Background: an optimization exercise with open tools, aiming at small area and a short achievable clock period. Do not read the settings as production practice.
Where RTL was checked, it was by simulation tests only, not by an equivalence proof against the original.
Some runs may be left out. An edit can pass the tests and still lose a function that they never use.
Function not checked in runs 2 to 11: the RTL went through the layout flow alone.

==> flow/design.v <==
module fp_normalizer (
  input [24:0] mantissa_temp,
  input [7:0] exp,
  output reg [22:0] normalized_mantissa,
  output reg [7:0] normalized_exp
);
  reg [22:0] zero_count;
  always @(*) begin
        if (mantissa_temp[24]) zero_count = 25;
        else if (mantissa_temp[23]) zero_count = 0;
        else if (mantissa_temp[22]) zero_count = 1;
        else if (mantissa_temp[21]) zero_count = 2;
        else if (mantissa_temp[20]) zero_count = 3;
        else if (mantissa_temp[19]) zero_count = 4;
        else if (mantissa_temp[18]) zero_count = 5;
        else if (mantissa_temp[17]) zero_count = 6;
        else if (mantissa_temp[16]) zero_count = 7;
        else if (mantissa_temp[15]) zero_count = 8;
        else if (mantissa_temp[14]) zero_count = 9;
        else if (mantissa_temp[13]) zero_count = 10;
        else if (mantissa_temp[12]) zero_count = 11;
        else if (mantissa_temp[11]) zero_count = 12;
        else if (mantissa_temp[10]) zero_count = 13;
        else if (mantissa_temp[9]) zero_count = 14;
        else if (mantissa_temp[8]) zero_count = 15;
        else if (mantissa_temp[7]) zero_count = 16;
        else if (mantissa_temp[6]) zero_count = 17;
        else if (mantissa_temp[5]) zero_count = 18;
        else if (mantissa_temp[4]) zero_count = 19;
        else if (mantissa_temp[3]) zero_count = 20;
        else if (mantissa_temp[2]) zero_count = 21;
        else if (mantissa_temp[1]) zero_count = 22;
        else if (mantissa_temp[0]) zero_count = 23;
        else zero_count = 24;  
    end
    always @(*) begin
      if (zero_count == 24) begin
        normalized_mantissa = 0;
        normalized_exp = 0;
      end
      else if (zero_count == 25) begin
        normalized_mantissa = mantissa_temp[23:1];
        normalized_exp = exp + 1;
      end
      else begin 
        normalized_mantissa = mantissa_temp << zero_count;
        normalized_exp = exp - zero_count;  
      end
    end
endmodule
`timescale 1ns / 1ps
module fpadd_pipelined (input clk,
                     input reset,
                     input [31:0]reg_A, 
                     input [31:0]reg_B,  
		     output reg[31:0] out);
	reg [31:0] A, B, result;						 
	reg max_num_sign, min_num_sign;					 
	reg [7:0] temp_exp_A, temp_exp_B;				 
	reg [7:0] max_num_exp, min_num_exp, exp;		 
	reg [22:0] temp_mantissa_A, temp_mantissa_B;	 
	reg [24:0] mantissa_temp, max_num_mantissa, min_num_mantissa, mantissa_B_shifted;	 
	reg [31:0] pipeline_A, pipeline_B;						 
	reg pipeline_max_num_sign, pipeline_min_num_sign;		 
	reg [7:0] pipeline_max_num_exp, pipeline_min_num_exp;	 
	reg [24:0] pipeline_mantissa_B_shifted, pipeline_max_num_mantissa;
	wire [22:0] normalized_mantissa;
	wire [7:0] normalized_exp;
	always @ (posedge clk or posedge reset)
		begin
			if (reset == 1'b1)
				begin
					A <= 32'b0;
					B <= 32'b0;
					out <= 32'b0;
				end
			else 
				begin
					A <= reg_A;
					B <= reg_B;
					out <= result;
				end
		end
	always@ (*)
		begin
			temp_exp_A = A[30:23];
			temp_exp_B = B[30:23];
	        temp_mantissa_A = A[22:0];
		    temp_mantissa_B = B[22:0];
			if (temp_exp_A > temp_exp_B || (temp_exp_A == temp_exp_B && temp_mantissa_A >= temp_mantissa_B)) 
				begin	 
					max_num_sign = A[31];
					min_num_sign = B[31];
					max_num_exp = A[30:23];
					min_num_exp = B[30:23];
					max_num_mantissa = {2'b01, A[22:0]};
					min_num_mantissa = {2'b01, B[22:0]};
				end
			else 
				begin																							 
					max_num_sign = B[31];
					min_num_sign = A[31];
					max_num_exp = B[30:23];
					min_num_exp = A[30:23];
					max_num_mantissa = {2'b01, B[22:0]};
					min_num_mantissa = {2'b01, A[22:0]};
				end
		end
	always @(*)
		begin
			mantissa_B_shifted = (min_num_mantissa >> (max_num_exp - min_num_exp));
		end
	always @(posedge clk or posedge reset)
		begin
			if (reset == 1'b1)
				begin
					pipeline_A <= 32'b0;
					pipeline_B <= 32'b0;
					pipeline_mantissa_B_shifted <= 25'b0;
					pipeline_max_num_mantissa <= 25'b0;
					pipeline_max_num_sign <= 1'b0;
					pipeline_min_num_sign <= 1'b0;
					pipeline_max_num_exp <= 8'b0;
					pipeline_min_num_exp <= 8'b0;
				end
			else
				begin
					pipeline_A <= A;
					pipeline_B <= B;
					pipeline_mantissa_B_shifted <= mantissa_B_shifted;
					pipeline_max_num_mantissa <= max_num_mantissa;
					pipeline_max_num_sign <= max_num_sign;
					pipeline_min_num_sign <= min_num_sign;
					pipeline_max_num_exp <= max_num_exp;
					pipeline_min_num_exp <= min_num_exp;
				end
		end
	always @(*)
		begin
			if (pipeline_max_num_sign == pipeline_min_num_sign)
				mantissa_temp = pipeline_max_num_mantissa + pipeline_mantissa_B_shifted;
			else
				mantissa_temp = pipeline_max_num_mantissa - pipeline_mantissa_B_shifted;
		end
	fp_normalizer fp_normalizer(.mantissa_temp(mantissa_temp),
								.exp(pipeline_max_num_exp),
								.normalized_mantissa(normalized_mantissa),
								.normalized_exp(normalized_exp));
	always @(*)
		begin
		 	if ((!pipeline_A && !pipeline_B) || (pipeline_max_num_exp == pipeline_min_num_exp && mantissa_temp == 0 && pipeline_max_num_sign != pipeline_min_num_sign))   
				result = 32'b0;
			else
				result = {pipeline_max_num_sign, normalized_exp, normalized_mantissa};
		end
endmodule
==> flow/run.sh <==
#!/bin/bash
# synth_recipe.tcl (not shown) runs the flow's synth.tcl, then flattens the netlist and writes it again
# the make line also repeats each setting of config.mk as NAME=value (left out here)
make -C /OpenROAD-flow-scripts/flow DESIGN_CONFIG=/design/flow/config.mk WORK_HOME=/design/flow/orfs CLKGATE_MAP_FILE= SYNTH_SCRIPT=/design/flow/synth_recipe.tcl finish
==> flow/config.mk <==
export PLATFORM = sky130hd
export DESIGN_NAME = fpadd_pipelined
export DESIGN_NICKNAME = fpadd_pipelined
export VERILOG_FILES = /design/flow/design.v
export SDC_FILE = /design/flow/constraint.sdc
export NUM_CORES = 4
export LEC_CHECK = 0
export CAP_MARGIN = 20
export CORE_MARGIN = 2
export CORE_UTILIZATION = 40
export SLEW_MARGIN = 20
==> flow/constraint.sdc <==
create_clock -name core_clock -period 6.5 [get_ports {clk}]
set_input_delay 1.3000 -clock core_clock [delete_from_list [all_inputs] [get_ports {clk}]]
set_output_delay 1.3000 -clock core_clock [all_outputs]
set_load 0.01 [all_outputs]
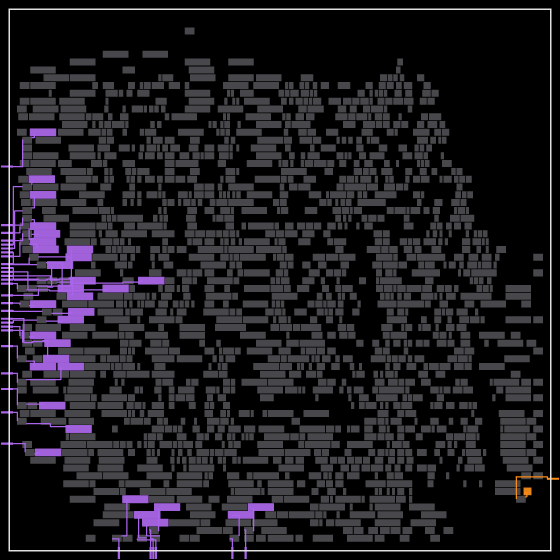
**Above:** run 1 (I/O nets highlighted).
`reset`: shown in orange, bits 1, direction input, edge east, end cells 1, buffers 1, wire 22.4 µm. `reg_A`: shown in purple, bits 32, direction input, edge 26 west, 6 south, end cells 32, buffers 32, wire 595 µm.

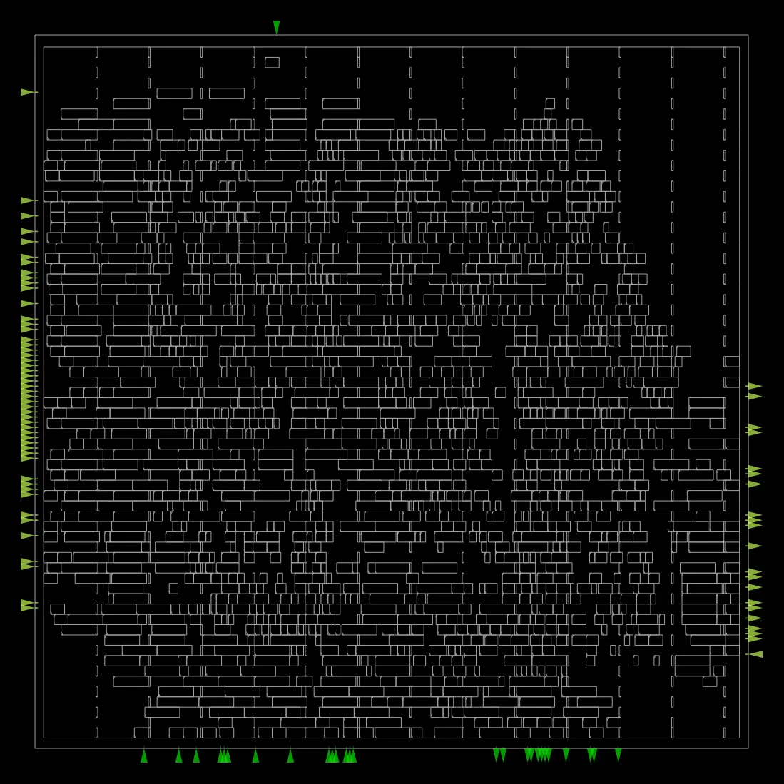
**Above:** run 1 (cell placement).
final design utilization: 49.6%
register share of the cell area: 34.1%
Seq cells: 226
number of well taps: 448

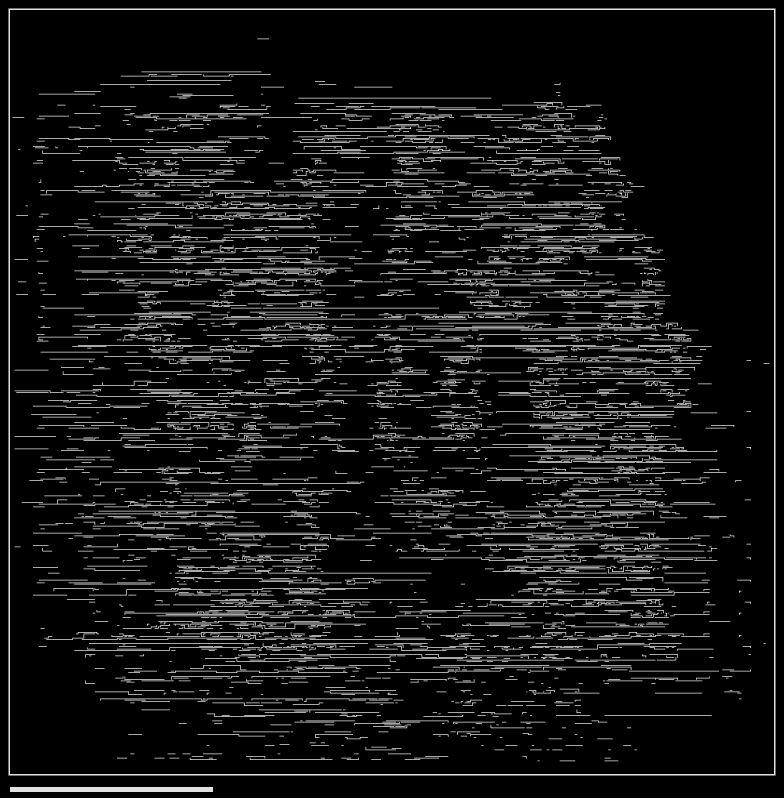
**Above:** run 1 (signal wires on met1).
The bar under the picture is 50 µm long.
1531 nets have wire on it. The wires run mostly horizontal.
routed via count: 10900
GRT met1 Usage: 28.1%
sum of routed wire length over all layers: 37900 µm

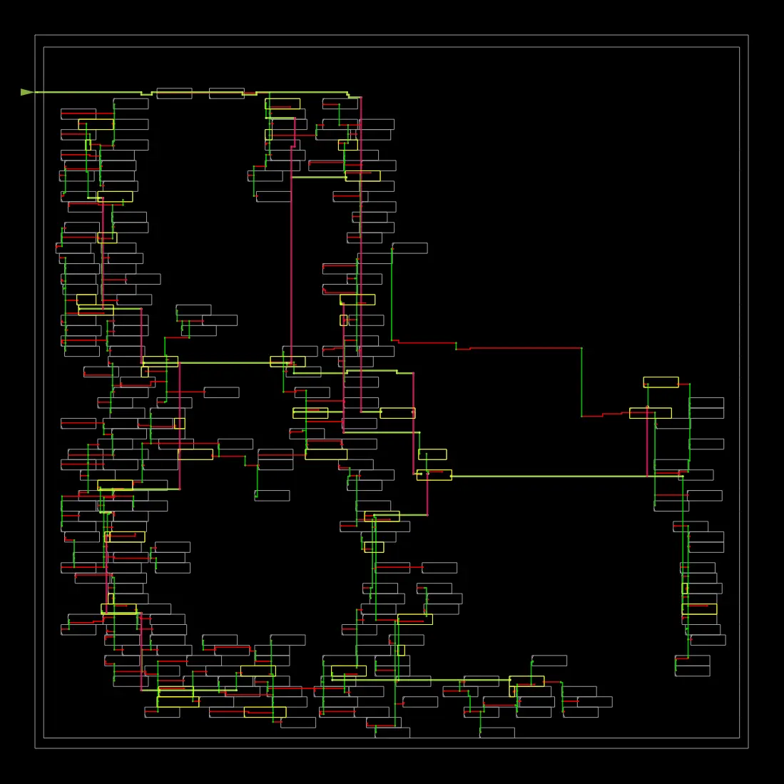
**Above:** run 1 (clock nets).
worst-skew pair later-pin latency: 0.54 ns
Clock Sink Count: 226
Worst Skew: 0.0208 ns
cts bufs inserted: 23

[run 1: flip-flops by register name (all words and copies together), names as in the netlist]
register,cells
A,32
pipeline_B,32
pipeline_max_num_exp,8
B,32
pipeline_mantissa_B_shifted,24
pipeline_max_num_mantissa,24
out,32
pipeline_max_num_sign,1
pipeline_min_num_exp,8
pipeline_min_num_sign,1
pipeline_A,32
[run 1: routing by layer]
metal / vias up / part of all wire [%]
li1: 5243 / -
met1: 5268 / 44
met2: 310 / 48
met3: 92 / 3.8
met4: 0 / 4.3
met5: - / 0
[run 1: cells by family (layout without fill, tap and decap cells)]
group | after synthesis | in the layout | share of synthesized area, %
AO/OA/AOI/OAI | 345 | 345 | 18.0
multiplexers | 140 | 140 | 11.3
flip-flops | 226 | 226 | 41.7
other | 1 | 1 | 0.0276
adder cells (fa/ha/maj) | 68 | 68 | 6.38
AND/OR/NAND/NOR | 381 | 381 | 14.4
XOR/XNOR | 64 | 64 | 4.38
buffers and inverters | 118 | 285 | 3.76
[run 1: layout make-up]
cell class / instances / area [µm²]
clock buffers: 32 / 649
clock inverters: 10 / 168
fillers: 3030 / 16900
inverters: 56 / 214
multi-input cells: 999 / 7670
flip-flops and latches: 226 / 5660
well taps: 448 / 561
repair buffers: 187 / 1670
[run 1: repair_timing]
item	CTS	global route
setup buffers	1	16
endpoints found under the setup margin	1	4
resized for setup	2	50
pin swaps	1	37
gates cloned	0	0
[run 1: stage by stage]
stage	hold WS, ns	TNS (ns)
after floorplan	0.365	0
after global placement	0.381	0
after detailed placement	0.390	-0.0611
after CTS	0.409	0
after global routing	0.419	-0.0964
final	0.403	0
[run 1: worst paths after layout]
check	start	endpoint	cells after the start
min reg2reg	B[13]	pipeline_B[13]	0
max in group asynchronous	reset	pipeline_B[7]	3
max reg2reg	pipeline_mantissa_B_shifted[5]	out[29]	32
min	B[13]	pipeline_B[13]	0
max	pipeline_mantissa_B_shifted[5]	out[29]	32
min in group asynchronous	reset	out[5]	2
==> metrics.cfg, run 1 <==
[status]
result_of_the_run = timing/DRC/antenna clean

[clock_network]
clock_tree.htree_level_count = 1
clkSlewWorstSetupHoldPaths_ns = 0.06
clock_tree_from_tritoncts = yes
cts_hold_repair_buffers = 0
cts-root-buf = sky130_fd_sc_hd__clkbuf_16
number_of_buffers_on_the_longest_clock_path = 3

[worst_setup_path]
crit_buf_inv = 3
timing.critical_path.to_type = register
critical_path_required_ns = 6.92
critPathTopFamily = compound AO/OA/AOI/OAI gates
worstSetupPathType = reg -> reg
regToRegSetupSlack_ns = 0.21
critical-path-slowest-cell = sky130_fd_sc_hd__fa_1
critical_path.max_fanout = 6
cp-start-kind = register
critPathArrivalTime_ns = 6.70
cell_occurring_most_often_along_the_worst_timing_path = sky130_fd_sc_hd__a21o_1
timing.critical_path.slowest_cell_delay_ns = 0.41

[timing]
postLayoutSetupSlackWorst_ns = 0.214
drv_slew = 0
hold_viol = 0
timing.max_slew.rel_slack_pct = 44.1
final.min_clock_period_ns = 6.29
setup_viol_count_final = 0
max_freq_mhz = 159
grt_setup_unrepaired = yes
max_slew.worst_pin.slew_ns = 0.838
min_period_over_period_pct = 96.7

[cells_and_area]
drive_above_1_share_pct = 17.2
final_cell_mix = sky130_fd_sc_hd__dfrtp_1, sky130_fd_sc_hd__nor2_1, sky130_fd_sc_hd__mux2i_1, sky130_fd_sc_hd__clkdlybuf4s50_1, sky130_fd_sc_hd__a21oi_1
mostFrequentLayoutCell = sky130_fd_sc_hd__dfrtp_1
post-route-cell-area_um2 = 16600
nets = 1627
non_filler_instance_count_after_layout = 1958
insertedDiodeCount = 0
area_growth_syn_to_layout_pct = 22.3

[hold_path]
holdCritPathClass = reg -> reg

[global_routing]
top_usage_layer = met2
met2_usage_pct = 35.9
grt_start_max_net_pins = 122
gr-usage-met3_pct = 2.34
number_of_antenna_violations_at_the_first_check_in_global_routing = 0
grt_use_total_pct = 21.4
total_global_routing_overflow = 0
first_global_vias = 10900
grt_first_pass_wirelength_um = 59700

[synth]
synth-seq-cells = 226
synthDistinctLibCells = 106
synthMostInstantiatedCell = sky130_fd_sc_hd__dfrtp_1
synthDominantCellAreaShare_pct = 41.7
synth-edff-count = 0
synth_largest_area_cell = sky130_fd_sc_hd__dfrtp_1
synth_top_flop_cell = sky130_fd_sc_hd__dfrtp_1
syn_avg_cell_area_um2 = 10.1
syn-instance-count = 1343
proportion_of_synthesized_flip_flops_having_asynchronous_set_or_reset_pct = 100
synth_top_cells_by_count = sky130_fd_sc_hd__dfrtp_1, sky130_fd_sc_hd__nor2_1, sky130_fd_sc_hd__mux2i_1
synth_area_um2 = 13600
syn_warnings = 2
synthesis.nets = 1477
sequential_element_share_of_the_synthesized_area_pct = 41.7
yosys-top-cells-area = sky130_fd_sc_hd__dfrtp_1, sky130_fd_sc_hd__mux2i_1, sky130_fd_sc_hd__ha_1

[drt]
drt_first_pass_iters = 5
vias_per_cell = 5.57
drt_drc_violations_left = 0
route.antenna.remaining_nets = 0
post_drt_wl_per_cell_um = 19.4
violation_count_after_the_first_detailed_routing_iteration = 654

[place]
place_congestion = 0.932
io_buffer_count = 97
place_worst_setup_slack_ns = -0.0611
placedInstanceArea_um2 = 15400
hpwl_um = 29700
placed_cells = 1899

[die]
floorplan.initialDensity_pct = 40.6
floorplan_core_area_um2 = 33400
io_pins = 98
core.rowCount = 67
floorplan.die_area_um2 = 35400
chipWidth_um = 188
chipHeight_um = 188

[run]
max_cap_violations = 0

## Run 2: what changed since run 1
==> flow/design.v (replaced) <==
module fp_normalizer (
  input  [24:0] mantissa_temp,
  input  [7:0]  exp,
  output [22:0] normalized_mantissa,
  output [7:0]  normalized_exp
);
  reg [4:0] zero_count;
  integer i;
  always @(*) begin
    zero_count = 5'd0;
    for (i = 0; i < 25; i = i + 1)
      if (mantissa_temp[i]) zero_count = 5'd24 - i;
  end
  wire [24:0] shifted = mantissa_temp << zero_count;
  assign normalized_mantissa = shifted[23:1];
  assign normalized_exp = exp + 8'd1 - {3'b0, zero_count};
endmodule
module fpadd_pipelined (input clk,
                        input reset,
                        input [31:0] reg_A,
                        input [31:0] reg_B,
                        output reg [31:0] out);
  wire a_ge_b = reg_A[30:0] >= reg_B[30:0];
  wire [7:0] ea = reg_A[30:23];
  wire [7:0] eb = reg_B[30:23];
  wire [8:0] dab = {1'b0, ea} - {1'b0, eb};
  wire [7:0] dba = eb - ea;
  wire [7:0] d = dab[8] ? dba : dab[7:0];
  wire [4:0] s = d[4:0] | {5{|d[7:5]}};
  wire both_zero = ~|{reg_A, reg_B};
  reg        s0_sign, s0_sub, s0_zero;
  reg [7:0]  s0_exp;
  reg [22:0] s0_fmx, s0_fmn;
  reg [4:0]  s0_shift;
  always @(posedge clk or posedge reset)
    if (reset) s0_zero <= 1'b1;
    else       s0_zero <= both_zero;
  always @(posedge clk) begin
    s0_sign  <= a_ge_b ? reg_A[31] : reg_B[31];
    s0_sub   <= reg_A[31] ^ reg_B[31];
    s0_exp   <= a_ge_b ? ea : eb;
    s0_fmx   <= a_ge_b ? reg_A[22:0] : reg_B[22:0];
    s0_fmn   <= a_ge_b ? reg_B[22:0] : reg_A[22:0];
    s0_shift <= s;
  end
  wire [24:0] M = {2'b01, s0_fmx};
  wire [24:0] m = {2'b01, s0_fmn} >> s0_shift;
  wire [24:0] t = s0_sub ? M - m : M + m;
  reg        s1_sign, s1_zero;
  reg [7:0]  s1_exp;
  reg [24:0] s1_t;
  always @(posedge clk or posedge reset)
    if (reset) s1_zero <= 1'b1;
    else       s1_zero <= s0_zero;
  always @(posedge clk) begin
    s1_sign <= s0_sign;
    s1_exp  <= s0_exp;
    s1_t    <= t;
  end
  wire [22:0] frac;
  wire [7:0]  nexp;
  fp_normalizer fp_normalizer(.mantissa_temp(s1_t),
                              .exp(s1_exp),
                              .normalized_mantissa(frac),
                              .normalized_exp(nexp));
  wire res_zero = s1_zero | ~|s1_t;
  always @(posedge clk or posedge reset)
    if (reset)         out <= 32'b0;
    else if (res_zero) out <= 32'b0;
    else               out <= {s1_sign, nexp, frac};
endmodule
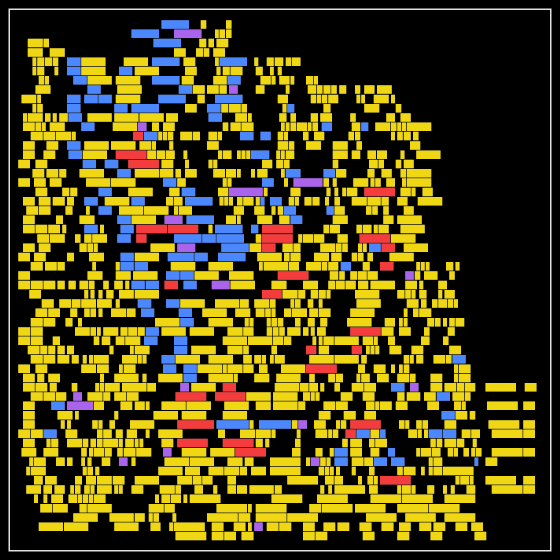
**Above:** run 2 (sizing map).
x6 and larger: shown in red, cells 30, share 2.7%. x1 and smaller: shown in yellow, cells 971, share 86%. x3 and x4: shown in purple, cells 18, share 1.6%. x2: shown in blue, cells 107, share 9.5%.

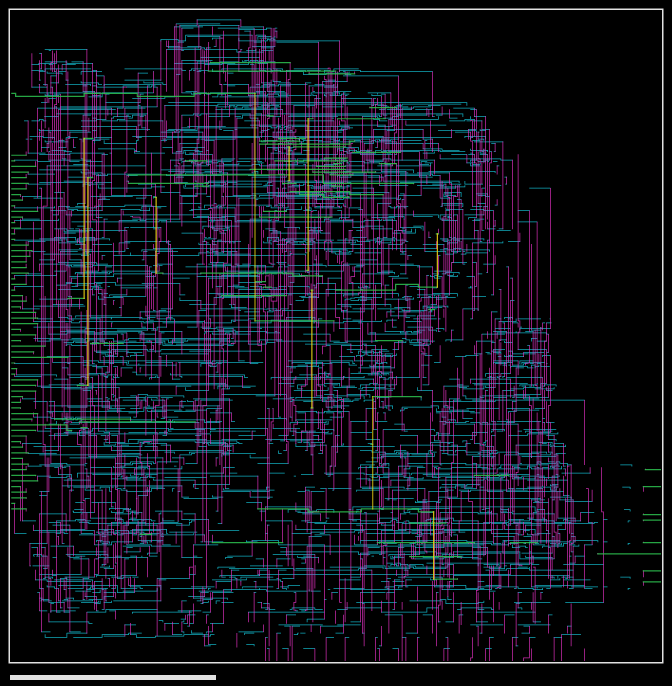
**Above:** run 2 (signal wires by layer).
The bar under the picture is 50 µm long.
M3: shown in green, wire length 1050 µm. M1: shown in cyan, wire length 11800 µm. M4: shown in yellow, wire length 292 µm. M2: shown in magenta, wire length 11700 µm.

==> run 2 against run 1 <==
Against the previous run:
- global-route usage decreased by 1.3 points
- utilization shrank 1.0 points
- count of clock-buffer cells in the layout down 14
- worst setup slack improved by 0.79 ns
- via count shrank 28%
- area after synthesis is 30% lower
- final cell count fell by 26%
- maximum frequency increased by 14%
- critical path depth is 14 lower
- sequential share of layout area fell by 9.8 points
==> metrics.cfg, run 2 <==
[status]
result_of_the_run = timing/DRC/antenna clean

[cells_and_area]
mostFrequentLayoutCell = sky130_fd_sc_hd__clkdlybuf4s50_1
drive_above_1_share_pct = 13.8
final_cell_mix = sky130_fd_sc_hd__clkdlybuf4s50_1, sky130_fd_sc_hd__dfxtp_1, sky130_fd_sc_hd__nor2_1, sky130_fd_sc_hd__ha_1, sky130_fd_sc_hd__mux2i_1
largest-register = out
non_filler_instance_count_after_layout = 1445
n_fill_cell = 2202
nets = 1256
utilization_pct = 48.6
largest_register_ffs = 32

[synth]
synth_top_flop_cell = sky130_fd_sc_hd__dfxtp_1
synth_largest_area_cell = sky130_fd_sc_hd__dfxtp_1
syn-instance-count = 1032
syn_warnings = 2
synth_top_cells_by_count = sky130_fd_sc_hd__dfxtp_1, sky130_fd_sc_hd__nor2_1, sky130_fd_sc_hd__ha_1
synth_area_um2 = 9480
proportion_of_synthesized_flip_flops_having_asynchronous_set_or_reset_pct = 26.4
synth-seq-cells = 129
sequential_element_share_of_the_synthesized_area_pct = 29.1
synth-edff-count = 0
syn_avg_cell_area_um2 = 9.18

[drt]
route.vias.total = 7824
route.antenna.remaining_nets = 0
violation_count_after_the_first_detailed_routing_iteration = 405
met1_length_um = 11800
detailroute.wirelength.met3_um = 1050

[place]
hpwl_um = 19900
place_congestion = 0.953
io_buffer_count = 97

[die]
floorplan.die_area_um2 = 24900
floorplan_core_area_um2 = 23300
floorplan.initialDensity_pct = 40.6

[hold_path]
hold_path_startpoint = s0_sign
hold-path-cell-count = 0

[clock_network]
cts-root-buf = sky130_fd_sc_hd__clkbuf_16
number_of_buffers_on_the_longest_clock_path = 2
post-cts-setup-buffers = 0
cts_hold_repair_buffers = 0
cts.sinks = 129
clock_latency_ns = 0.42

[global_routing]
grt_start_max_net_pins = 51
first_global_vias = 7359
number_of_antenna_violations_at_the_first_check_in_global_routing = 0
grt_first_pass_wirelength_um = 39200

[timing]
finalClockSkew_ns = 0.0144
max_freq_mhz = 182
max_slew.worst_pin.slew_ns = 0.981
final.min_clock_period_ns = 5.50
setup_tns_ns = 0
hold_viol = 0

[worst_setup_path]
timing.rr.end = s1_t[21]
worst-r2r-cell-count = 18
timing.critical_path.to_type = register
regToRegSetupSlack_ns = 1.00
cp-start-kind = register
critPathTopFamily = compound AO/OA/AOI/OAI gates
critical-path-slowest-cell = sky130_fd_sc_hd__dfxtp_2
rr_startpoint = s0_shift[1]

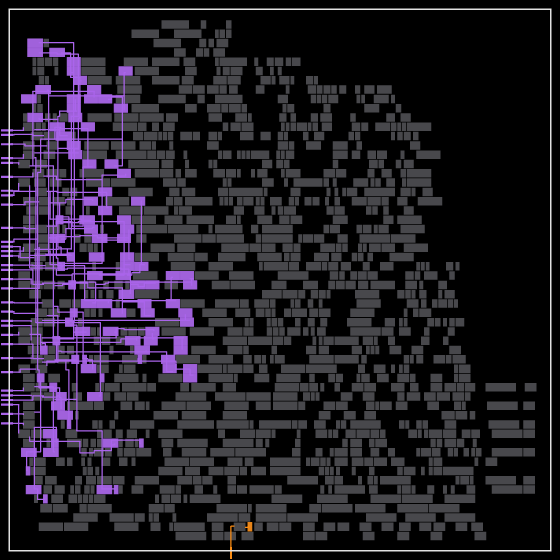
**Above:** run 2 (I/O nets highlighted).
`reg_A`: shown in purple, bits 32, direction input, edge west, end cells 99, buffers 32, wire 2090 µm. `reset`: shown in orange, bits 1, direction input, edge south, end cells 1, buffers 1, wire 9.00 µm.

-- run 2: changes by cell type in the layout (fill, tap and decap cells not counted), sizes merged, moves of 17 or more --
cell and delta:
a21oi -32, buf -80, dfrtp -194, dfxtp +95
inv +24, mux2 +37, mux2i -27, nand2 -20
nor2 -30, nor2b +17, nor3 -23
-- run 2: cell type report --
type	count	area [µm²]	share of cell area, %
clock inverter	14	159	1.40
tap	319	399	3.52
timing repair buffer	107	1050	9.23
clock buffer	18	450	3.97
multi-input combinational	785	6250	55.1
inverter	73	274	2.42
sequential	129	2760	24.3
-- run 2: worst max path at each step --
| stage | startpoint | to | slack (ns) | depth (start not counted) |
|---|---|---|---|---|
| after detailed placement | s0_shift[1] | s1_t[21] | 1.05 | 17 |
| after floorplan | s0_shift[1] | s1_t[21] | 1.90 | 19 |
| after global routing | s0_shift[1] | s1_t[22] | 0.63 | 18 |
| final | s0_shift[1] | s1_t[21] | 1.00 | 18 |
| after global placement | s0_shift[1] | s1_t[21] | 1.12 | 18 |
| after CTS | s0_shift[1] | s1_t[21] | 1.0 | 17 |
-- run 2: cells by family after synthesis --
family | synth area share (%)
muxes | 20.1
AOI/OAI and AO/OA | 16.8
adders and majority gates | 10.5
xor gates and xnor gates | 4.53
buffers and inverters | 5.14
DFF | 29.1
and+or+nand+nor | 13.9
-- run 2: layer usage --
metal,global-route usage (%),vias up
met5,0,-
met4,4.76,0
met3,3.37,21
met2,33.7,197
met1,26.9,3696
li1,-,3910
-- run 2: stage by stage --
| stage | cell area (µm²) | hold slack (ns) | worst slack [ns] |
|---|---|---|---|
| after floorplan | 9480 | 0.310 | 1.90 |
| after global placement | 10700 | 0.312 | 1.12 |
| after detailed placement | 10700 | 0.312 | 1.05 |
| after CTS | 11300 | 0.328 | 0.996 |
| after global routing | 11300 | 0.334 | 0.630 |
| final | 11300 | 0.328 | 1.00 |
## Run 3: what changed since run 2
--- a/flow/config.mk
+++ b/flow/config.mk
@@ -5,6 +5,7 @@
 export SDC_FILE = /design/flow/constraint.sdc
 export NUM_CORES = 4
 export LEC_CHECK = 0
+export ABC_AREA = 1
 export CAP_MARGIN = 20
 export CORE_MARGIN = 2
 export CORE_UTILIZATION = 40
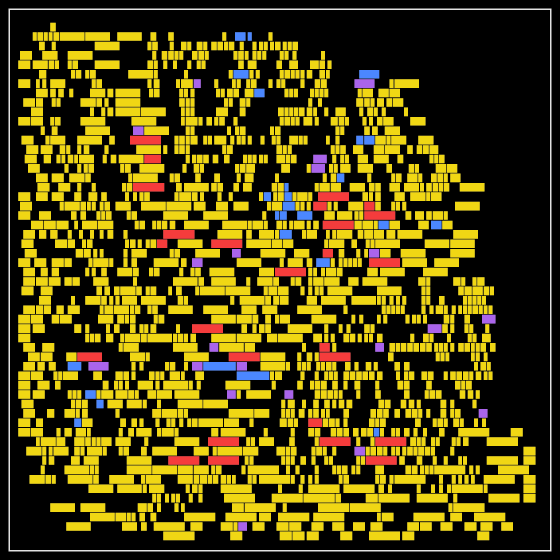
**Above:** run 3 (sizing map).
x2: shown in blue, cells 26, share 1.8%. x3 and x4: shown in purple, cells 20, share 1.4%. x1 and smaller: shown in yellow, cells 1371, share 95%. x6 and larger: shown in red, cells 26, share 1.8%.
Final Cell Area: 11000 µm²
Synth-to-Final Area Change: 18.9%

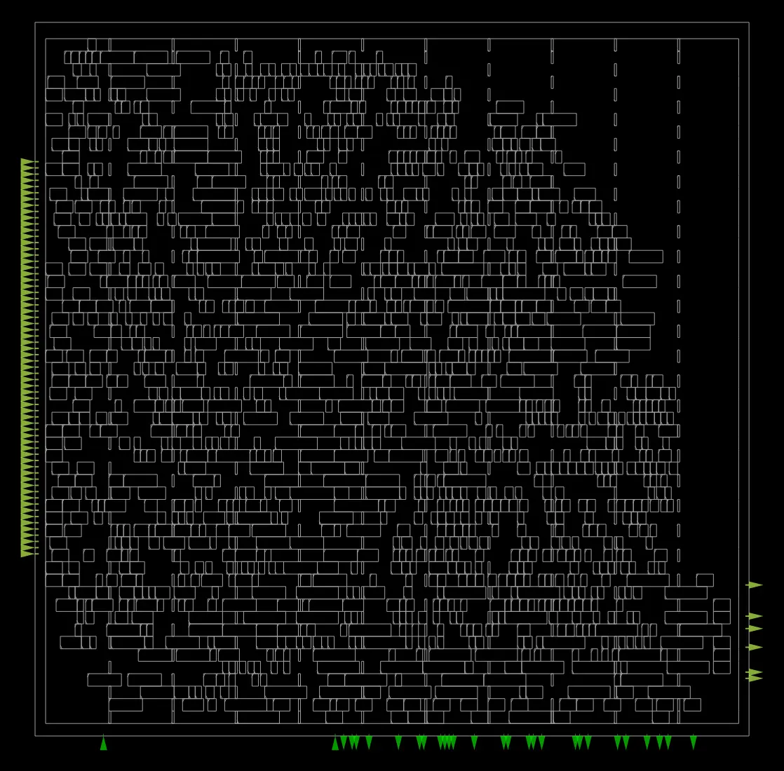
**Above:** run 3 (cell placement).
FP Rows: 55
non-filler instance count after layout: 1728
final design utilization: 48.5%
Filler cells: 2296
number of well taps: 285

==> run 3 against run 2 <==
Against the previous run:
- sequential share of layout area rose by 0.79 points
- utilization is 0.11 points lower
- die area decreased by 2.5%
- critical path depth grew 10
- critical path type unchanged
- critical endpoint is now s1_t[24]
==> metrics.cfg, run 3 <==
[place]
hpwl_um = 20500
placedInstanceArea_um2 = 10400
placed_cells = 1696

[synth]
syn_avg_cell_area_um2 = 6.82
syn-instance-count = 1353
synth-edff-count = 0
yosys-top-cells-area = sky130_fd_sc_hd__dfxtp_1, sky130_fd_sc_hd__nand2_1, sky130_fd_sc_hd__ha_1
synth_top_flop_cell = sky130_fd_sc_hd__dfxtp_1
synth_fa_ha_area_share_pct = 10.8
synth_top_cells_by_count = sky130_fd_sc_hd__nand2_1, sky130_fd_sc_hd__inv_1, sky130_fd_sc_hd__nand3_1
yosys.area_share.simple_pct = 29.4
post_synth_xor_area_fraction_pct = 4.92
combinational_family_with_the_most_area_after_synthesis = simple AND/OR/NAND/NOR gates
synthesis.nets = 1496
synthDominantCellAreaShare_pct = 20.6
synthMostInstantiatedCell = sky130_fd_sc_hd__nand2_1
synth_largest_area_cell = sky130_fd_sc_hd__dfxtp_1
synth_area_um2 = 9230

[status]
result_of_the_run = timing/DRC/antenna clean

[global_routing]
total_global_routing_overflow = 0
grt_start_max_net_pins = 101
grt_first_pass_wirelength_um = 41100
grt_use_total_pct = 21.3
number_of_antenna_violations_at_the_first_check_in_global_routing = 0
first_global_vias = 8239

[timing]
hold_viol = 0
max_slew.worst_pin.slew_ns = 0.997
drv_slew = 0
setup_tns_ns = 0
grt_setup_unrepaired = no
max_freq_mhz = 187

[drt]
route.antenna.remaining_nets = 0
drt_wl_total_um = 25300
route.vias.total = 9019

[clock_network]
clock_latency_ns = 0.42
post-cts-setup-buffers = 0
cts.sinks = 129
cts_bufs_inserted = 17
cts_hold_repair_buffers = 0
clock_tree_from_tritoncts = yes

[cells_and_area]
final_cell_mix = sky130_fd_sc_hd__nand2_1, sky130_fd_sc_hd__inv_1, sky130_fd_sc_hd__nand3_1, sky130_fd_sc_hd__nor2_1, sky130_fd_sc_hd__clkdlybuf4s50_1
largest-register = out
nets = 1573
largest_register_ffs = 32

[worst_setup_path]
critical_path_required_ns = 6.80
timing.rr.end = s1_t[24]
cell_occurring_most_often_along_the_worst_timing_path = sky130_fd_sc_hd__nand2_1
worst-r2r-cell-count = 28
timing.critical_path.to_type = register
worstSetupPathType = reg -> reg
crit_buf_inv = 2
timing.critical_path.slowest_cell_delay_ns = 0.97
critical_path.max_fanout = 25

[die]
io_pins = 98
floorplan.die_area_um2 = 24300
floorplan.initialDensity_pct = 40.8
chipHeight_um = 156
floorplan_core_area_um2 = 22600
chipWidth_um = 156

[hold_path]
hold_path_startpoint = s0_exp[5]
holdCritPathClass = reg -> reg

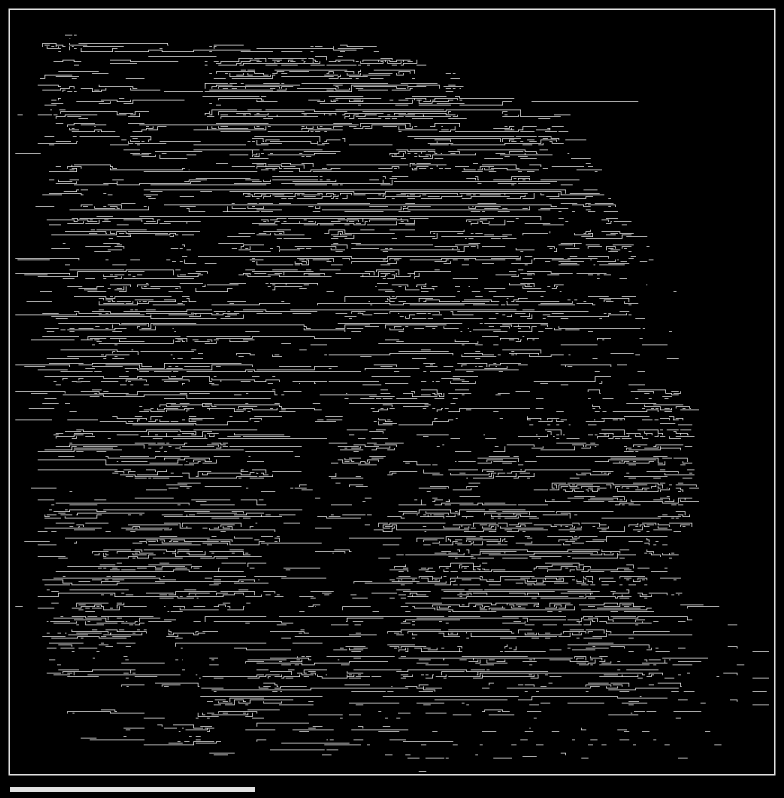
**Above:** run 3 (signal wires on met1).
The bar under the picture is 50 µm long.
The layer carries 11900 µm of wire. The wires run mostly horizontal. The layer holds 47% of the routed length. The longest straight run is 86.0 µm. 1478 nets have wire on it.

==> run 3: cell families after synthesis <==
kind of cell / count (synthesis)
and+or+nand+nor: 635
buffers and inverters: 211
xor gates and xnor gates: 51
AOI/OAI and AO/OA: 240
muxes: 10
DFF: 129
adders and majority gates: 77
==> run 3: stage by stage <==
stage / hold WS, ns
3_3_place_gp: 0.311
5_1_grt: 0.332
2_1_floorplan: 0.310
4_1_cts: 0.329
3_5_place_dp: 0.314
6_report: 0.328
==> run 3: cell type report <==
class	instances	area, µm²	share of cell area (%)
clock inverter	13	115	1.05
clock buffer	19	464	4.23
sequential	129	2760	25.1
tap	285	357	3.25
inverter	164	618	5.63
multi-input combinational	1013	5620	51.2
timing repair buffer	105	1040	9.51
==> run 3: layer usage <==
layer  wire, µm  GRT usage [%]  up-vias
met1      11900           29.3     4141
met2      11900           35.4      241
met5          0              0        -
met3       1240           3.47       23
li1           -              -     4614
met4        256           4.63        0
==> run 3: how the worst max path moves through the flow <==
stage / endpoint / startpoint / cells past startpoint
final: s1_t[24] / s0_shift[0] / 28
after floorplan: s1_t[24] / s0_shift[0] / 30
after global placement: s1_t[24] / s0_shift[0] / 28
after detailed placement: s1_t[24] / s0_shift[0] / 28
after CTS: s1_t[24] / s0_shift[0] / 28
after global routing: s1_t[24] / s0_shift[0] / 30
## Run 4: what changed since run 3
--- a/flow/config.mk
+++ b/flow/config.mk
@@ -5,8 +5,9 @@
 export SDC_FILE = /design/flow/constraint.sdc
 export NUM_CORES = 4
 export LEC_CHECK = 0
-export ABC_AREA = 1
+export ABC_CLOCK_PERIOD_IN_PS = 3500
 export CAP_MARGIN = 20
 export CORE_MARGIN = 2
 export CORE_UTILIZATION = 40
+export SETUP_SLACK_MARGIN = 2.5
 export SLEW_MARGIN = 20
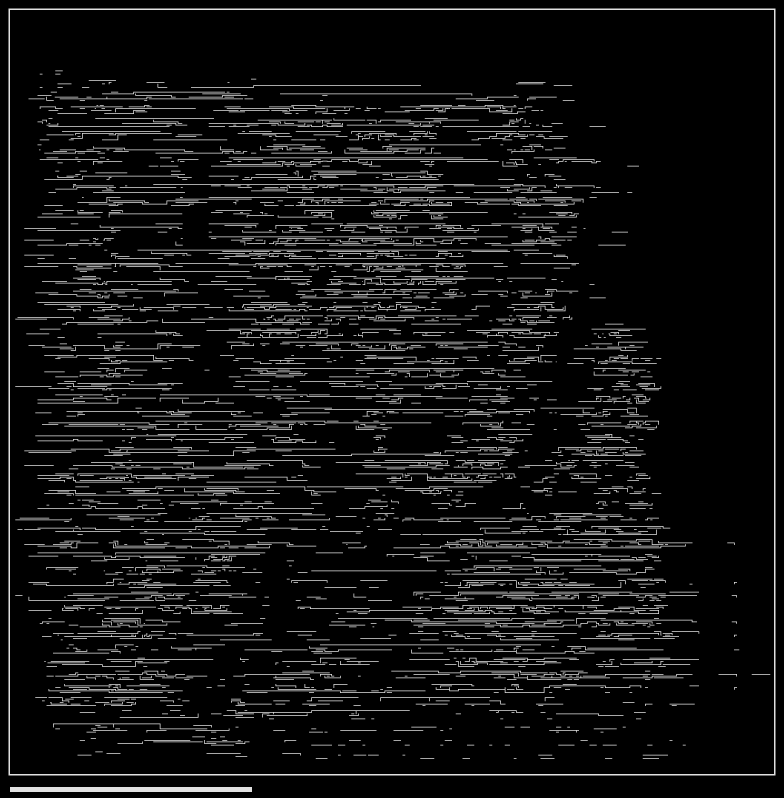
**Above:** run 4 (signal wires on met1).
The bar under the picture is 50 µm long.
The layer holds 45% of the routed length. 1212 nets have wire on it. The wires run mostly horizontal. The layer carries 11900 µm of wire.
routed via count: 8285
GRT met1 Usage: 27.8%
sum of routed wire length over all layers: 26200 µm

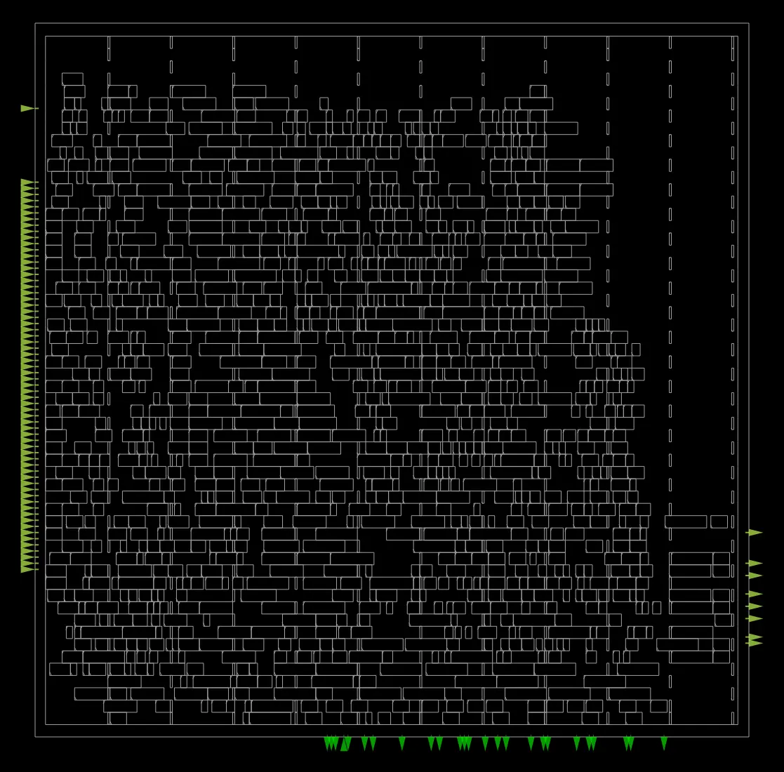
**Above:** run 4 (cell placement).
non-filler instance count after layout: 1498
Floorplan Core Area: 23300 µm²
register share of the cell area: 22.8%

==> run 4 against run 3 <==
Against the previous run:
- clock skew is 0.00084 ns higher
- non-clock buffer count rose by 54
- global-route usage is 0.30 points lower
- utilization increased by 3.7 points
- count of clock-buffer cells in the layout decreased by 1
- register-to-register slack improved by 0.76 ns
- synthesized cell count is 24% lower
- via count fell by 8.1%
- critical endpoint is now s1_t[21]
- area after synthesis grew 2.7%
- final cell count is 13% lower
- flip-flop and latch count did not move
- maximum frequency grew 17%
==> metrics.cfg, run 4 <==
[cells_and_area]
mostFrequentLayoutCell = sky130_fd_sc_hd__dfxtp_1
reg.largest.list = out: 32 flops, s1_t: 25 flops
nets = 1309
drive_above_1_share_pct = 23.1
final_cell_mix = sky130_fd_sc_hd__dfxtp_1, sky130_fd_sc_hd__clkdlybuf4s50_1, sky130_fd_sc_hd__nor2_1, sky130_fd_sc_hd__inv_1, sky130_fd_sc_hd__ha_1
multi_input_comb_area_um2 = 6580
largest-register = out
utilization_pct = 52.1

[die]
io_pins = 98
chipHeight_um = 158
chipWidth_um = 158
core.rowCount = 56
floorplan.initialDensity_pct = 40.6

[clock_network]
cts-root-buf = sky130_fd_sc_hd__clkbuf_16
clock_tree_from_tritoncts = yes
cts.sinks = 129
clkSlewWorstSetupHoldPaths_ns = 0.07

[synth]
synth_top_flop_cell = sky130_fd_sc_hd__dfxtp_1
synth-compound-area-share_pct = 16.8
synth_top_cells_by_count = sky130_fd_sc_hd__dfxtp_1, sky130_fd_sc_hd__nor2_1, sky130_fd_sc_hd__ha_1
combinational_family_with_the_most_area_after_synthesis = multiplexers
syn_avg_cell_area_um2 = 9.18
syn_warnings = 2
synth_area_um2 = 9480
synth-edff-count = 0
sequential_element_share_of_the_synthesized_area_pct = 29.1
synthesis.nets = 1175
yosys.area_share.simple_pct = 13.9
yosys-top-cells-area = sky130_fd_sc_hd__dfxtp_1, sky130_fd_sc_hd__ha_1, sky130_fd_sc_hd__dfrtp_1
synth_fa_ha_area_share_pct = 10.5
synthDominantCellAreaShare_pct = 20.1
synthMostInstantiatedCell = sky130_fd_sc_hd__dfxtp_1

[worst_setup_path]
crit_buf_inv = 2
worst-r2r-cell-count = 20
critical_path_required_ns = 6.84
timing.critical_path.slowest_cell_delay_ns = 0.48
timing.critical_path.to_type = register
timing.rr.end = s1_t[21]
critPathTopFamily = compound AO/OA/AOI/OAI gates
critical-path-slowest-cell = sky130_fd_sc_hd__mux4_2

[global_routing]
first_global_vias = 8013
grt_use_total_pct = 21.0
number_of_antenna_violations_at_the_first_check_in_global_routing = 0
grt_start_max_net_pins = 51
total_global_routing_overflow = 0

[timing]
finalClockSkew_ns = 0.0123
max_slew.worst_pin.slew_ns = 0.714
hold_viol = 0
hold-worst-slack_ns = 0.330
final.min_clock_period_ns = 4.58
max_freq_mhz = 218
drv_slew = 0
min_period_over_period_pct = 70.4
grt_setup_unrepaired = yes

[drt]
vias_per_cell = 5.53
met1_length_um = 11900
routed.top_layer = met4
route.antenna.remaining_nets = 0
dr_wl_met2_um = 12600
drt_first_pass_iters = 5

[place]
place_congestion = 0.912
hpwl_um = 19400
io_buffer_count = 97

[status]
result_of_the_run = timing/DRC/antenna clean

[hold_path]
timing.hold.worst_endpoint = s1_exp[4]
hold-path-cell-count = 0
holdCritPathClass = reg -> reg

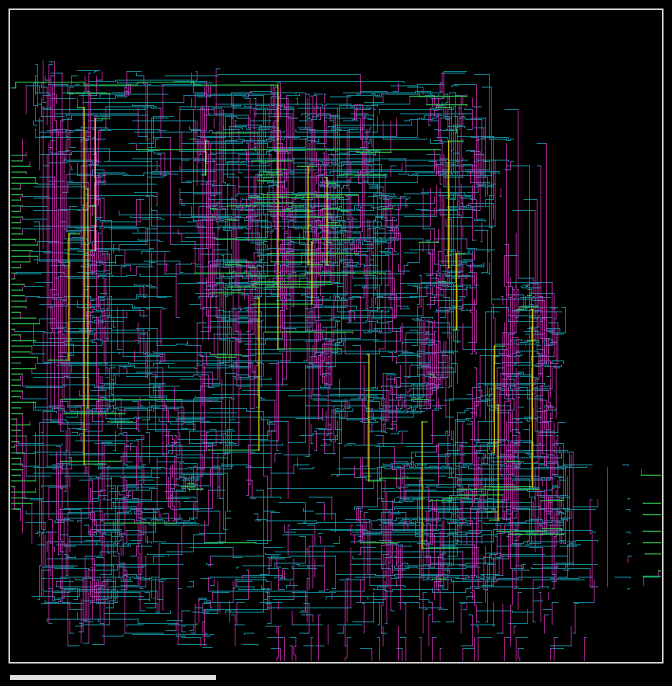
**Above:** run 4 (signal wires by layer).
The bar under the picture is 50 µm long.
M1: shown in cyan, wire length 11900 µm. M3: shown in green, wire length 1160 µm. M2: shown in magenta, wire length 12600 µm. M4: shown in yellow, wire length 577 µm.

==> run 4: changes by cell type after synthesis, moves of 34 or more <==
| cell | before | now |
|---|---|---|
| sky130_fd_sc_hd__nand2_1 | 340 | 56 |
| sky130_fd_sc_hd__nand3_1 | 125 | 8 |
| sky130_fd_sc_hd__inv_1 | 159 | 68 |
| sky130_fd_sc_hd__mux2_2 | 1 | 67 |
| sky130_fd_sc_hd__mux2i_1 | 9 | 69 |
| sky130_fd_sc_hd__o21ai_0 | 85 | 51 |
==> run 4: through the flow <==
step	std cells	setup WS [ns]	area, µm²
2_1_floorplan	1032	2.06	9540
3_3_place_gp	1412	1.24	10800
3_5_place_dp	1412	1.18	10800
4_1_cts	1476	1.96	11800
5_1_grt	1498	1.74	12200
6_report	1498	1.92	12200
==> run 4: cell type report <==
| type | instances | area share, % |
|---|---|---|
| Inverter | 73 | 2.31 |
| Sequential cell | 129 | 22.8 |
| Timing Repair Buffer | 159 | 12.6 |
| Clock inverter | 14 | 1.14 |
| Multi-Input combinational cell | 785 | 54.1 |
| Timing Repair inverter | 1 | 0.0411 |
| Tap cell | 319 | 3.28 |
| Clock buffer | 18 | 3.70 |
==> run 4: repair_timing <==
action / CTS / global route
gates resized for setup: 58 / 51
gates cloned: 0 / 2
buffers inserted: 32 / 20
hold endpoints to repair: 0 / 0
pin swaps: 24 / 30
setup endpoints to repair: 77 / 69
==> run 4: how the worst max path moves through the flow <==
stage,startpoint,end,slack [ns],cells after the start
6_report,s0_shift[1],s1_t[21],1.92,20
5_1_grt,s0_shift[1],s1_t[21],1.74,21
4_1_cts,s0_shift[1],s1_t[21],1.96,18
3_5_place_dp,s0_shift[0],s1_t[21],1.18,17
3_3_place_gp,s0_shift[0],s1_t[21],1.24,17
2_1_floorplan,s0_shift[1],s1_t[21],2.06,19
==> run 4: layer usage <==
| metal | up-vias | global-route usage [%] |
|---|---|---|
| met4 | 0 | 7.53 |
| met5 | - | 0 |
| met1 | 3947 | 27.8 |
| met2 | 277 | 34.5 |
| met3 | 35 | 3.64 |
| li1 | 4026 | - |
## Run 5: what changed since run 4
--- a/flow/design.v
+++ b/flow/design.v
@@ -20,6 +20,7 @@
                         input [31:0] reg_A,
                         input [31:0] reg_B,
                         output reg [31:0] out);
+  localparam FINE = 3;
   wire a_ge_b = reg_A[30:0] >= reg_B[30:0];
   wire [7:0] ea = reg_A[30:23];
   wire [7:0] eb = reg_B[30:23];
@@ -28,10 +29,13 @@
   wire [7:0] d = dab[8] ? dba : dab[7:0];
   wire [4:0] s = d[4:0] | {5{|d[7:5]}};
   wire both_zero = ~|{reg_A, reg_B};
+  wire [22:0] fmn = a_ge_b ? reg_B[22:0] : reg_A[22:0];
+  wire [23:0] m0 = {1'b1, fmn} >> {s[4:FINE], {FINE{1'b0}}};
   reg        s0_sign, s0_sub, s0_zero;
   reg [7:0]  s0_exp;
-  reg [22:0] s0_fmx, s0_fmn;
-  reg [4:0]  s0_shift;
+  reg [22:0] s0_fmx;
+  reg [23:0] s0_m;
+  reg [FINE-1:0] s0_shift;
   always @(posedge clk or posedge reset)
     if (reset) s0_zero <= 1'b1;
     else       s0_zero <= both_zero;
@@ -40,12 +44,12 @@
     s0_sub   <= reg_A[31] ^ reg_B[31];
     s0_exp   <= a_ge_b ? ea : eb;
     s0_fmx   <= a_ge_b ? reg_A[22:0] : reg_B[22:0];
-    s0_fmn   <= a_ge_b ? reg_B[22:0] : reg_A[22:0];
-    s0_shift <= s;
+    s0_m     <= m0;
+    s0_shift <= s[FINE-1:0];
   end
-  wire [24:0] M = {2'b01, s0_fmx};
-  wire [24:0] m = {2'b01, s0_fmn} >> s0_shift;
-  wire [24:0] t = s0_sub ? M - m : M + m;
+  wire [23:0] m = s0_m >> s0_shift;
+  wire [25:0] sum = {2'b01, s0_fmx, 1'b1} + {s0_sub, m ^ {24{s0_sub}}, s0_sub};
+  wire [24:0] t = sum[25:1];
   reg        s1_sign, s1_zero;
   reg [7:0]  s1_exp;
   reg [24:0] s1_t;
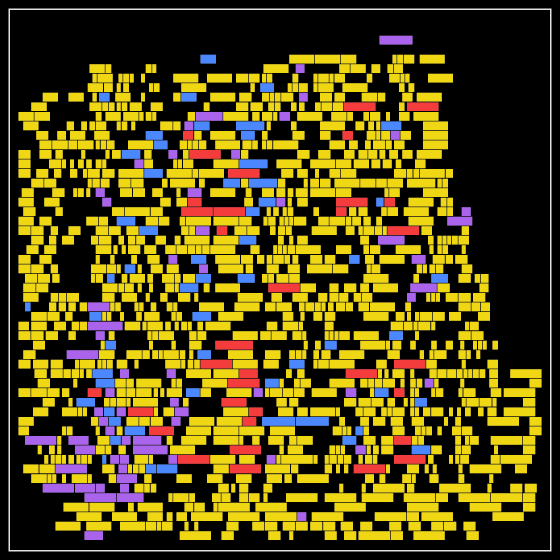
**Above:** run 5 (sizing map).
x6 and larger: shown in red, cells 34, share 2.9%. x3 and x4: shown in purple, cells 62, share 5.3%. x2: shown in blue, cells 56, share 4.8%. x1 and smaller: shown in yellow, cells 1013, share 87%.
Final Cell Area: 11500 µm²
Synth-to-Final Area Change: 27.5%
Final WS setup: 2.52 ns
Buffers, non-clock: 135

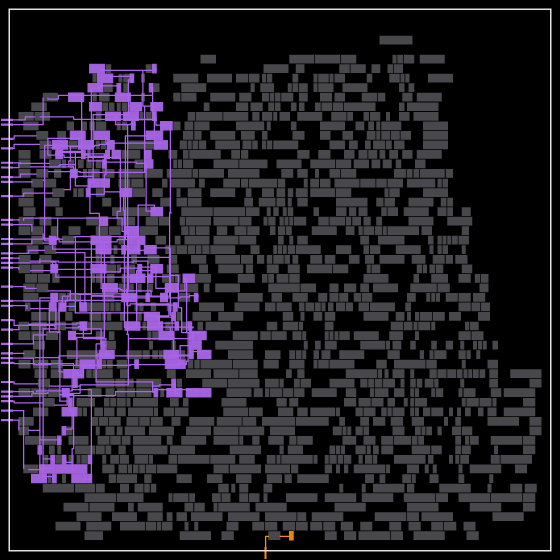
**Above:** run 5 (I/O nets highlighted).
`reset`: shown in orange, bits 1, direction input, edge south, end cells 1, buffers 1, wire 7.40 µm. `reg_A`: shown in purple, bits 32, direction input, edge west, end cells 114, buffers 32, wire 2440 µm.
total of buffers placed on input and output ports: 97
Top Ports: 98

==> run 5 against run 4 <==
Against the previous run:
- wire length shrank 1.1%
- critical endpoint is now s0_m[11]
- utilization grew 0.20 points
- critical path depth shrank 5
- register-to-register slack gained 0.83 ns
==> metrics.cfg, run 5 <==
[global_routing]
met2_usage_pct = 34.7
grt_start_max_net_pins = 40
top_usage_layer = met2
first_global_vias = 7534
number_of_antenna_violations_at_the_first_check_in_global_routing = 1
grt_use_total_pct = 21.5
total_global_routing_overflow = 0
met1_usage_pct = 27.9
gr-usage-met3_pct = 5.05

[drt]
vias_per_cell = 5.49
route.vias.total = 7928
drt_first_pass_iters = 5
violation_count_after_the_first_detailed_routing_iteration = 476
drt_wl_total_um = 25900
drt_drc_violations_left = 0
route.antenna.remaining_nets = 0
post_drt_wl_per_cell_um = 17.9

[hold_path]
holdCritPathClass = reg -> reg

[clock_network]
cts_bufs_inserted = 17
clock_latency_ns = 0.43
cts_hold_repair_buffers = 0
number_of_buffers_on_the_longest_clock_path = 2
clkSlewWorstSetupHoldPaths_ns = 0.06
cts-root-buf = sky130_fd_sc_hd__clkbuf_16
cts.sinks = 128
clock_tree_from_tritoncts = yes
clock_tree.htree_level_count = 4

[cells_and_area]
utilization_pct = 52.3
final_cell_mix = sky130_fd_sc_hd__nand2_1, sky130_fd_sc_hd__dfxtp_1, sky130_fd_sc_hd__mux2i_1, sky130_fd_sc_hd__clkdlybuf4s50_1, sky130_fd_sc_hd__a21oi_1
nets = 1293
largest_register_ffs = 32
drive_above_1_share_pct = 13.0
n_fill_cell = 2045
largest-register = out
insertedDiodeCount = 0
reg.largest.list = out: 32 flops, s1_t: 25 flops, s0_m: 24 flops

[die]
floorplan_core_area_um2 = 22000
floorplan.die_area_um2 = 23700
chipHeight_um = 154
chipWidth_um = 154
core.rowCount = 54
floorplan.initialDensity_pct = 41.0

[worst_setup_path]
critical_path.max_fanout = 7
crit_buf_inv = 5
cell_occurring_most_often_along_the_worst_timing_path = sky130_fd_sc_hd__buf_4
critPathTopFamily = buffers and inverters
cp-start-kind = input pin
critPathArrivalTime_ns = 4.28
timing.critical_path.to_type = register
critical_path_required_ns = 6.80
worstSetupPathType = in -> reg

[synth]
synthDominantCellAreaShare_pct = 20.9
synth_largest_area_cell = sky130_fd_sc_hd__dfxtp_1
syn_avg_cell_area_um2 = 8.66
synthesis.nets = 1181
synthDistinctLibCells = 75
sequential_element_share_of_the_synthesized_area_pct = 30.4
synth_top_flop_cell = sky130_fd_sc_hd__dfxtp_1
syn_warnings = 2
synth-edff-count = 0
synth_area_um2 = 9010
yosys-top-cells-area = sky130_fd_sc_hd__dfxtp_1, sky130_fd_sc_hd__mux2i_1, sky130_fd_sc_hd__ha_1
synthMostInstantiatedCell = sky130_fd_sc_hd__mux2i_1
synth_top_cells_by_count = sky130_fd_sc_hd__mux2i_1, sky130_fd_sc_hd__dfxtp_1, sky130_fd_sc_hd__nand2_1
proportion_of_synthesized_flip_flops_having_asynchronous_set_or_reset_pct = 26.6
synth-seq-cells = 128

[timing]
drv_slew = 0
setup_viol_count_final = 0
setup_tns_ns = 0
hold_viol = 0
timing.max_slew.rel_slack_pct = 51.9
max_slew.worst_pin.slew_ns = 0.714
finalClockSkew_ns = 0.00785
final.min_clock_period_ns = 3.98

[place]
place_worst_setup_slack_ns = 1.51
hpwl_um = 19500
placedInstanceArea_um2 = 10200
place_congestion = 0.950

[status]
result_of_the_run = timing/DRC/antenna clean

[run]
max_cap_violations = 0

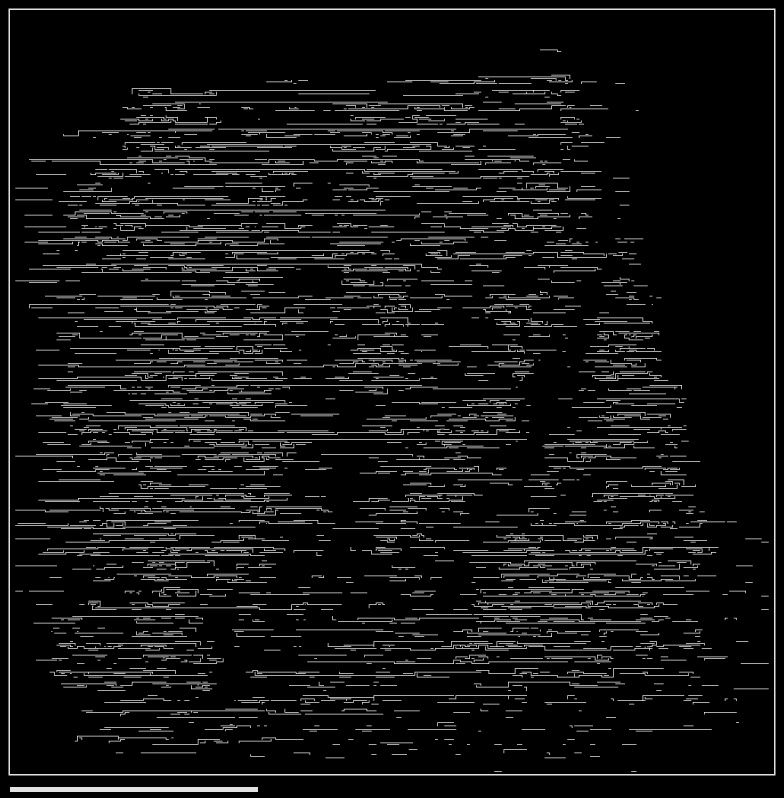
**Above:** run 5 (signal wires on met1).
The bar under the picture is 50 µm long.
1191 nets have wire on it. The layer holds 44% of the routed length. The wires run mostly horizontal.

## run 5: timing repair
| item | in CTS | in global routing |
|---|---|---|
| cloned | 4 | 1 |
| buffers inserted | 10 | 12 |
| setup endpoints to repair | 54 | 46 |
| resized for setup | 33 | 74 |
| endpoints found under the hold margin | 0 | 0 |
| pin swaps | 3 | 7 |
## run 5: path summary, 6_finish.rpt
check                             from         to  slack [ns]  cells after the start
max reg2reg                s0_shift[0]   s1_t[23]        2.75                     14
min                          s0_exp[0]  s1_exp[0]        0.32                      0
min in group asynchronous        reset    out[30]        1.26                      3
min reg2reg                  s0_exp[0]  s1_exp[0]        0.32                      0
max in group asynchronous        reset    s0_zero        4.91                      3
max                          reg_B[30]   s0_m[11]        2.52                     15
## run 5: cell type report
| class | count | area (µm²) | share of cell area, % |
|---|---|---|---|
| inverters | 67 | 260 | 2.26 |
| clock inverters | 13 | 138 | 1.20 |
| repair buffers | 135 | 1340 | 11.7 |
| well taps | 280 | 350 | 3.05 |
| flip-flops and latches | 128 | 2740 | 23.8 |
| multi-input cells | 803 | 6200 | 54.0 |
| clock buffers | 19 | 464 | 4.04 |
## run 5: metrics by stage
step | cells | hold slack, ns
4_1_cts | 1432 | 0.322
5_1_grt | 1445 | 0.330
6_report | 1445 | 0.323
2_1_floorplan | 1040 | 0.310
3_3_place_gp | 1386 | 0.311
3_5_place_dp | 1386 | 0.312
## run 5: routing by layer
| layer | part of all wire [%] | wire length, µm |
|---|---|---|
| met1 | 44 | 11400 |
| met2 | 46 | 12000 |
| met3 | 6.5 | 1690 |
| met4 | 3.0 | 778 |
| met5 | 0.050 | 13 |
## run 5: logic make-up after synthesis
logic type	count (synthesis)	synth area share (%)
multiplexers	112	13.1
AND/OR/NAND/NOR	285	15.0
XOR/XNOR	58	5.87
AO/OA/AOI/OAI	269	19.7
buffers and inverters	113	5.28
adder cells (fa/ha/maj)	75	10.7
flip-flops	128	30.4
## Run 6: what changed since run 5
--- a/flow/config.mk
+++ b/flow/config.mk
@@ -5,9 +5,8 @@
 export SDC_FILE = /design/flow/constraint.sdc
 export NUM_CORES = 4
 export LEC_CHECK = 0
-export ABC_CLOCK_PERIOD_IN_PS = 3500
 export CAP_MARGIN = 20
 export CORE_MARGIN = 2
 export CORE_UTILIZATION = 40
-export SETUP_SLACK_MARGIN = 2.5
+export SETUP_SLACK_MARGIN = 3.0
 export SLEW_MARGIN = 20
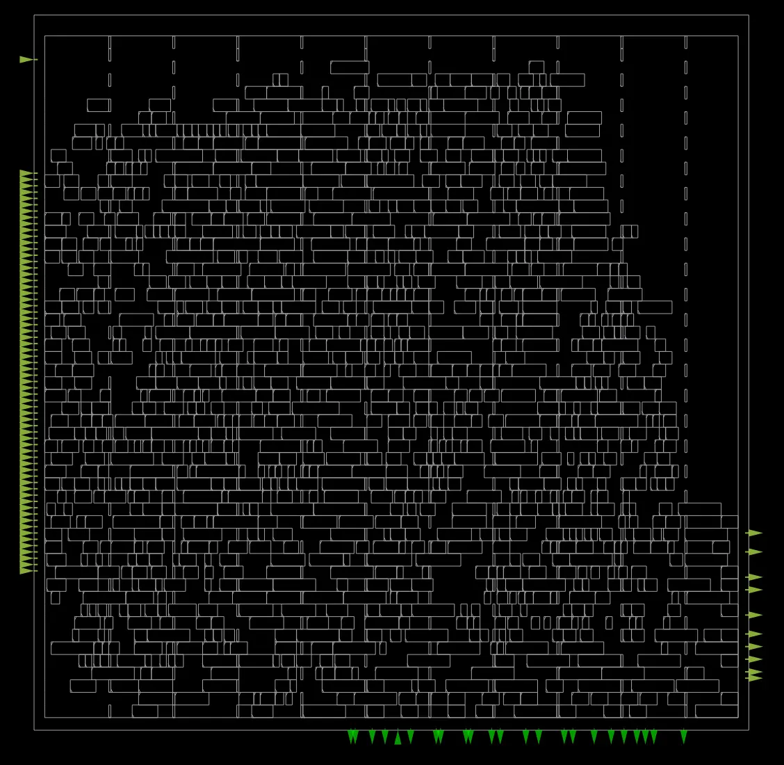
**Above:** run 6 (cell placement).
Floorplan Core Area: 22000 µm²
Filler cells: 1874

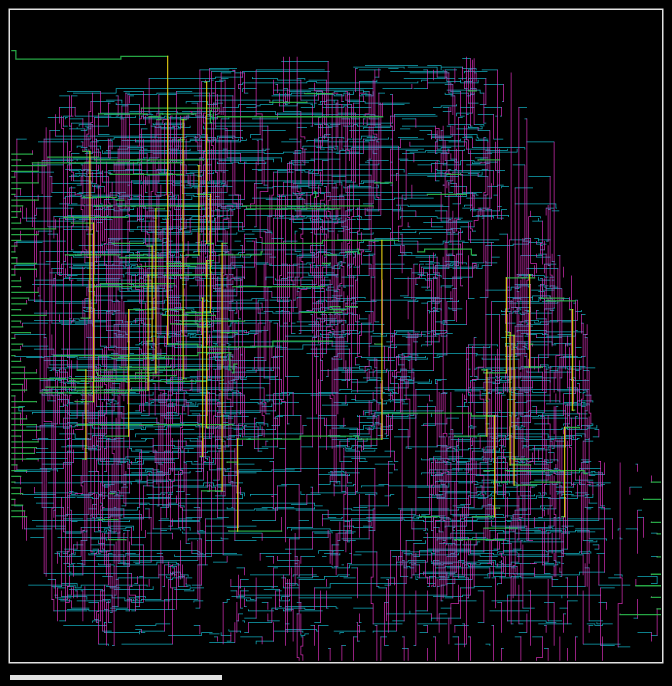
**Above:** run 6 (signal wires by layer).
The bar under the picture is 50 µm long.
M2: shown in magenta, wire length 14100 µm. M4: shown in yellow, wire length 836 µm. M1: shown in cyan, wire length 12400 µm. M3: shown in green, wire length 1450 µm.
total routing usage reported by global routing: 23.2%
routed via count: 8453
final routed wire length divided by cell count: 19.4 µm

==> run 6 against run 5 <==
Against the previous run:
- clock skew grew 0.0035 ns
- utilization increased by 4.4 points
- critical path type unchanged
- worst hold slack improved by 0.0029 ns
- via count grew 6.6%
- final cell count increased by 2.6%
- die area is the same
- area after synthesis unchanged
- wire length rose by 11%
- largest cell class unchanged
- first-iteration DRC count rose by 15%
==> metrics.cfg, run 6 <==
[status]
result_of_the_run = timing/DRC/antenna clean

[die]
chipHeight_um = 154
floorplan.initialDensity_pct = 41.0
chipWidth_um = 154

[cells_and_area]
reg.largest.list = out: 32 flops, s1_t: 25 flops, s0_m: 24 flops
seq_area_um2 = 2740
drive_above_1_share_pct = 23.2
final_cell_mix = sky130_fd_sc_hd__nand2_1, sky130_fd_sc_hd__dfxtp_1, sky130_fd_sc_hd__mux2i_1, sky130_fd_sc_hd__nor2_1
multi_input_comb_area_um2 = 6810
insertedDiodeCount = 0
largest-register = out
nets = 1330

[place]
io_buffer_count = 97
place_congestion = 0.906
place_worst_setup_slack_ns = 1.39

[timing]
drv_slew = 0
postLayoutSetupSlackWorst_ns = 2.93
finalClockSkew_ns = 0.0113
final.min_clock_period_ns = 3.57
hold-worst-slack_ns = 0.326
timing.max_slew.rel_slack_pct = 48.8

[clock_network]
cts_hold_repair_buffers = 0
cts-root-buf = sky130_fd_sc_hd__clkbuf_16
clock_latency_ns = 0.42
cts.sinks = 128
cts_bufs_inserted = 17
number_of_buffers_on_the_longest_clock_path = 2
clock_tree.htree_level_count = 4

[worst_setup_path]
critPathLaunch = reg_B[16]
worstSetupPathType = in -> reg
cp_num_cells = 11
timing.rr.end = s1_t[24]
timing.critical_path.slowest_cell_delay_ns = 0.41
critical_path_required_ns = 6.81
worst-r2r-cell-count = 16
crit_buf_inv = 3
regToRegSetupSlack_ns = 2.97
critical_path.max_fanout = 7
crit_path_end = s0_m[2]
critPathArrivalTime_ns = 3.88
timing.critical_path.to_type = register
critPathTopFamily = compound AO/OA/AOI/OAI gates
cp-start-kind = input pin

[global_routing]
total_global_routing_overflow = 0
grt_start_max_net_pins = 40
number_of_antenna_violations_at_the_first_check_in_global_routing = 0
grt_first_pass_wirelength_um = 43300

[synth]
syn_warnings = 2
syn_avg_cell_area_um2 = 8.66
synthDistinctLibCells = 75
synth-seq-cells = 128
sequential_element_share_of_the_synthesized_area_pct = 30.4
post_synth_xor_area_fraction_pct = 5.87
synth-edff-count = 0
synth_largest_area_cell = sky130_fd_sc_hd__dfxtp_1
proportion_of_synthesized_flip_flops_having_asynchronous_set_or_reset_pct = 26.6
synth_top_cells_by_count = sky130_fd_sc_hd__mux2i_1, sky130_fd_sc_hd__dfxtp_1, sky130_fd_sc_hd__nand2_1
post_synth_mux_area_share_pct = 13.1

[hold_path]
holdCritPathClass = reg -> reg

[run]
max_cap_violations = 0

[drt]
drt_first_pass_iters = 5

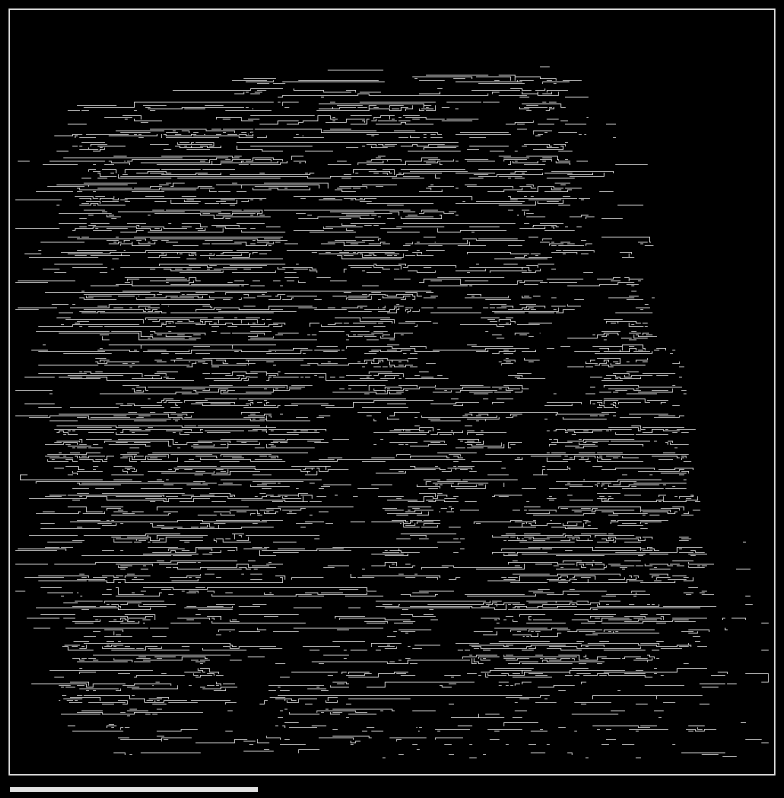
**Above:** run 6 (signal wires on met1).
The bar under the picture is 50 µm long.
The longest straight run is 62.1 µm. The wires run mostly horizontal. The layer holds 43% of the routed length. The layer carries 12400 µm of wire. 1225 nets have wire on it.
GRT met1 Usage: 29.9%
sum of routed wire length over all layers: 28800 µm

run 6: cell types whose count changed in the layout (fill, tap and decap cells not counted), moves of 6 or more:
cell                              previous run  this run
sky130_fd_sc_hd__clkdlybuf4s50_1            77        55
sky130_fd_sc_hd__buf_4                      31        48
sky130_fd_sc_hd__dlygate4sd2_1               2        19
sky130_fd_sc_hd__a21oi_1                    67        56
sky130_fd_sc_hd__a21oi_2                     4        14
sky130_fd_sc_hd__dlymetal6s2s_1             16         6
sky130_fd_sc_hd__buf_6                       2        11
sky130_fd_sc_hd__ha_1                       65        56
sky130_fd_sc_hd__inv_1                      64        55
sky130_fd_sc_hd__mux2i_1                    90        82
sky130_fd_sc_hd__a2111oi_4                   0         6
sky130_fd_sc_hd__o21ai_0                    59        53
run 6: through the flow:
step	std cells	util [%]
floorplan	1040	-
global placement	1384	47.4
detailed placement	1384	47.4
CTS	1465	53.7
global route	1482	56.7
finish	1482	56.7
run 6: what timing repair did:
action	4_1_cts	5_1_grt
setup endpoints to repair	89	52
gates cloned	11	3
pin swaps	30	46
buffers inserted	38	14
gates resized for setup	162	115
run 6: final cells by class:
cell class	count	share of cell area, %
multi-input cells	808	54.7
flip-flops and latches	128	22.0
repair buffers	166	13.4
clock buffers	19	3.65
well taps	280	2.81
inverters	67	2.20
clock inverters	13	1.20
repair inverters	1	0.0402
run 6: worst min path at each step:
stage	cells past startpoint	end
final	0	s1_exp[2]
after global routing	0	s1_exp[2]
after CTS	0	s1_exp[2]
after detailed placement	0	s1_exp[2]
after global placement	0	s1_exp[4]
after floorplan	0	s1_exp[0]
run 6: worst reg2reg max path: cells and delay by family (launching register included):
family,cells,cell delay [ns]
flops,1,0.34
compound gates,8,1.53
buf+inv,2,0.41
xor+xnor,1,0.18
fa+ha+maj,1,0.33
mux,1,0.21
simple gates,3,0.46
run 6: metal layers:
metal	GRT usage [%]	vias up	wire length (µm)
met5	0	-	0
li1	-	4070	-
met3	3.35	58	1450
met2	39.9	298	14100
met1	29.9	4027	12400
met4	8.10	0	836
## Run 7: what changed since run 6
--- a/flow/config.mk
+++ b/flow/config.mk
@@ -5,6 +5,7 @@
 export SDC_FILE = /design/flow/constraint.sdc
 export NUM_CORES = 4
 export LEC_CHECK = 0
+export ABC_AREA = 1
 export CAP_MARGIN = 20
 export CORE_MARGIN = 2
 export CORE_UTILIZATION = 40
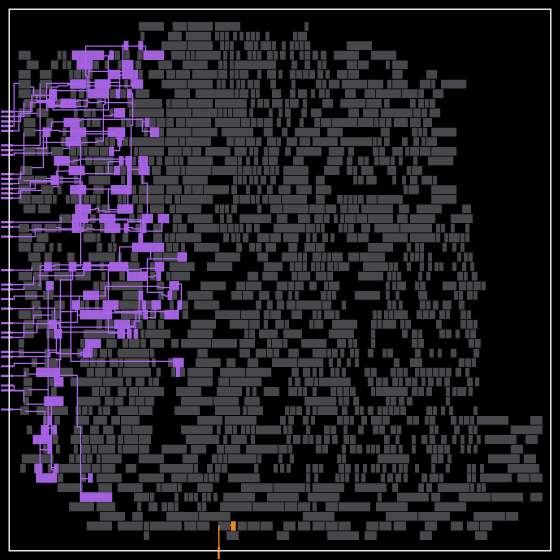
**Above:** run 7 (I/O nets highlighted).
`reset`: shown in orange, bits 1, direction input, edge south, end cells 1, buffers 1, wire 7.30 µm. `reg_A`: shown in purple, bits 32, direction input, edge west, end cells 107, buffers 32, wire 1700 µm.

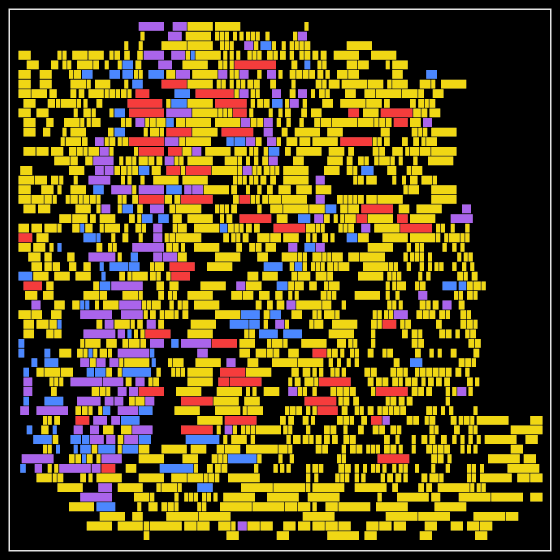
**Above:** run 7 (sizing map).
x3 and x4: shown in purple, cells 112, share 7.8%. x6 and larger: shown in red, cells 51, share 3.5%. x1 and smaller: shown in yellow, cells 1182, share 82%. x2: shown in blue, cells 94, share 6.5%.

==> run 7 against run 6 <==
Against the previous run:
- flip-flop and latch count unchanged
- die area decreased by 1.6%
- worst hold slack improved by 0.0032 ns
- final cell count increased by 16%
- largest cell class unchanged
- still clean
- utilization decreased by 1.8 points
- worst setup slack improved by 0.024 ns
- clock skew increased by 0.0064 ns
- final area decreased by 3.7%
==> metrics.cfg, run 7 <==
[clock_network]
clock_tree_from_tritoncts = yes
clock_tree.htree_level_count = 4
number_of_buffers_on_the_longest_clock_path = 2

[worst_setup_path]
worstSetupPathType = in -> reg
timing.critical_path.to_type = register
critical_path.max_fanout = 6
rr_startpoint = s1_t[22]
critPathArrivalTime_ns = 3.87
cp-start-kind = input pin
timing.rr.end = out[30]

[hold_path]
hold-path-cell-count = 0
timing.hold.worst_endpoint = s1_exp[7]

[synth]
synthesis.nets = 1419
yosys-top-cells-area = sky130_fd_sc_hd__dfxtp_1, sky130_fd_sc_hd__nand2_1, sky130_fd_sc_hd__ha_1
synth_area_um2 = 8870
synthDistinctLibCells = 47
proportion_of_synthesized_flip_flops_having_asynchronous_set_or_reset_pct = 26.6
synth-edff-count = 0
syn_avg_cell_area_um2 = 6.94
synth_largest_area_cell = sky130_fd_sc_hd__dfxtp_1

[timing]
min_period_over_period_pct = 54.6
max_slew.worst_pin.slew_ns = 0.766
grt_setup_unrepaired = yes
postLayoutSetupSlackWorst_ns = 2.95
hold_viol = 0
timing.max_slew.rel_slack_pct = 48.5
max_freq_mhz = 282
hold-worst-slack_ns = 0.329
final.min_clock_period_ns = 3.55

[cells_and_area]
insertedDiodeCount = 0
post-route-cell-area_um2 = 12000
mostFrequentLayoutCell = sky130_fd_sc_hd__nand2_1
area_growth_syn_to_layout_pct = 35.2
n_fill_cell = 2054
reg.largest.list = out: 32 flops, s1_t: 25 flops, s0_m: 24 flops
largest-register = out
final_cell_mix = sky130_fd_sc_hd__nand2_1, sky130_fd_sc_hd__nand3_1, sky130_fd_sc_hd__inv_1, sky130_fd_sc_hd__dfxtp_1, sky130_fd_sc_hd__nor2_1

[die]
io_pins = 98
core.rowCount = 54
floorplan.die_area_um2 = 23400

[drt]
route.vias.total = 9156
violation_count_after_the_first_detailed_routing_iteration = 654

[run]
max_cap_violations = 0

[place]
place_worst_setup_slack_ns = 1.44
hpwl_um = 19800
placedInstanceArea_um2 = 10100

[global_routing]
grt_start_max_net_pins = 35
first_global_vias = 8661
number_of_antenna_violations_at_the_first_check_in_global_routing = 0
grt_first_pass_wirelength_um = 42600

[status]
result_of_the_run = timing/DRC/antenna clean

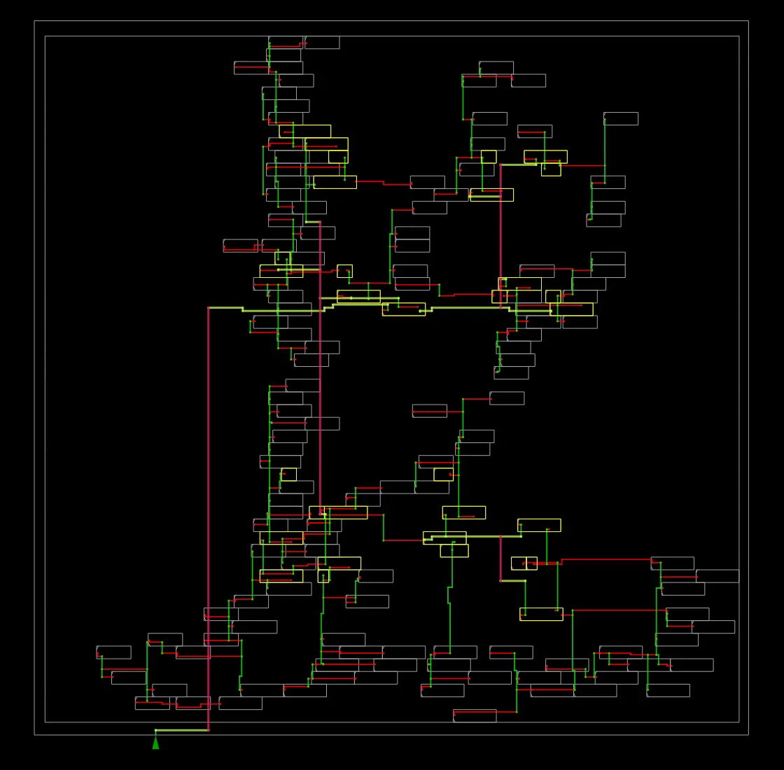
**Above:** run 7 (clock nets).
cts bufs inserted: 17
Worst Skew: 0.0178 ns
total of clock buffers placed in the layout: 17

run 7: cell count changes in the layout (fill, tap and decap cells not counted), sizes merged, moves of 22 or more:
cell	delta
nand2	+226
a211oi	-29
nor2	+22
xnor2	-30
inv	+71
nand3	+111
mux2i	-90
a21o	-25
o21ai	+58
xor2	+28
run 7: worst register-to-register path, delay by kind of cell, from the launching register on:
kind	cells	cell delay (ns)
simple gates	7	1.10
compound gates	5	0.60
fa+ha+maj	2	0.68
flops	1	0.34
buf+inv	3	0.47
run 7: worst max-delay path by stage:
stage,slack [ns],endpoint,cells after the start,startpoint
3_3_place_gp,1.48,s0_m[0],13,reg_A[29]
3_5_place_dp,1.44,s0_m[10],12,reg_A[29]
2_1_floorplan,2.89,s0_m[1],19,reg_B[28]
5_1_grt,2.84,s0_m[3],17,reg_A[23]
4_1_cts,2.97,s0_m[5],16,reg_B[4]
6_report,2.95,s0_m[4],17,reg_A[23]
run 7: cells by family (layout without fill, tap and decap cells):
kind of cell / Yosys count / in the layout / share of synthesized area, %
and+or+nand+nor: 582 / 588 / 28.2
AOI/OAI and AO/OA: 249 / 249 / 15.7
buffers and inverters: 181 / 336 / 8.07
muxes: 7 / 7 / 0.790
DFF: 128 / 128 / 30.8
xor gates and xnor gates: 56 / 56 / 5.53
adders and majority gates: 75 / 75 / 10.8
run 7: cell type report:
| type | count | area [µm²] | share of cell area (%) |
|---|---|---|---|
| Sequential cell | 128 | 2740 | 22.8 |
| Timing Repair inverter | 6 | 41.3 | 0.344 |
| Inverter | 131 | 515 | 4.30 |
| Tap cell | 280 | 350 | 2.92 |
| Multi-Input combinational cell | 975 | 6100 | 50.9 |
| Clock buffer | 17 | 425 | 3.55 |
| Timing Repair Buffer | 167 | 1660 | 13.8 |
| Clock inverter | 15 | 163 | 1.36 |
run 7: layer usage:
| metal | global-route usage [%] | wire length, µm | part of all wire (%) |
|---|---|---|---|
| met4 | 7.14 | 578 | 2.1 |
| met3 | 3.09 | 1150 | 4.2 |
| met5 | 0 | 0 | 0 |
| met1 | 28.3 | 11800 | 44 |
| met2 | 39.3 | 13500 | 50 |
## Run 8: what changed since run 7
--- a/flow/config.mk
+++ b/flow/config.mk
@@ -5,9 +5,8 @@
 export SDC_FILE = /design/flow/constraint.sdc
 export NUM_CORES = 4
 export LEC_CHECK = 0
-export ABC_AREA = 1
 export CAP_MARGIN = 20
 export CORE_MARGIN = 2
 export CORE_UTILIZATION = 40
-export SETUP_SLACK_MARGIN = 3.0
+export SETUP_SLACK_MARGIN = 3.5
 export SLEW_MARGIN = 20
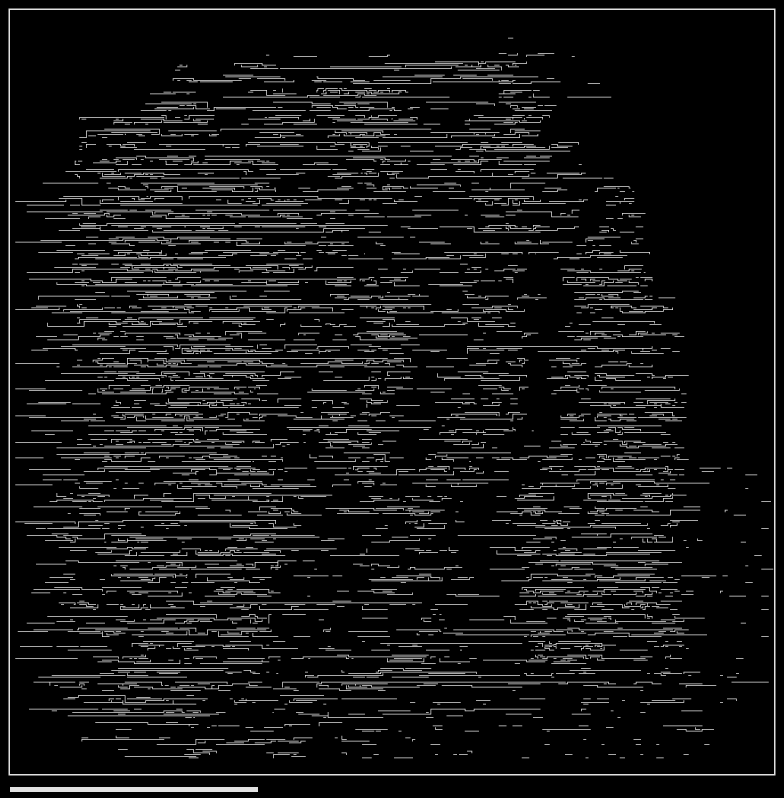
**Above:** run 8 (signal wires on met1).
The bar under the picture is 50 µm long.
The layer holds 39% of the routed length. The layer carries 12500 µm of wire. The longest straight run is 55.7 µm.
GRT met1 Usage: 29.3%
routed via count: 9143
sum of routed wire length over all layers: 32200 µm

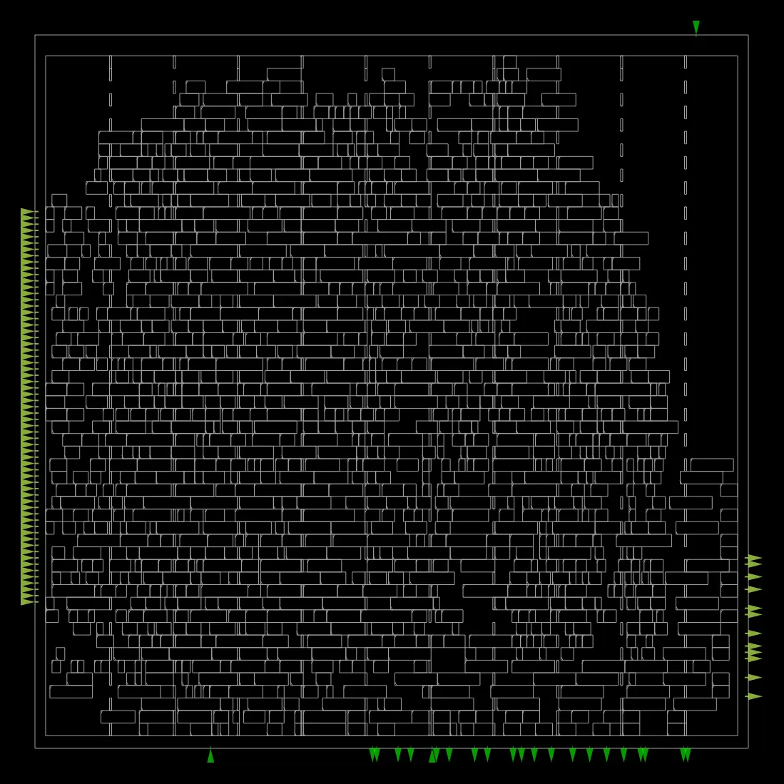
**Above:** run 8 (cell placement).
FP Rows: 54
Filler cells: 1640
register share of the cell area: 19.5%

==> run 8 against run 7 <==
Against the previous run:
- sequential share of layout area shrank 3.3 points
- area after synthesis grew 1.6%
- critical path type unchanged
- highest routed layer unchanged
==> metrics.cfg, run 8 <==
[cells_and_area]
mostFrequentLayoutCell = sky130_fd_sc_hd__buf_4
nets = 1406
drive_above_1_share_pct = 40.7
non_filler_instance_count_after_layout = 1558
area_growth_syn_to_layout_pct = 57.3
insertedDiodeCount = 0
final_cell_mix = sky130_fd_sc_hd__buf_4, sky130_fd_sc_hd__dfxtp_1, sky130_fd_sc_hd__mux2i_1, sky130_fd_sc_hd__nand2_1, sky130_fd_sc_hd__nor2_1
largest_register_ffs = 32

[clock_network]
cts.sinks = 128
cts_bufs_inserted = 17
cts-root-buf = sky130_fd_sc_hd__clkbuf_16
clock_tree.htree_level_count = 4
cts_hold_repair_buffers = 0
clkSlewWorstSetupHoldPaths_ns = 0.06
number_of_buffers_on_the_longest_clock_path = 2

[worst_setup_path]
timing.critical_path.slowest_cell_delay_ns = 0.30
worstSetupPathType = in -> reg
critical-path-slowest-cell = sky130_fd_sc_hd__ha_1
critPathArrivalTime_ns = 3.91
timing.critical_path.to_type = register
cp-start-kind = input pin

[die]
chipHeight_um = 154
io_pins = 98
floorplan.initialDensity_pct = 41.0
floorplan.die_area_um2 = 23700
chipWidth_um = 154
floorplan_core_area_um2 = 22000

[synth]
synth_area_um2 = 9010
synthDominantCellAreaShare_pct = 20.9
synth-seq-cells = 128
synth_top_flop_cell = sky130_fd_sc_hd__dfxtp_1
synthDistinctLibCells = 75
synth_top_cells_by_count = sky130_fd_sc_hd__mux2i_1, sky130_fd_sc_hd__dfxtp_1, sky130_fd_sc_hd__nand2_1

[timing]
setup_viol_count_final = 0
min_period_over_period_pct = 55.5
final.min_clock_period_ns = 3.61
max_freq_mhz = 277
hold_viol = 0
finalClockSkew_ns = 0.0117
grt_setup_unrepaired = yes

[global_routing]
number_of_antenna_violations_at_the_first_check_in_global_routing = 0
grt_use_total_pct = 24.9
total_global_routing_overflow = 0

[drt]
vias_per_cell = 5.87
met1_length_um = 12500
violation_count_after_the_first_detailed_routing_iteration = 625
drt_drc_violations_left = 0
drt_first_pass_iters = 5
detailroute.wirelength.met3_um = 1930
dr_wl_met2_um = 15900

[place]
hpwl_um = 19600
placedInstanceArea_um2 = 10600
io_buffer_count = 97
placed_cells = 1381
place_congestion = 0.896

[hold_path]
holdCritPathClass = reg -> reg

[status]
result_of_the_run = timing/DRC/antenna clean

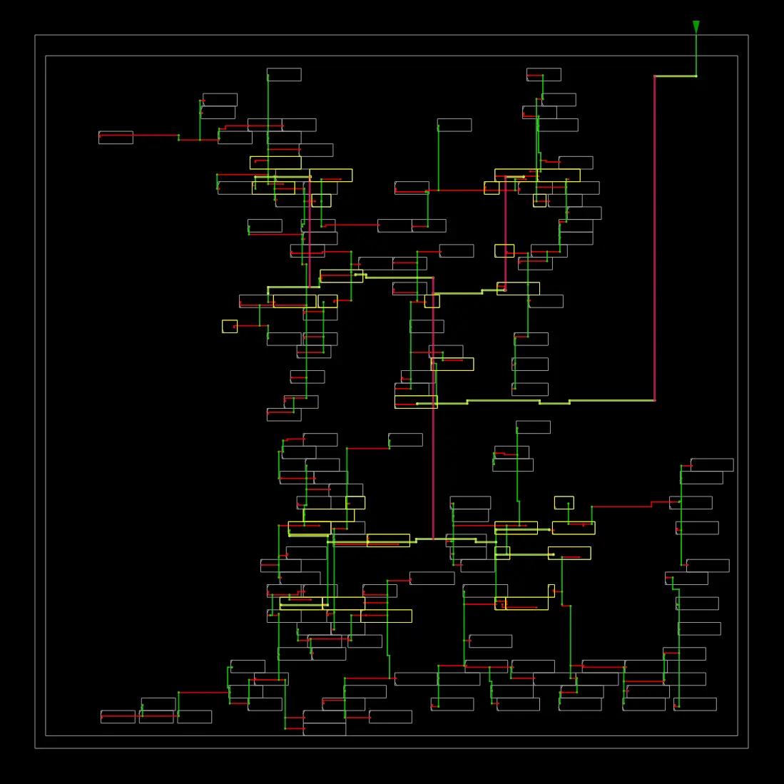
**Above:** run 8 (clock nets).
worst-skew pair later-pin latency: 0.42 ns
total of clock buffers placed in the layout: 18

==> run 8: changes by cell type in the layout (fill, tap and decap cells not counted), sizes merged, moves of 25 or more <==
cell,before,now
xor2,46,18
inv,138,73
o21ai,125,67
a21o,2,27
a211oi,1,30
nand3,126,15
mux2i,7,97
buf,78,164
nand2,323,97
xnor2,10,40
==> run 8: kinds of logic (layout without fill, tap and decap cells) <==
kind of cell	after synthesis	count (layout)	synth area share [%]
adder cells (fa/ha/maj)	75	75	10.7
AND/OR/NAND/NOR	285	288	15.0
AO/OA/AOI/OAI	269	274	19.7
flip-flops	128	128	30.4
XOR/XNOR	58	59	5.87
buffers and inverters	113	342	5.28
multiplexers	112	112	13.1
==> run 8: layer usage <==
metal  vias up  global-route usage [%]
met5         -                       0
met4         0                    15.4
met3       139                    3.75
met2       460                    42.6
met1      4324                    29.3
li1       4220                       -
==> run 8: layout make-up <==
cell class / count / area [µm²] / share of cell area [%]
multi-input combinational: 808 / 7680 / 54.2
sequential: 128 / 2770 / 19.5
timing repair buffer: 242 / 2450 / 17.3
clock buffer: 18 / 429 / 3.03
tap: 280 / 350 / 2.47
inverter: 67 / 293 / 2.07
clock inverter: 14 / 195 / 1.38
timing repair inverter: 1 / 6.26 / 0.0441
==> run 8: repair_timing <==
action,4_1_cts,5_1_grt
buffers inserted,88,38
pin swaps,76,76
gates resized for setup,401,173
gates cloned,16,3
endpoints found under the setup margin,101,88
==> run 8: worst max-delay path, delay by kind of cell <==
| family | cells | cell delay (ns) |
|---|---|---|
| adders and majority gates | 1 | 0.30 |
| AOI/OAI and AO/OA | 4 | 0.83 |
| xor gates and xnor gates | 1 | 0.14 |
| muxes | 1 | 0.26 |
| buffers and inverters | 5 | 0.85 |
| and+or+nand+nor | 2 | 0.24 |
==> run 8: path summary, 6_finish.rpt <==
check / startpoint / endpoint / slack, ns / cells after the start
worst max-delay path: reg_B[26] / s0_m[4] / 2.89 / 14
worst min-delay path: s0_exp[5] / s1_exp[5] / 0.33 / 0
worst max register to register: s0_shift[0] / s1_t[23] / 3.07 / 14
worst min register to register: s0_exp[5] / s1_exp[5] / 0.33 / 0
max in group asynchronous: reset / s1_zero / 4.91 / 3
min in group asynchronous: reset / out[29] / 1.26 / 3
## Run 9: what changed since run 8
==> flow/flow/run.sh (new file) <==
#!/bin/bash
# Standard layout with the smallest buffer on the ports and no CTS dummy loads.
bash standard.sh \
  "BUFFER_PORTS_ARGS=-buffer_cell sky130_fd_sc_hd__buf_1" \
  "CTS_ARGS=-sink_clustering_enable -repair_clock_nets -dont_use_dummy_load" \
  finish > standard.log 2>&1
==> flow/standard.sh (new file) <==
#!/bin/bash
# synth_recipe.tcl (not shown) runs the flow's synth.tcl, then flattens the netlist and writes it again
# the make line also repeats each setting of config.mk as NAME=value (left out here)
make -C /OpenROAD-flow-scripts/flow DESIGN_CONFIG=/design/flow/config.mk WORK_HOME=/design/flow/orfs CLKGATE_MAP_FILE= SYNTH_SCRIPT=/design/flow/synth_recipe.tcl "${@:-finish}"
--- a/flow/config.mk
+++ b/flow/config.mk
@@ -5,8 +5,9 @@
 export SDC_FILE = /design/flow/constraint.sdc
 export NUM_CORES = 4
 export LEC_CHECK = 0
+export ABC_AREA = 1
 export CAP_MARGIN = 20
 export CORE_MARGIN = 2
 export CORE_UTILIZATION = 40
-export SETUP_SLACK_MARGIN = 3.5
+export SETUP_SLACK_MARGIN = 3.0
 export SLEW_MARGIN = 20
removed: flow/run.sh
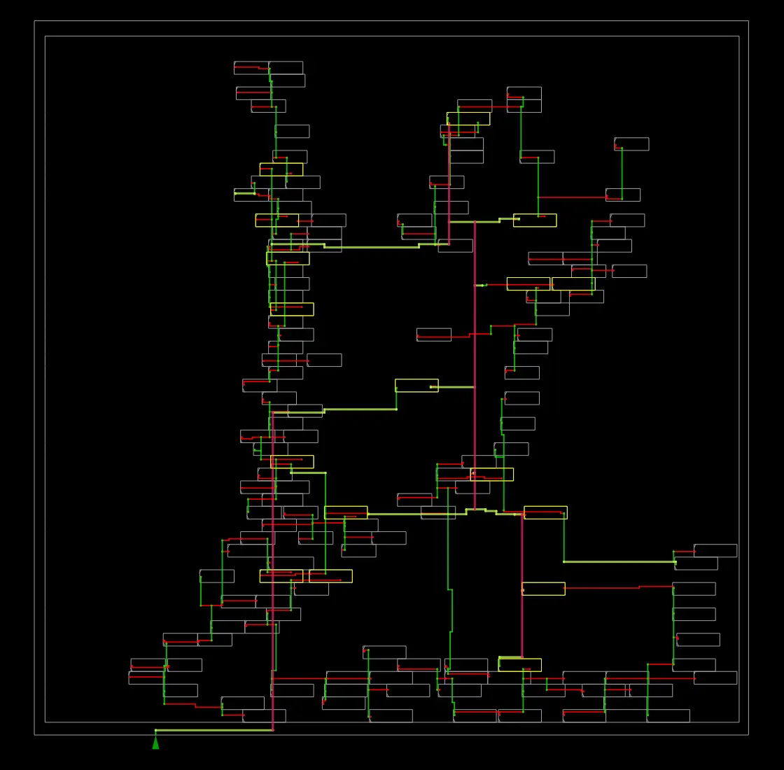
**Above:** run 9 (clock nets).
Worst Skew: 0.0255 ns
Clock Sink Count: 128
total of clock buffers placed in the layout: 17
Seq cells: 128

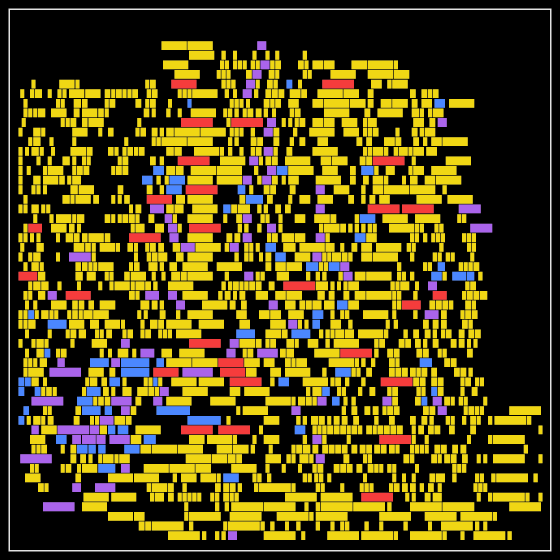
**Above:** run 9 (sizing map).
x2: shown in blue, cells 66, share 4.7%. x6 and larger: shown in red, cells 29, share 2.1%. x3 and x4: shown in purple, cells 75, share 5.3%. x1 and smaller: shown in yellow, cells 1234, share 88%.
Final WS setup: 2.92 ns
Synth-to-Final Area Change: 21.2%
Buffers, non-clock: 151
Final Cell Area: 10700 µm²

==> run 9 against run 8 <==
Against the previous run:
- still clean
- first-iteration DRC count decreased by 17%
- clock skew increased by 0.014 ns
- count of clock-buffer cells in the layout decreased by 1
- register-to-register slack improved by 0.07 ns
- die area decreased by 1.6%
- highest routed layer unchanged
==> metrics.cfg, run 9 <==
[synth]
syn_warnings = 2
syn-instance-count = 1278
yosys-top-cells-area = sky130_fd_sc_hd__dfxtp_1, sky130_fd_sc_hd__nand2_1, sky130_fd_sc_hd__ha_1
syn_avg_cell_area_um2 = 6.94
sequential_element_share_of_the_synthesized_area_pct = 30.8
synth_area_um2 = 8870
synth-edff-count = 0
synth_largest_area_cell = sky130_fd_sc_hd__dfxtp_1
proportion_of_synthesized_flip_flops_having_asynchronous_set_or_reset_pct = 26.6
synthMostInstantiatedCell = sky130_fd_sc_hd__nand2_1
synth_top_flop_cell = sky130_fd_sc_hd__dfxtp_1
synth-seq-cells = 128

[run]
max_cap_violations = 0

[clock_network]
cts-root-buf = sky130_fd_sc_hd__clkbuf_16
clock_tree_from_tritoncts = yes
cts_hold_repair_buffers = 0
clock_latency_ns = 0.42
clock_tree.htree_level_count = 4
cts_bufs_inserted = 17
number_of_buffers_on_the_longest_clock_path = 2

[drt]
drt_wl_total_um = 25400
route.antenna.remaining_nets = 0
violation_count_after_the_first_detailed_routing_iteration = 517
drt_first_pass_iters = 5
route.vias.total = 8897
drt_drc_violations_left = 0
routed.top_layer = met4
detailroute.wirelength.met3_um = 1260

[cells_and_area]
largest-register = out
drive_above_1_share_pct = 12.1
final_cell_mix = sky130_fd_sc_hd__nand2_1, sky130_fd_sc_hd__nand3_1, sky130_fd_sc_hd__inv_1, sky130_fd_sc_hd__dfxtp_1, sky130_fd_sc_hd__o21ai_0
reg.largest.list = out: 32 flops, s1_t: 25 flops, s0_m: 24 flops
mostFrequentLayoutCell = sky130_fd_sc_hd__nand2_1
largest_register_ffs = 32
insertedDiodeCount = 0

[hold_path]
holdCritPathClass = reg -> reg
hold-path-cell-count = 0
timing.hold.worst_endpoint = s1_sign

[global_routing]
grt_first_pass_wirelength_um = 39900
met2_usage_pct = 33.7
first_global_vias = 8100
grt_start_max_net_pins = 93
total_global_routing_overflow = 0
top_usage_layer = met2
gr-usage-met3_pct = 3.29

[worst_setup_path]
critical_path_required_ns = 6.81
timing.rr.end = out[30]
critical-path-slowest-cell = sky130_fd_sc_hd__fa_2
critical_path.max_fanout = 6
worst-r2r-cell-count = 22
regToRegSetupSlack_ns = 3.14
timing.critical_path.to_type = register
worstSetupPathType = in -> reg
cp-start-kind = input pin
critPathTopFamily = simple AND/OR/NAND/NOR gates

[die]
io_pins = 98
chipHeight_um = 153
floorplan.die_area_um2 = 23400

[timing]
final.min_clock_period_ns = 3.58
setup_tns_ns = 0
hold_viol = 0
grt_setup_unrepaired = yes
max_slew.worst_pin.slew_ns = 0.768
drv_slew = 0
timing.max_slew.rel_slack_pct = 48.7

[place]
place_congestion = 0.986
hpwl_um = 19500

[status]
result_of_the_run = timing/DRC/antenna clean

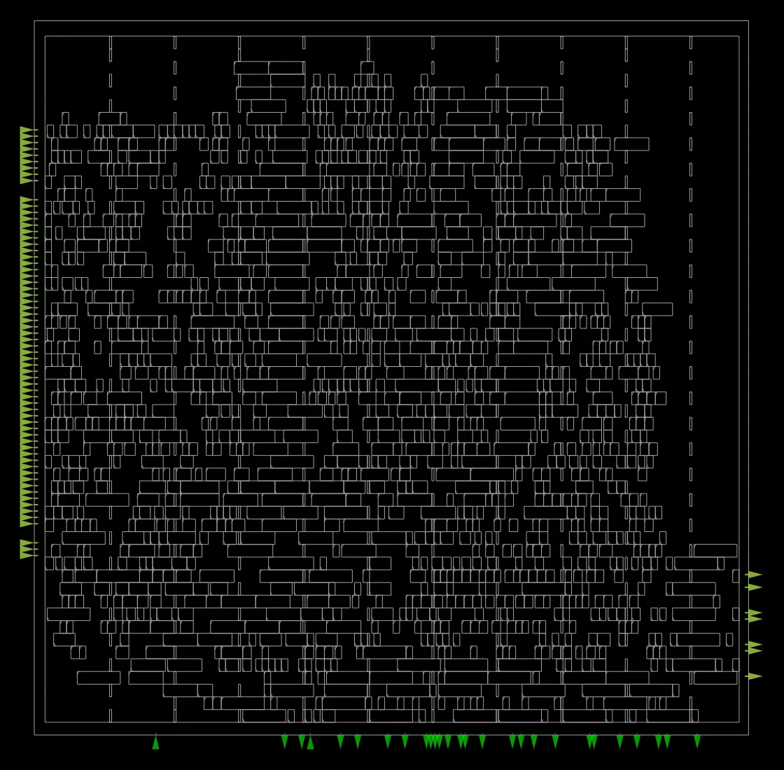
**Above:** run 9 (cell placement).
Floorplan Core Area: 21800 µm²
register share of the cell area: 25.5%
non-filler instance count after layout: 1684

[run 9: changes by cell type after synthesis, moves of 52 or more]
cell                      before  now
sky130_fd_sc_hd__inv_1        66  127
sky130_fd_sc_hd__nand3_1      15  123
sky130_fd_sc_hd__mux2i_1      95    7
sky130_fd_sc_hd__nand2_1      94  321
sky130_fd_sc_hd__o21ai_0      64  116
[run 9: worst max path at each step]
stage	from	depth (start not counted)	to
final	reg_A[23]	18	s0_m[2]
after CTS	s0_shift[0]	22	s1_t[24]
after detailed placement	reg_A[29]	12	s0_m[0]
after global placement	reg_A[29]	12	s0_m[0]
after floorplan	reg_B[28]	19	s0_m[1]
after global routing	reg_B[30]	17	s0_m[4]
[run 9: cells by family after synthesis]
kind of cell,count (synthesis),share of synthesized area (%)
and+or+nand+nor,582,28.2
adders and majority gates,75,10.8
buffers and inverters,181,8.07
xor gates and xnor gates,56,5.53
muxes,7,0.790
DFF,128,30.8
AOI/OAI and AO/OA,249,15.7
[run 9: repair_timing]
item	4_1_cts	5_1_grt
buffers inserted	14	28
cloned	6	5
resized for setup	51	71
pin swaps	10	28
setup endpoints to repair	77	63
[run 9: final cells by class]
class,count,area (µm²)
multi-input combinational,971,5770
inverter,131,514
timing repair inverter,6,40.0
tap,280,350
fill,2242,11100
timing repair buffer,151,905
sequential,128,2740
clock buffer,17,425
[run 9: per-stage QoR]
stage	hold WS, ns	util, %	cells	setup slack [ns]
finish	0.326	49.2	1684	2.92
global route	0.330	49.2	1684	2.76
floorplan	0.310	-	1278	2.89
detailed placement	0.312	43.6	1614	1.97
CTS	0.327	47.0	1651	2.95
global placement	0.310	43.6	1614	1.98
[run 9: worst reg2reg max path: cells and delay by family (launching register included)]
kind                     cells  cell delay [ns]
adder cells (fa/ha/maj)      3             0.93
AND/OR/NAND/NOR             10             0.83
buffers and inverters        3             0.30
flip-flops                   1             0.31
AO/OA/AOI/OAI                6             0.93
## Run 10: what changed since run 9
==> flow/flow/run.sh (replaced) <==
#!/bin/bash
# Standard layout with smaller port buffers, no CTS dummy loads and
# area/power recovery on non-critical gates after global routing.
bash standard.sh \
  "BUFFER_PORTS_ARGS=-buffer_cell sky130_fd_sc_hd__buf_1" \
  "CTS_ARGS=-sink_clustering_enable -repair_clock_nets -dont_use_dummy_load" \
  RECOVER_POWER=100 \
  finish > standard.log 2>&1
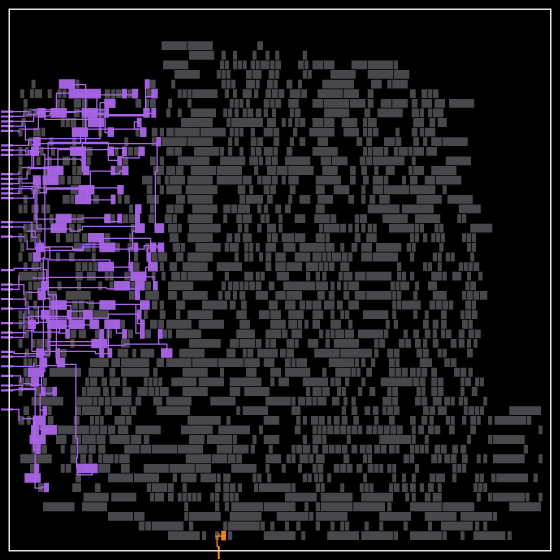
**Above:** run 10 (I/O nets highlighted).
`reg_A`: shown in purple, bits 32, direction input, edge west, end cells 107, buffers 33, wire 1540 µm. `reset`: shown in orange, bits 1, direction input, edge south, end cells 1, buffers 1, wire 6.30 µm.

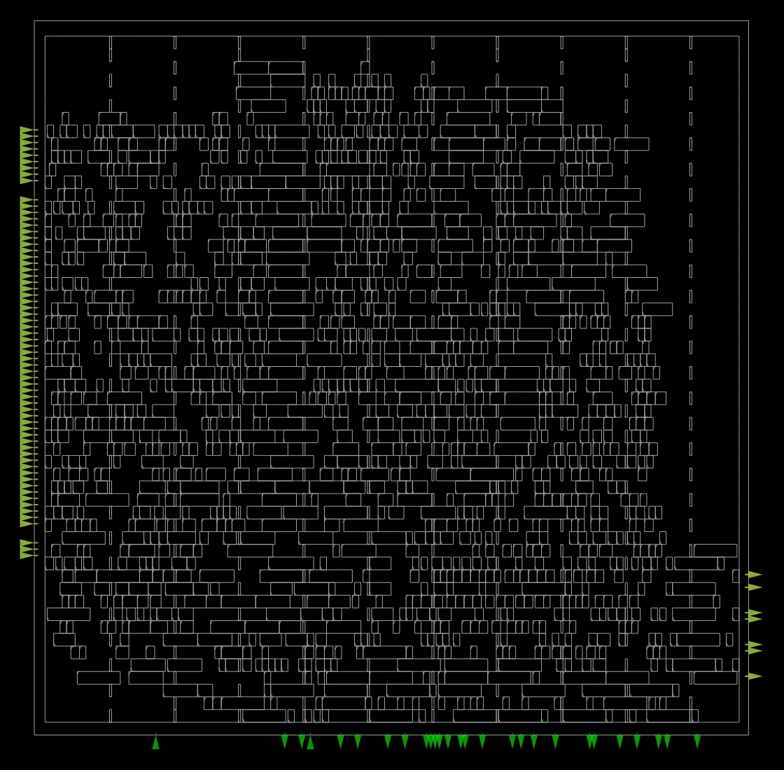
**Above:** run 10 (cell placement).
Filler cells: 2283
final design utilization: 48.3%
register share of the cell area: 25.9%

==> run 10 against run 9 <==
Against the previous run:
- now fails the layout checks on capacitance limit, slew limit
- flip-flop and latch count is the same
- synthesized cell count unchanged
- global-route usage is the same
- wire length is essentially flat
- clock skew shrank 0.0010 ns
- critical path depth decreased by 8
- die area unchanged
- sequential share of layout area up 0.45 points
- critical endpoint is now s0_fmx[21]
- largest cell class unchanged
- highest routed layer unchanged
==> metrics.cfg, run 10 <==
[timing]
max_freq_mhz = 209
drv_slew = 35
finalClockSkew_ns = 0.0244
min_period_over_period_pct = 73.6
final.min_clock_period_ns = 4.78
max_slew.worst_pin.slew_ns = 1.74
hold_viol = 0
grt_setup_unrepaired = yes

[die]
chipWidth_um = 153
floorplan.die_area_um2 = 23400
core.rowCount = 54
floorplan_core_area_um2 = 21800
io_pins = 98
floorplan.initialDensity_pct = 40.6

[synth]
post_synth_xor_area_fraction_pct = 5.53
synth_top_cells_by_count = sky130_fd_sc_hd__nand2_1, sky130_fd_sc_hd__inv_1, sky130_fd_sc_hd__nand3_1
synth-edff-count = 0
syn_avg_cell_area_um2 = 6.94
proportion_of_synthesized_flip_flops_having_asynchronous_set_or_reset_pct = 26.6
yosys.area_share.simple_pct = 28.2
synthDistinctLibCells = 47
combinational_family_with_the_most_area_after_synthesis = simple AND/OR/NAND/NOR gates
synthDominantCellAreaShare_pct = 21.2
post_synth_mux_area_share_pct = 0.790
synth-seq-cells = 128
synthesis.nets = 1419
sequential_element_share_of_the_synthesized_area_pct = 30.8
synth_fa_ha_area_share_pct = 10.8
syn_warnings = 2
synth_area_um2 = 8870

[cells_and_area]
drive_above_1_share_pct = 10.1
largest-register = out
area_growth_syn_to_layout_pct = 18.9
reg.largest.list = out: 32 flops, s1_t: 25 flops, s0_m: 24 flops
nets = 1547
insertedDiodeCount = 0
largest_register_ffs = 32

[drt]
vias_per_cell = 5.29
post_drt_wl_per_cell_um = 15.1
drt_drc_violations_left = 0
violation_count_after_the_first_detailed_routing_iteration = 502

[worst_setup_path]
timing.critical_path.slowest_cell_delay_ns = 1.15
critPathArrivalTime_ns = 4.93
cp-start-kind = input pin
critical_path_required_ns = 6.64

[clock_network]
clkSlewWorstSetupHoldPaths_ns = 0.05
clock_latency_ns = 0.42
clock_tree.htree_level_count = 4
cts_hold_repair_buffers = 0
cts-root-buf = sky130_fd_sc_hd__clkbuf_16
cts.sinks = 128

[global_routing]
total_global_routing_overflow = 0
grt_start_max_net_pins = 93
first_global_vias = 8100

[status]
result_of_the_run = complete, but fails checks
checkFailReasons = capacitance limit, slew limit

[place]
place_congestion = 0.986
hpwl_um = 19500
placedInstanceArea_um2 = 9510

[run]
max_cap_violations = 2

[hold_path]
holdCritPathClass = reg -> reg

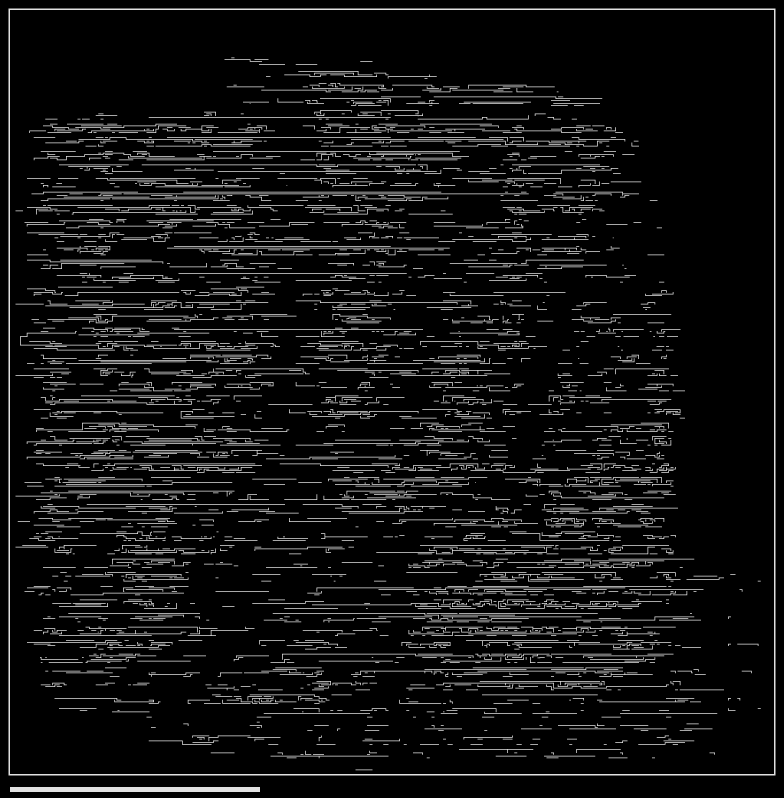
**Above:** run 10 (signal wires on met1).
The bar under the picture is 50 µm long.
The longest straight run is 81.0 µm. The layer holds 45% of the routed length. The wires run mostly horizontal. 1416 nets have wire on it.
sum of routed wire length over all layers: 25400 µm
routed via count: 8912

run 10: cell counts after synthesis:
Identical to the previous run, type by type.
run 10: kinds of logic (layout without fill, tap and decap cells):
logic type,Yosys count,count (layout)
compound gates,249,249
xor+xnor,56,56
fa+ha+maj,75,75
buf+inv,181,305
flops,128,128
mux,7,7
simple gates,582,584
run 10: final cells by class:
cell class | instances | area, µm² | area share (%)
Multi-Input combinational cell | 971 | 5640 | 53.5
Sequential cell | 128 | 2740 | 25.9
Timing Repair Buffer | 151 | 836 | 7.93
Inverter | 131 | 512 | 4.85
Clock buffer | 17 | 425 | 4.04
Tap cell | 280 | 350 | 3.32
Timing Repair inverter | 6 | 40.0 | 0.380
run 10: metal layers:
metal  global-route usage [%]  wire length (µm)
met1                     27.9             11500
met3                     3.29              1240
met5                        0                 0
met4                     9.79               944
met2                     33.7             11700
run 10: final timing paths:
path,startpoint,end,slack (ns),cells after the start
max,reg_A[29],s0_fmx[21],1.72,10
min,s0_sign,s1_sign,0.33,0
max reg2reg,s0_shift[0],s1_t[24],1.88,19
min reg2reg,s0_sign,s1_sign,0.33,0
max in group asynchronous,reset,out[18],4.01,3
min in group asynchronous,reset,out[29],1.45,3
run 10: per-stage QoR:
stage	hold WS, ns	std cells	setup slack [ns]
global route	0.330	1684	1.39
floorplan	0.310	1278	2.89
global placement	0.310	1614	1.98
detailed placement	0.312	1614	1.97
CTS	0.327	1651	2.95
finish	0.326	1684	1.72
run 10: what timing repair did:
item	4_1_cts	5_1_grt
gates resized for setup	51	71
endpoints found under the setup margin	77	63
gates cloned	6	5
endpoints found under the hold margin	0	0
setup buffers	14	28
pin swaps	10	28
run 10: worst max-delay path: cells and delay by family:
kind	cells	cell delay, ns
buffers and inverters	4	1.48
AND/OR/NAND/NOR	3	1.20
adder cells (fa/ha/maj)	1	0.31
AO/OA/AOI/OAI	2	0.60
## Run 11: what changed since run 10
--- a/flow/design.v
+++ b/flow/design.v
@@ -20,34 +20,31 @@
                         input [31:0] reg_A,
                         input [31:0] reg_B,
                         output reg [31:0] out);
-  localparam FINE = 3;
-  wire a_ge_b = reg_A[30:0] >= reg_B[30:0];
+  wire [31:0] cmp = {1'b0, reg_A[30:0]} - {1'b0, reg_B[30:0]};
+  wire a_ge_b = ~cmp[31];
   wire [7:0] ea = reg_A[30:23];
   wire [7:0] eb = reg_B[30:23];
-  wire [8:0] dab = {1'b0, ea} - {1'b0, eb};
-  wire [7:0] dba = eb - ea;
-  wire [7:0] d = dab[8] ? dba : dab[7:0];
+  wire [7:0] emx = a_ge_b ? ea : eb;
+  wire [7:0] emn = a_ge_b ? eb : ea;
+  wire [7:0] d = emx - emn;
   wire [4:0] s = d[4:0] | {5{|d[7:5]}};
   wire both_zero = ~|{reg_A, reg_B};
-  wire [22:0] fmn = a_ge_b ? reg_B[22:0] : reg_A[22:0];
-  wire [23:0] m0 = {1'b1, fmn} >> {s[4:FINE], {FINE{1'b0}}};
   reg        s0_sign, s0_sub, s0_zero;
   reg [7:0]  s0_exp;
-  reg [22:0] s0_fmx;
-  reg [23:0] s0_m;
-  reg [FINE-1:0] s0_shift;
+  reg [22:0] s0_fmx, s0_fmn;
+  reg [4:0]  s0_shift;
   always @(posedge clk or posedge reset)
     if (reset) s0_zero <= 1'b1;
     else       s0_zero <= both_zero;
   always @(posedge clk) begin
     s0_sign  <= a_ge_b ? reg_A[31] : reg_B[31];
     s0_sub   <= reg_A[31] ^ reg_B[31];
-    s0_exp   <= a_ge_b ? ea : eb;
+    s0_exp   <= emx;
     s0_fmx   <= a_ge_b ? reg_A[22:0] : reg_B[22:0];
-    s0_m     <= m0;
-    s0_shift <= s[FINE-1:0];
+    s0_fmn   <= a_ge_b ? reg_B[22:0] : reg_A[22:0];
+    s0_shift <= s;
   end
-  wire [23:0] m = s0_m >> s0_shift;
+  wire [23:0] m = {1'b1, s0_fmn} >> s0_shift;
   wire [25:0] sum = {2'b01, s0_fmx, 1'b1} + {s0_sub, m ^ {24{s0_sub}}, s0_sub};
   wire [24:0] t = sum[25:1];
   reg        s1_sign, s1_zero;
==> flow/run.sh (new file) <==
#!/bin/bash
# synth_recipe.tcl (not shown) runs the flow's synth.tcl, then flattens the netlist and writes it again
# the make line also repeats each setting of config.mk as NAME=value (left out here)
make -C /OpenROAD-flow-scripts/flow DESIGN_CONFIG=/design/flow/config.mk WORK_HOME=/design/flow/orfs CLKGATE_MAP_FILE= SYNTH_SCRIPT=/design/flow/synth_recipe.tcl finish
--- a/flow/config.mk
+++ b/flow/config.mk
@@ -5,9 +5,9 @@
 export SDC_FILE = /design/flow/constraint.sdc
 export NUM_CORES = 4
 export LEC_CHECK = 0
-export ABC_AREA = 1
+export ABC_CLOCK_PERIOD_IN_PS = 3500
 export CAP_MARGIN = 20
 export CORE_MARGIN = 2
 export CORE_UTILIZATION = 40
-export SETUP_SLACK_MARGIN = 3.0
+export SETUP_SLACK_MARGIN = 2.5
 export SLEW_MARGIN = 20
removed: flow/flow/run.sh
removed: flow/standard.sh
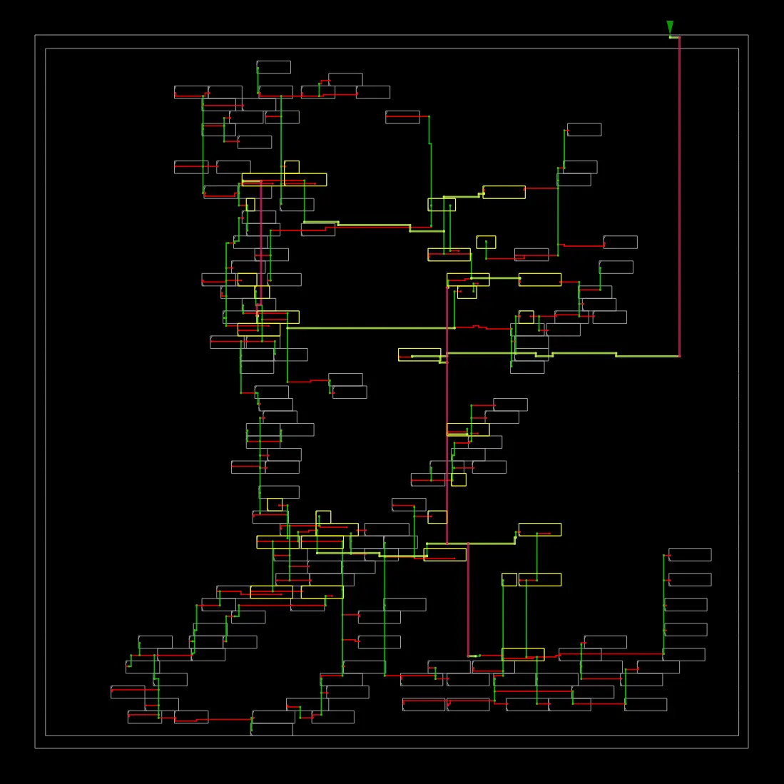
**Above:** run 11 (clock nets).
total of clock buffers placed in the layout: 19
Clock Sink Count: 129
worst-skew pair later-pin latency: 0.43 ns

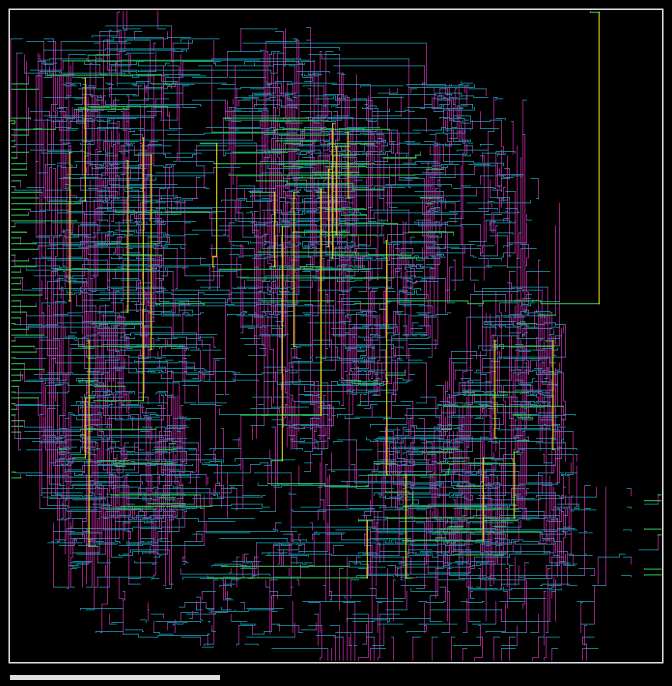
**Above:** run 11 (signal wires by layer).
The bar under the picture is 50 µm long.
M1: shown in cyan, wire length 12200 µm. M3: shown in green, wire length 1670 µm. M4: shown in yellow, wire length 801 µm. M2: shown in magenta, wire length 13300 µm.

==> run 11 against run 10 <==
Against the previous run:
- the run now finishes clean
- maximum frequency is 16% higher
- utilization is 5.4 points higher
- die area is 3.1% higher
- wire length is 10% higher
==> metrics.cfg, run 11 <==
[cells_and_area]
nets = 1355
non_filler_instance_count_after_layout = 1521
drive_above_1_share_pct = 24.8
post-route-cell-area_um2 = 12100
area_growth_syn_to_layout_pct = 32.5
final_cell_mix = sky130_fd_sc_hd__dfxtp_1, sky130_fd_sc_hd__nor2_1, sky130_fd_sc_hd__nand2_1, sky130_fd_sc_hd__a21oi_1, sky130_fd_sc_hd__buf_4
reg.largest.list = out: 32 flops, s1_t: 25 flops

[timing]
hold-worst-slack_ns = 0.319
timing.max_slew.rel_slack_pct = 38.0
max_slew.worst_pin.slew_ns = 0.922
postLayoutSetupSlackWorst_ns = 2.37
setup_viol_count_final = 0
grt_setup_unrepaired = yes
finalClockSkew_ns = 0.0136
final.min_clock_period_ns = 4.13
max_freq_mhz = 242
hold_viol = 0

[die]
floorplan.initialDensity_pct = 40.5
floorplan_core_area_um2 = 22600
io_pins = 98
chipHeight_um = 155
floorplan.die_area_um2 = 24100
core.rowCount = 55

[drt]
route.antenna.remaining_nets = 0
vias_per_cell = 5.70
drt_wl_total_um = 28000
drt_first_pass_iters = 5
post_drt_wl_per_cell_um = 18.4
drt_drc_violations_left = 0
violation_count_after_the_first_detailed_routing_iteration = 515
route.vias.total = 8666

[clock_network]
cts_bufs_inserted = 17
number_of_buffers_on_the_longest_clock_path = 2
clock_tree_from_tritoncts = yes
cts-root-buf = sky130_fd_sc_hd__clkbuf_16
clkSlewWorstSetupHoldPaths_ns = 0.06
clock_tree.htree_level_count = 4
cts_hold_repair_buffers = 0
post-cts-setup-buffers = 30

[worst_setup_path]
critical_path_required_ns = 6.80
worstSetupPathType = reg -> reg
regToRegSetupSlack_ns = 2.37
critical-path-slowest-cell = sky130_fd_sc_hd__or3_4
critical_path.max_fanout = 5
rr_startpoint = s0_shift[0]
timing.rr.end = s1_t[23]
timing.critical_path.to_type = register
cp-start-kind = register

[synth]
synthDistinctLibCells = 79
synth_top_flop_cell = sky130_fd_sc_hd__dfxtp_1
proportion_of_synthesized_flip_flops_having_asynchronous_set_or_reset_pct = 26.4
synth-edff-count = 0
synthesis.nets = 1218
synth_top_cells_by_count = sky130_fd_sc_hd__dfxtp_1, sky130_fd_sc_hd__nand2_1, sky130_fd_sc_hd__nor2_1
synthMostInstantiatedCell = sky130_fd_sc_hd__dfxtp_1
yosys-top-cells-area = sky130_fd_sc_hd__dfxtp_1, sky130_fd_sc_hd__ha_1, sky130_fd_sc_hd__dfrtp_1
synth_area_um2 = 9150
sequential_element_share_of_the_synthesized_area_pct = 30.1
syn_avg_cell_area_um2 = 8.43
synth_largest_area_cell = sky130_fd_sc_hd__dfxtp_1
synthDominantCellAreaShare_pct = 20.8

[place]
place_worst_setup_slack_ns = 1.47
io_buffer_count = 97
hpwl_um = 20400
placed_cells = 1428

[global_routing]
grt_first_pass_wirelength_um = 43000
grt_use_total_pct = 22.5
number_of_antenna_violations_at_the_first_check_in_global_routing = 1
first_global_vias = 8292
total_global_routing_overflow = 0

[hold_path]
timing.hold.worst_endpoint = s1_exp[0]
holdCritPathClass = reg -> reg
hold_path_startpoint = s0_exp[0]

[status]
result_of_the_run = timing/DRC/antenna clean

[run]
max_cap_violations = 0

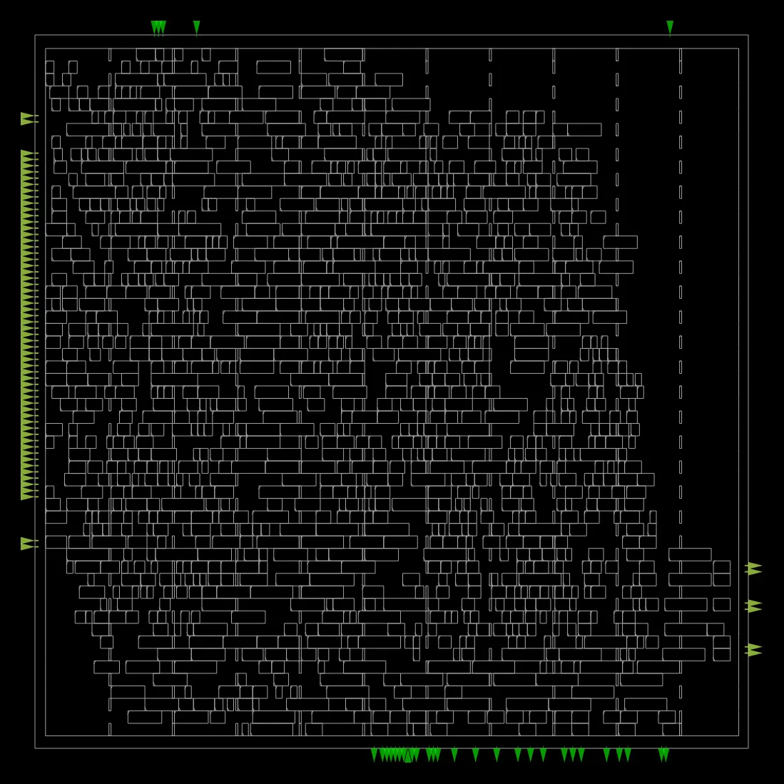
**Above:** run 11 (cell placement).
register share of the cell area: 22.8%
final design utilization: 53.7%
Filler cells: 2088

## run 11: cell types whose count changed after synthesis, moves of 37 or more
cell and delta:
sky130_fd_sc_hd__nand2_1 -229, sky130_fd_sc_hd__nand3_1 -101, sky130_fd_sc_hd__o21ai_0 -47, sky130_fd_sc_hd__mux2_2 +45
sky130_fd_sc_hd__a211oi_1 +37, sky130_fd_sc_hd__inv_1 -63
## run 11: kinds of logic after synthesis
logic type               count (synthesis)  synth area share [%]
AND/OR/NAND/NOR                        334                  17.7
AO/OA/AOI/OAI                          291                  20.6
flip-flops                             129                  30.1
buffers and inverters                  114                  5.03
multiplexers                            92                  11.6
adder cells (fa/ha/maj)                 66                  9.10
XOR/XNOR                                60                  5.82
## run 11: worst max-delay path by stage
stage / endpoint / cells after the start / startpoint
finish: s1_t[23] / 18 / s0_shift[0]
global route: s1_t[23] / 18 / s0_shift[1]
CTS: s1_t[23] / 19 / s0_shift[0]
detailed placement: s0_shift[4] / 12 / reg_B[14]
global placement: s1_t[24] / 15 / s0_shift[0]
floorplan: s1_t[23] / 20 / s0_shift[0]
## run 11: layer usage
layer	vias to the layer above	GRT usage (%)	share of wire, %	routed length, µm
li1	4221	-	-	-
met1	4075	29.7	44	12200
met2	318	38.2	47	13300
met3	52	3.62	6.0	1670
met4	0	6.42	2.9	801
met5	-	0	0	0
## run 11: area by class of cell
cell class | instances | area (µm²) | share of cell area, %
multi-input combinational | 844 | 6590 | 54.4
timing repair buffer | 165 | 1540 | 12.7
clock inverter | 13 | 128 | 1.05
tap | 285 | 357 | 2.94
clock buffer | 19 | 475 | 3.92
sequential | 129 | 2760 | 22.8
timing repair inverter | 2 | 12.5 | 0.103
inverter | 64 | 262 | 2.16
## run 11: critical path, delay by kind of cell, from the launching register on
| family | cells | cell delay [ns] |
|---|---|---|
| adder cells (fa/ha/maj) | 1 | 0.33 |
| XOR/XNOR | 2 | 0.27 |
| AO/OA/AOI/OAI | 5 | 1.09 |
| AND/OR/NAND/NOR | 5 | 0.99 |
| buffers and inverters | 2 | 0.27 |
| multiplexers | 3 | 0.68 |
| flip-flops | 1 | 0.38 |

==> port drivers added, routing unchanged <==
The flow's constraints put no driver on any port. The routed layouts listed below were extracted and timed again, unchanged, in two steps. Step 1 sets driving cells, clkbuf_16 on the clock port and buf_2 on the other inputs (assumed; they add their load-dependent delay and slew). Step 2 moves the port delays by t, midway between the first and last clock arrival at a register: inputs arrive t later, outputs are due t later. That takes back most of the time a late clock gives input paths. Slacks: no drivers / after step 1 / after step 2; pairs: no drivers / after step 1.
run | shift t [ns] | setup WS [ns] | worst setup path at the end | clock arrival spread, ns | worst data-port slew with drivers (ns)
run 1 | 0.575 | 0.214 / 0.214 / 0.214 | register to register | 0.021 / 0.021 | 0.04
run 2 | 0.463 | 1.001 / 1.001 / 1.001 | register to register | 0.015 / 0.015 | 0.04
run 3 | 0.461 | 1.161 / 1.161 / 1.161 | register to register | 0.012 / 0.012 | 0.04
run 4 | 0.467 | 1.923 / 1.923 / 1.923 | register to register | 0.013 / 0.013 | 0.04
run 5 | 0.468 | 2.517 / 2.536 / 2.068 | input to register | 0.010 / 0.010 | 0.04
run 6 | 0.468 | 2.928 / 2.955 / 2.487 | input to register | 0.012 / 0.012 | 0.05
run 7 | 0.465 | 2.952 / 2.952 / 2.487 | input to register | 0.017 / 0.018 | 0.05
run 8 | 0.463 | 2.892 / 2.913 / 2.450 | input to register | 0.012 / 0.012 | 0.06
run 9 | 0.451 | 2.923 / 2.913 / 2.462 | input to register | 0.028 / 0.028 | 0.05
run 10 | 0.451 | 1.717 / 1.736 / 1.286 | input to register | 0.027 / 0.027 | 0.05
run 11 | 0.463 | 2.372 / 2.372 / 2.197 | input to register | 0.013 / 0.014 | 0.06
The setup slack of run 7, which loses most, moves by 0.000 ns with the drivers and by -0.465 ns with both steps.
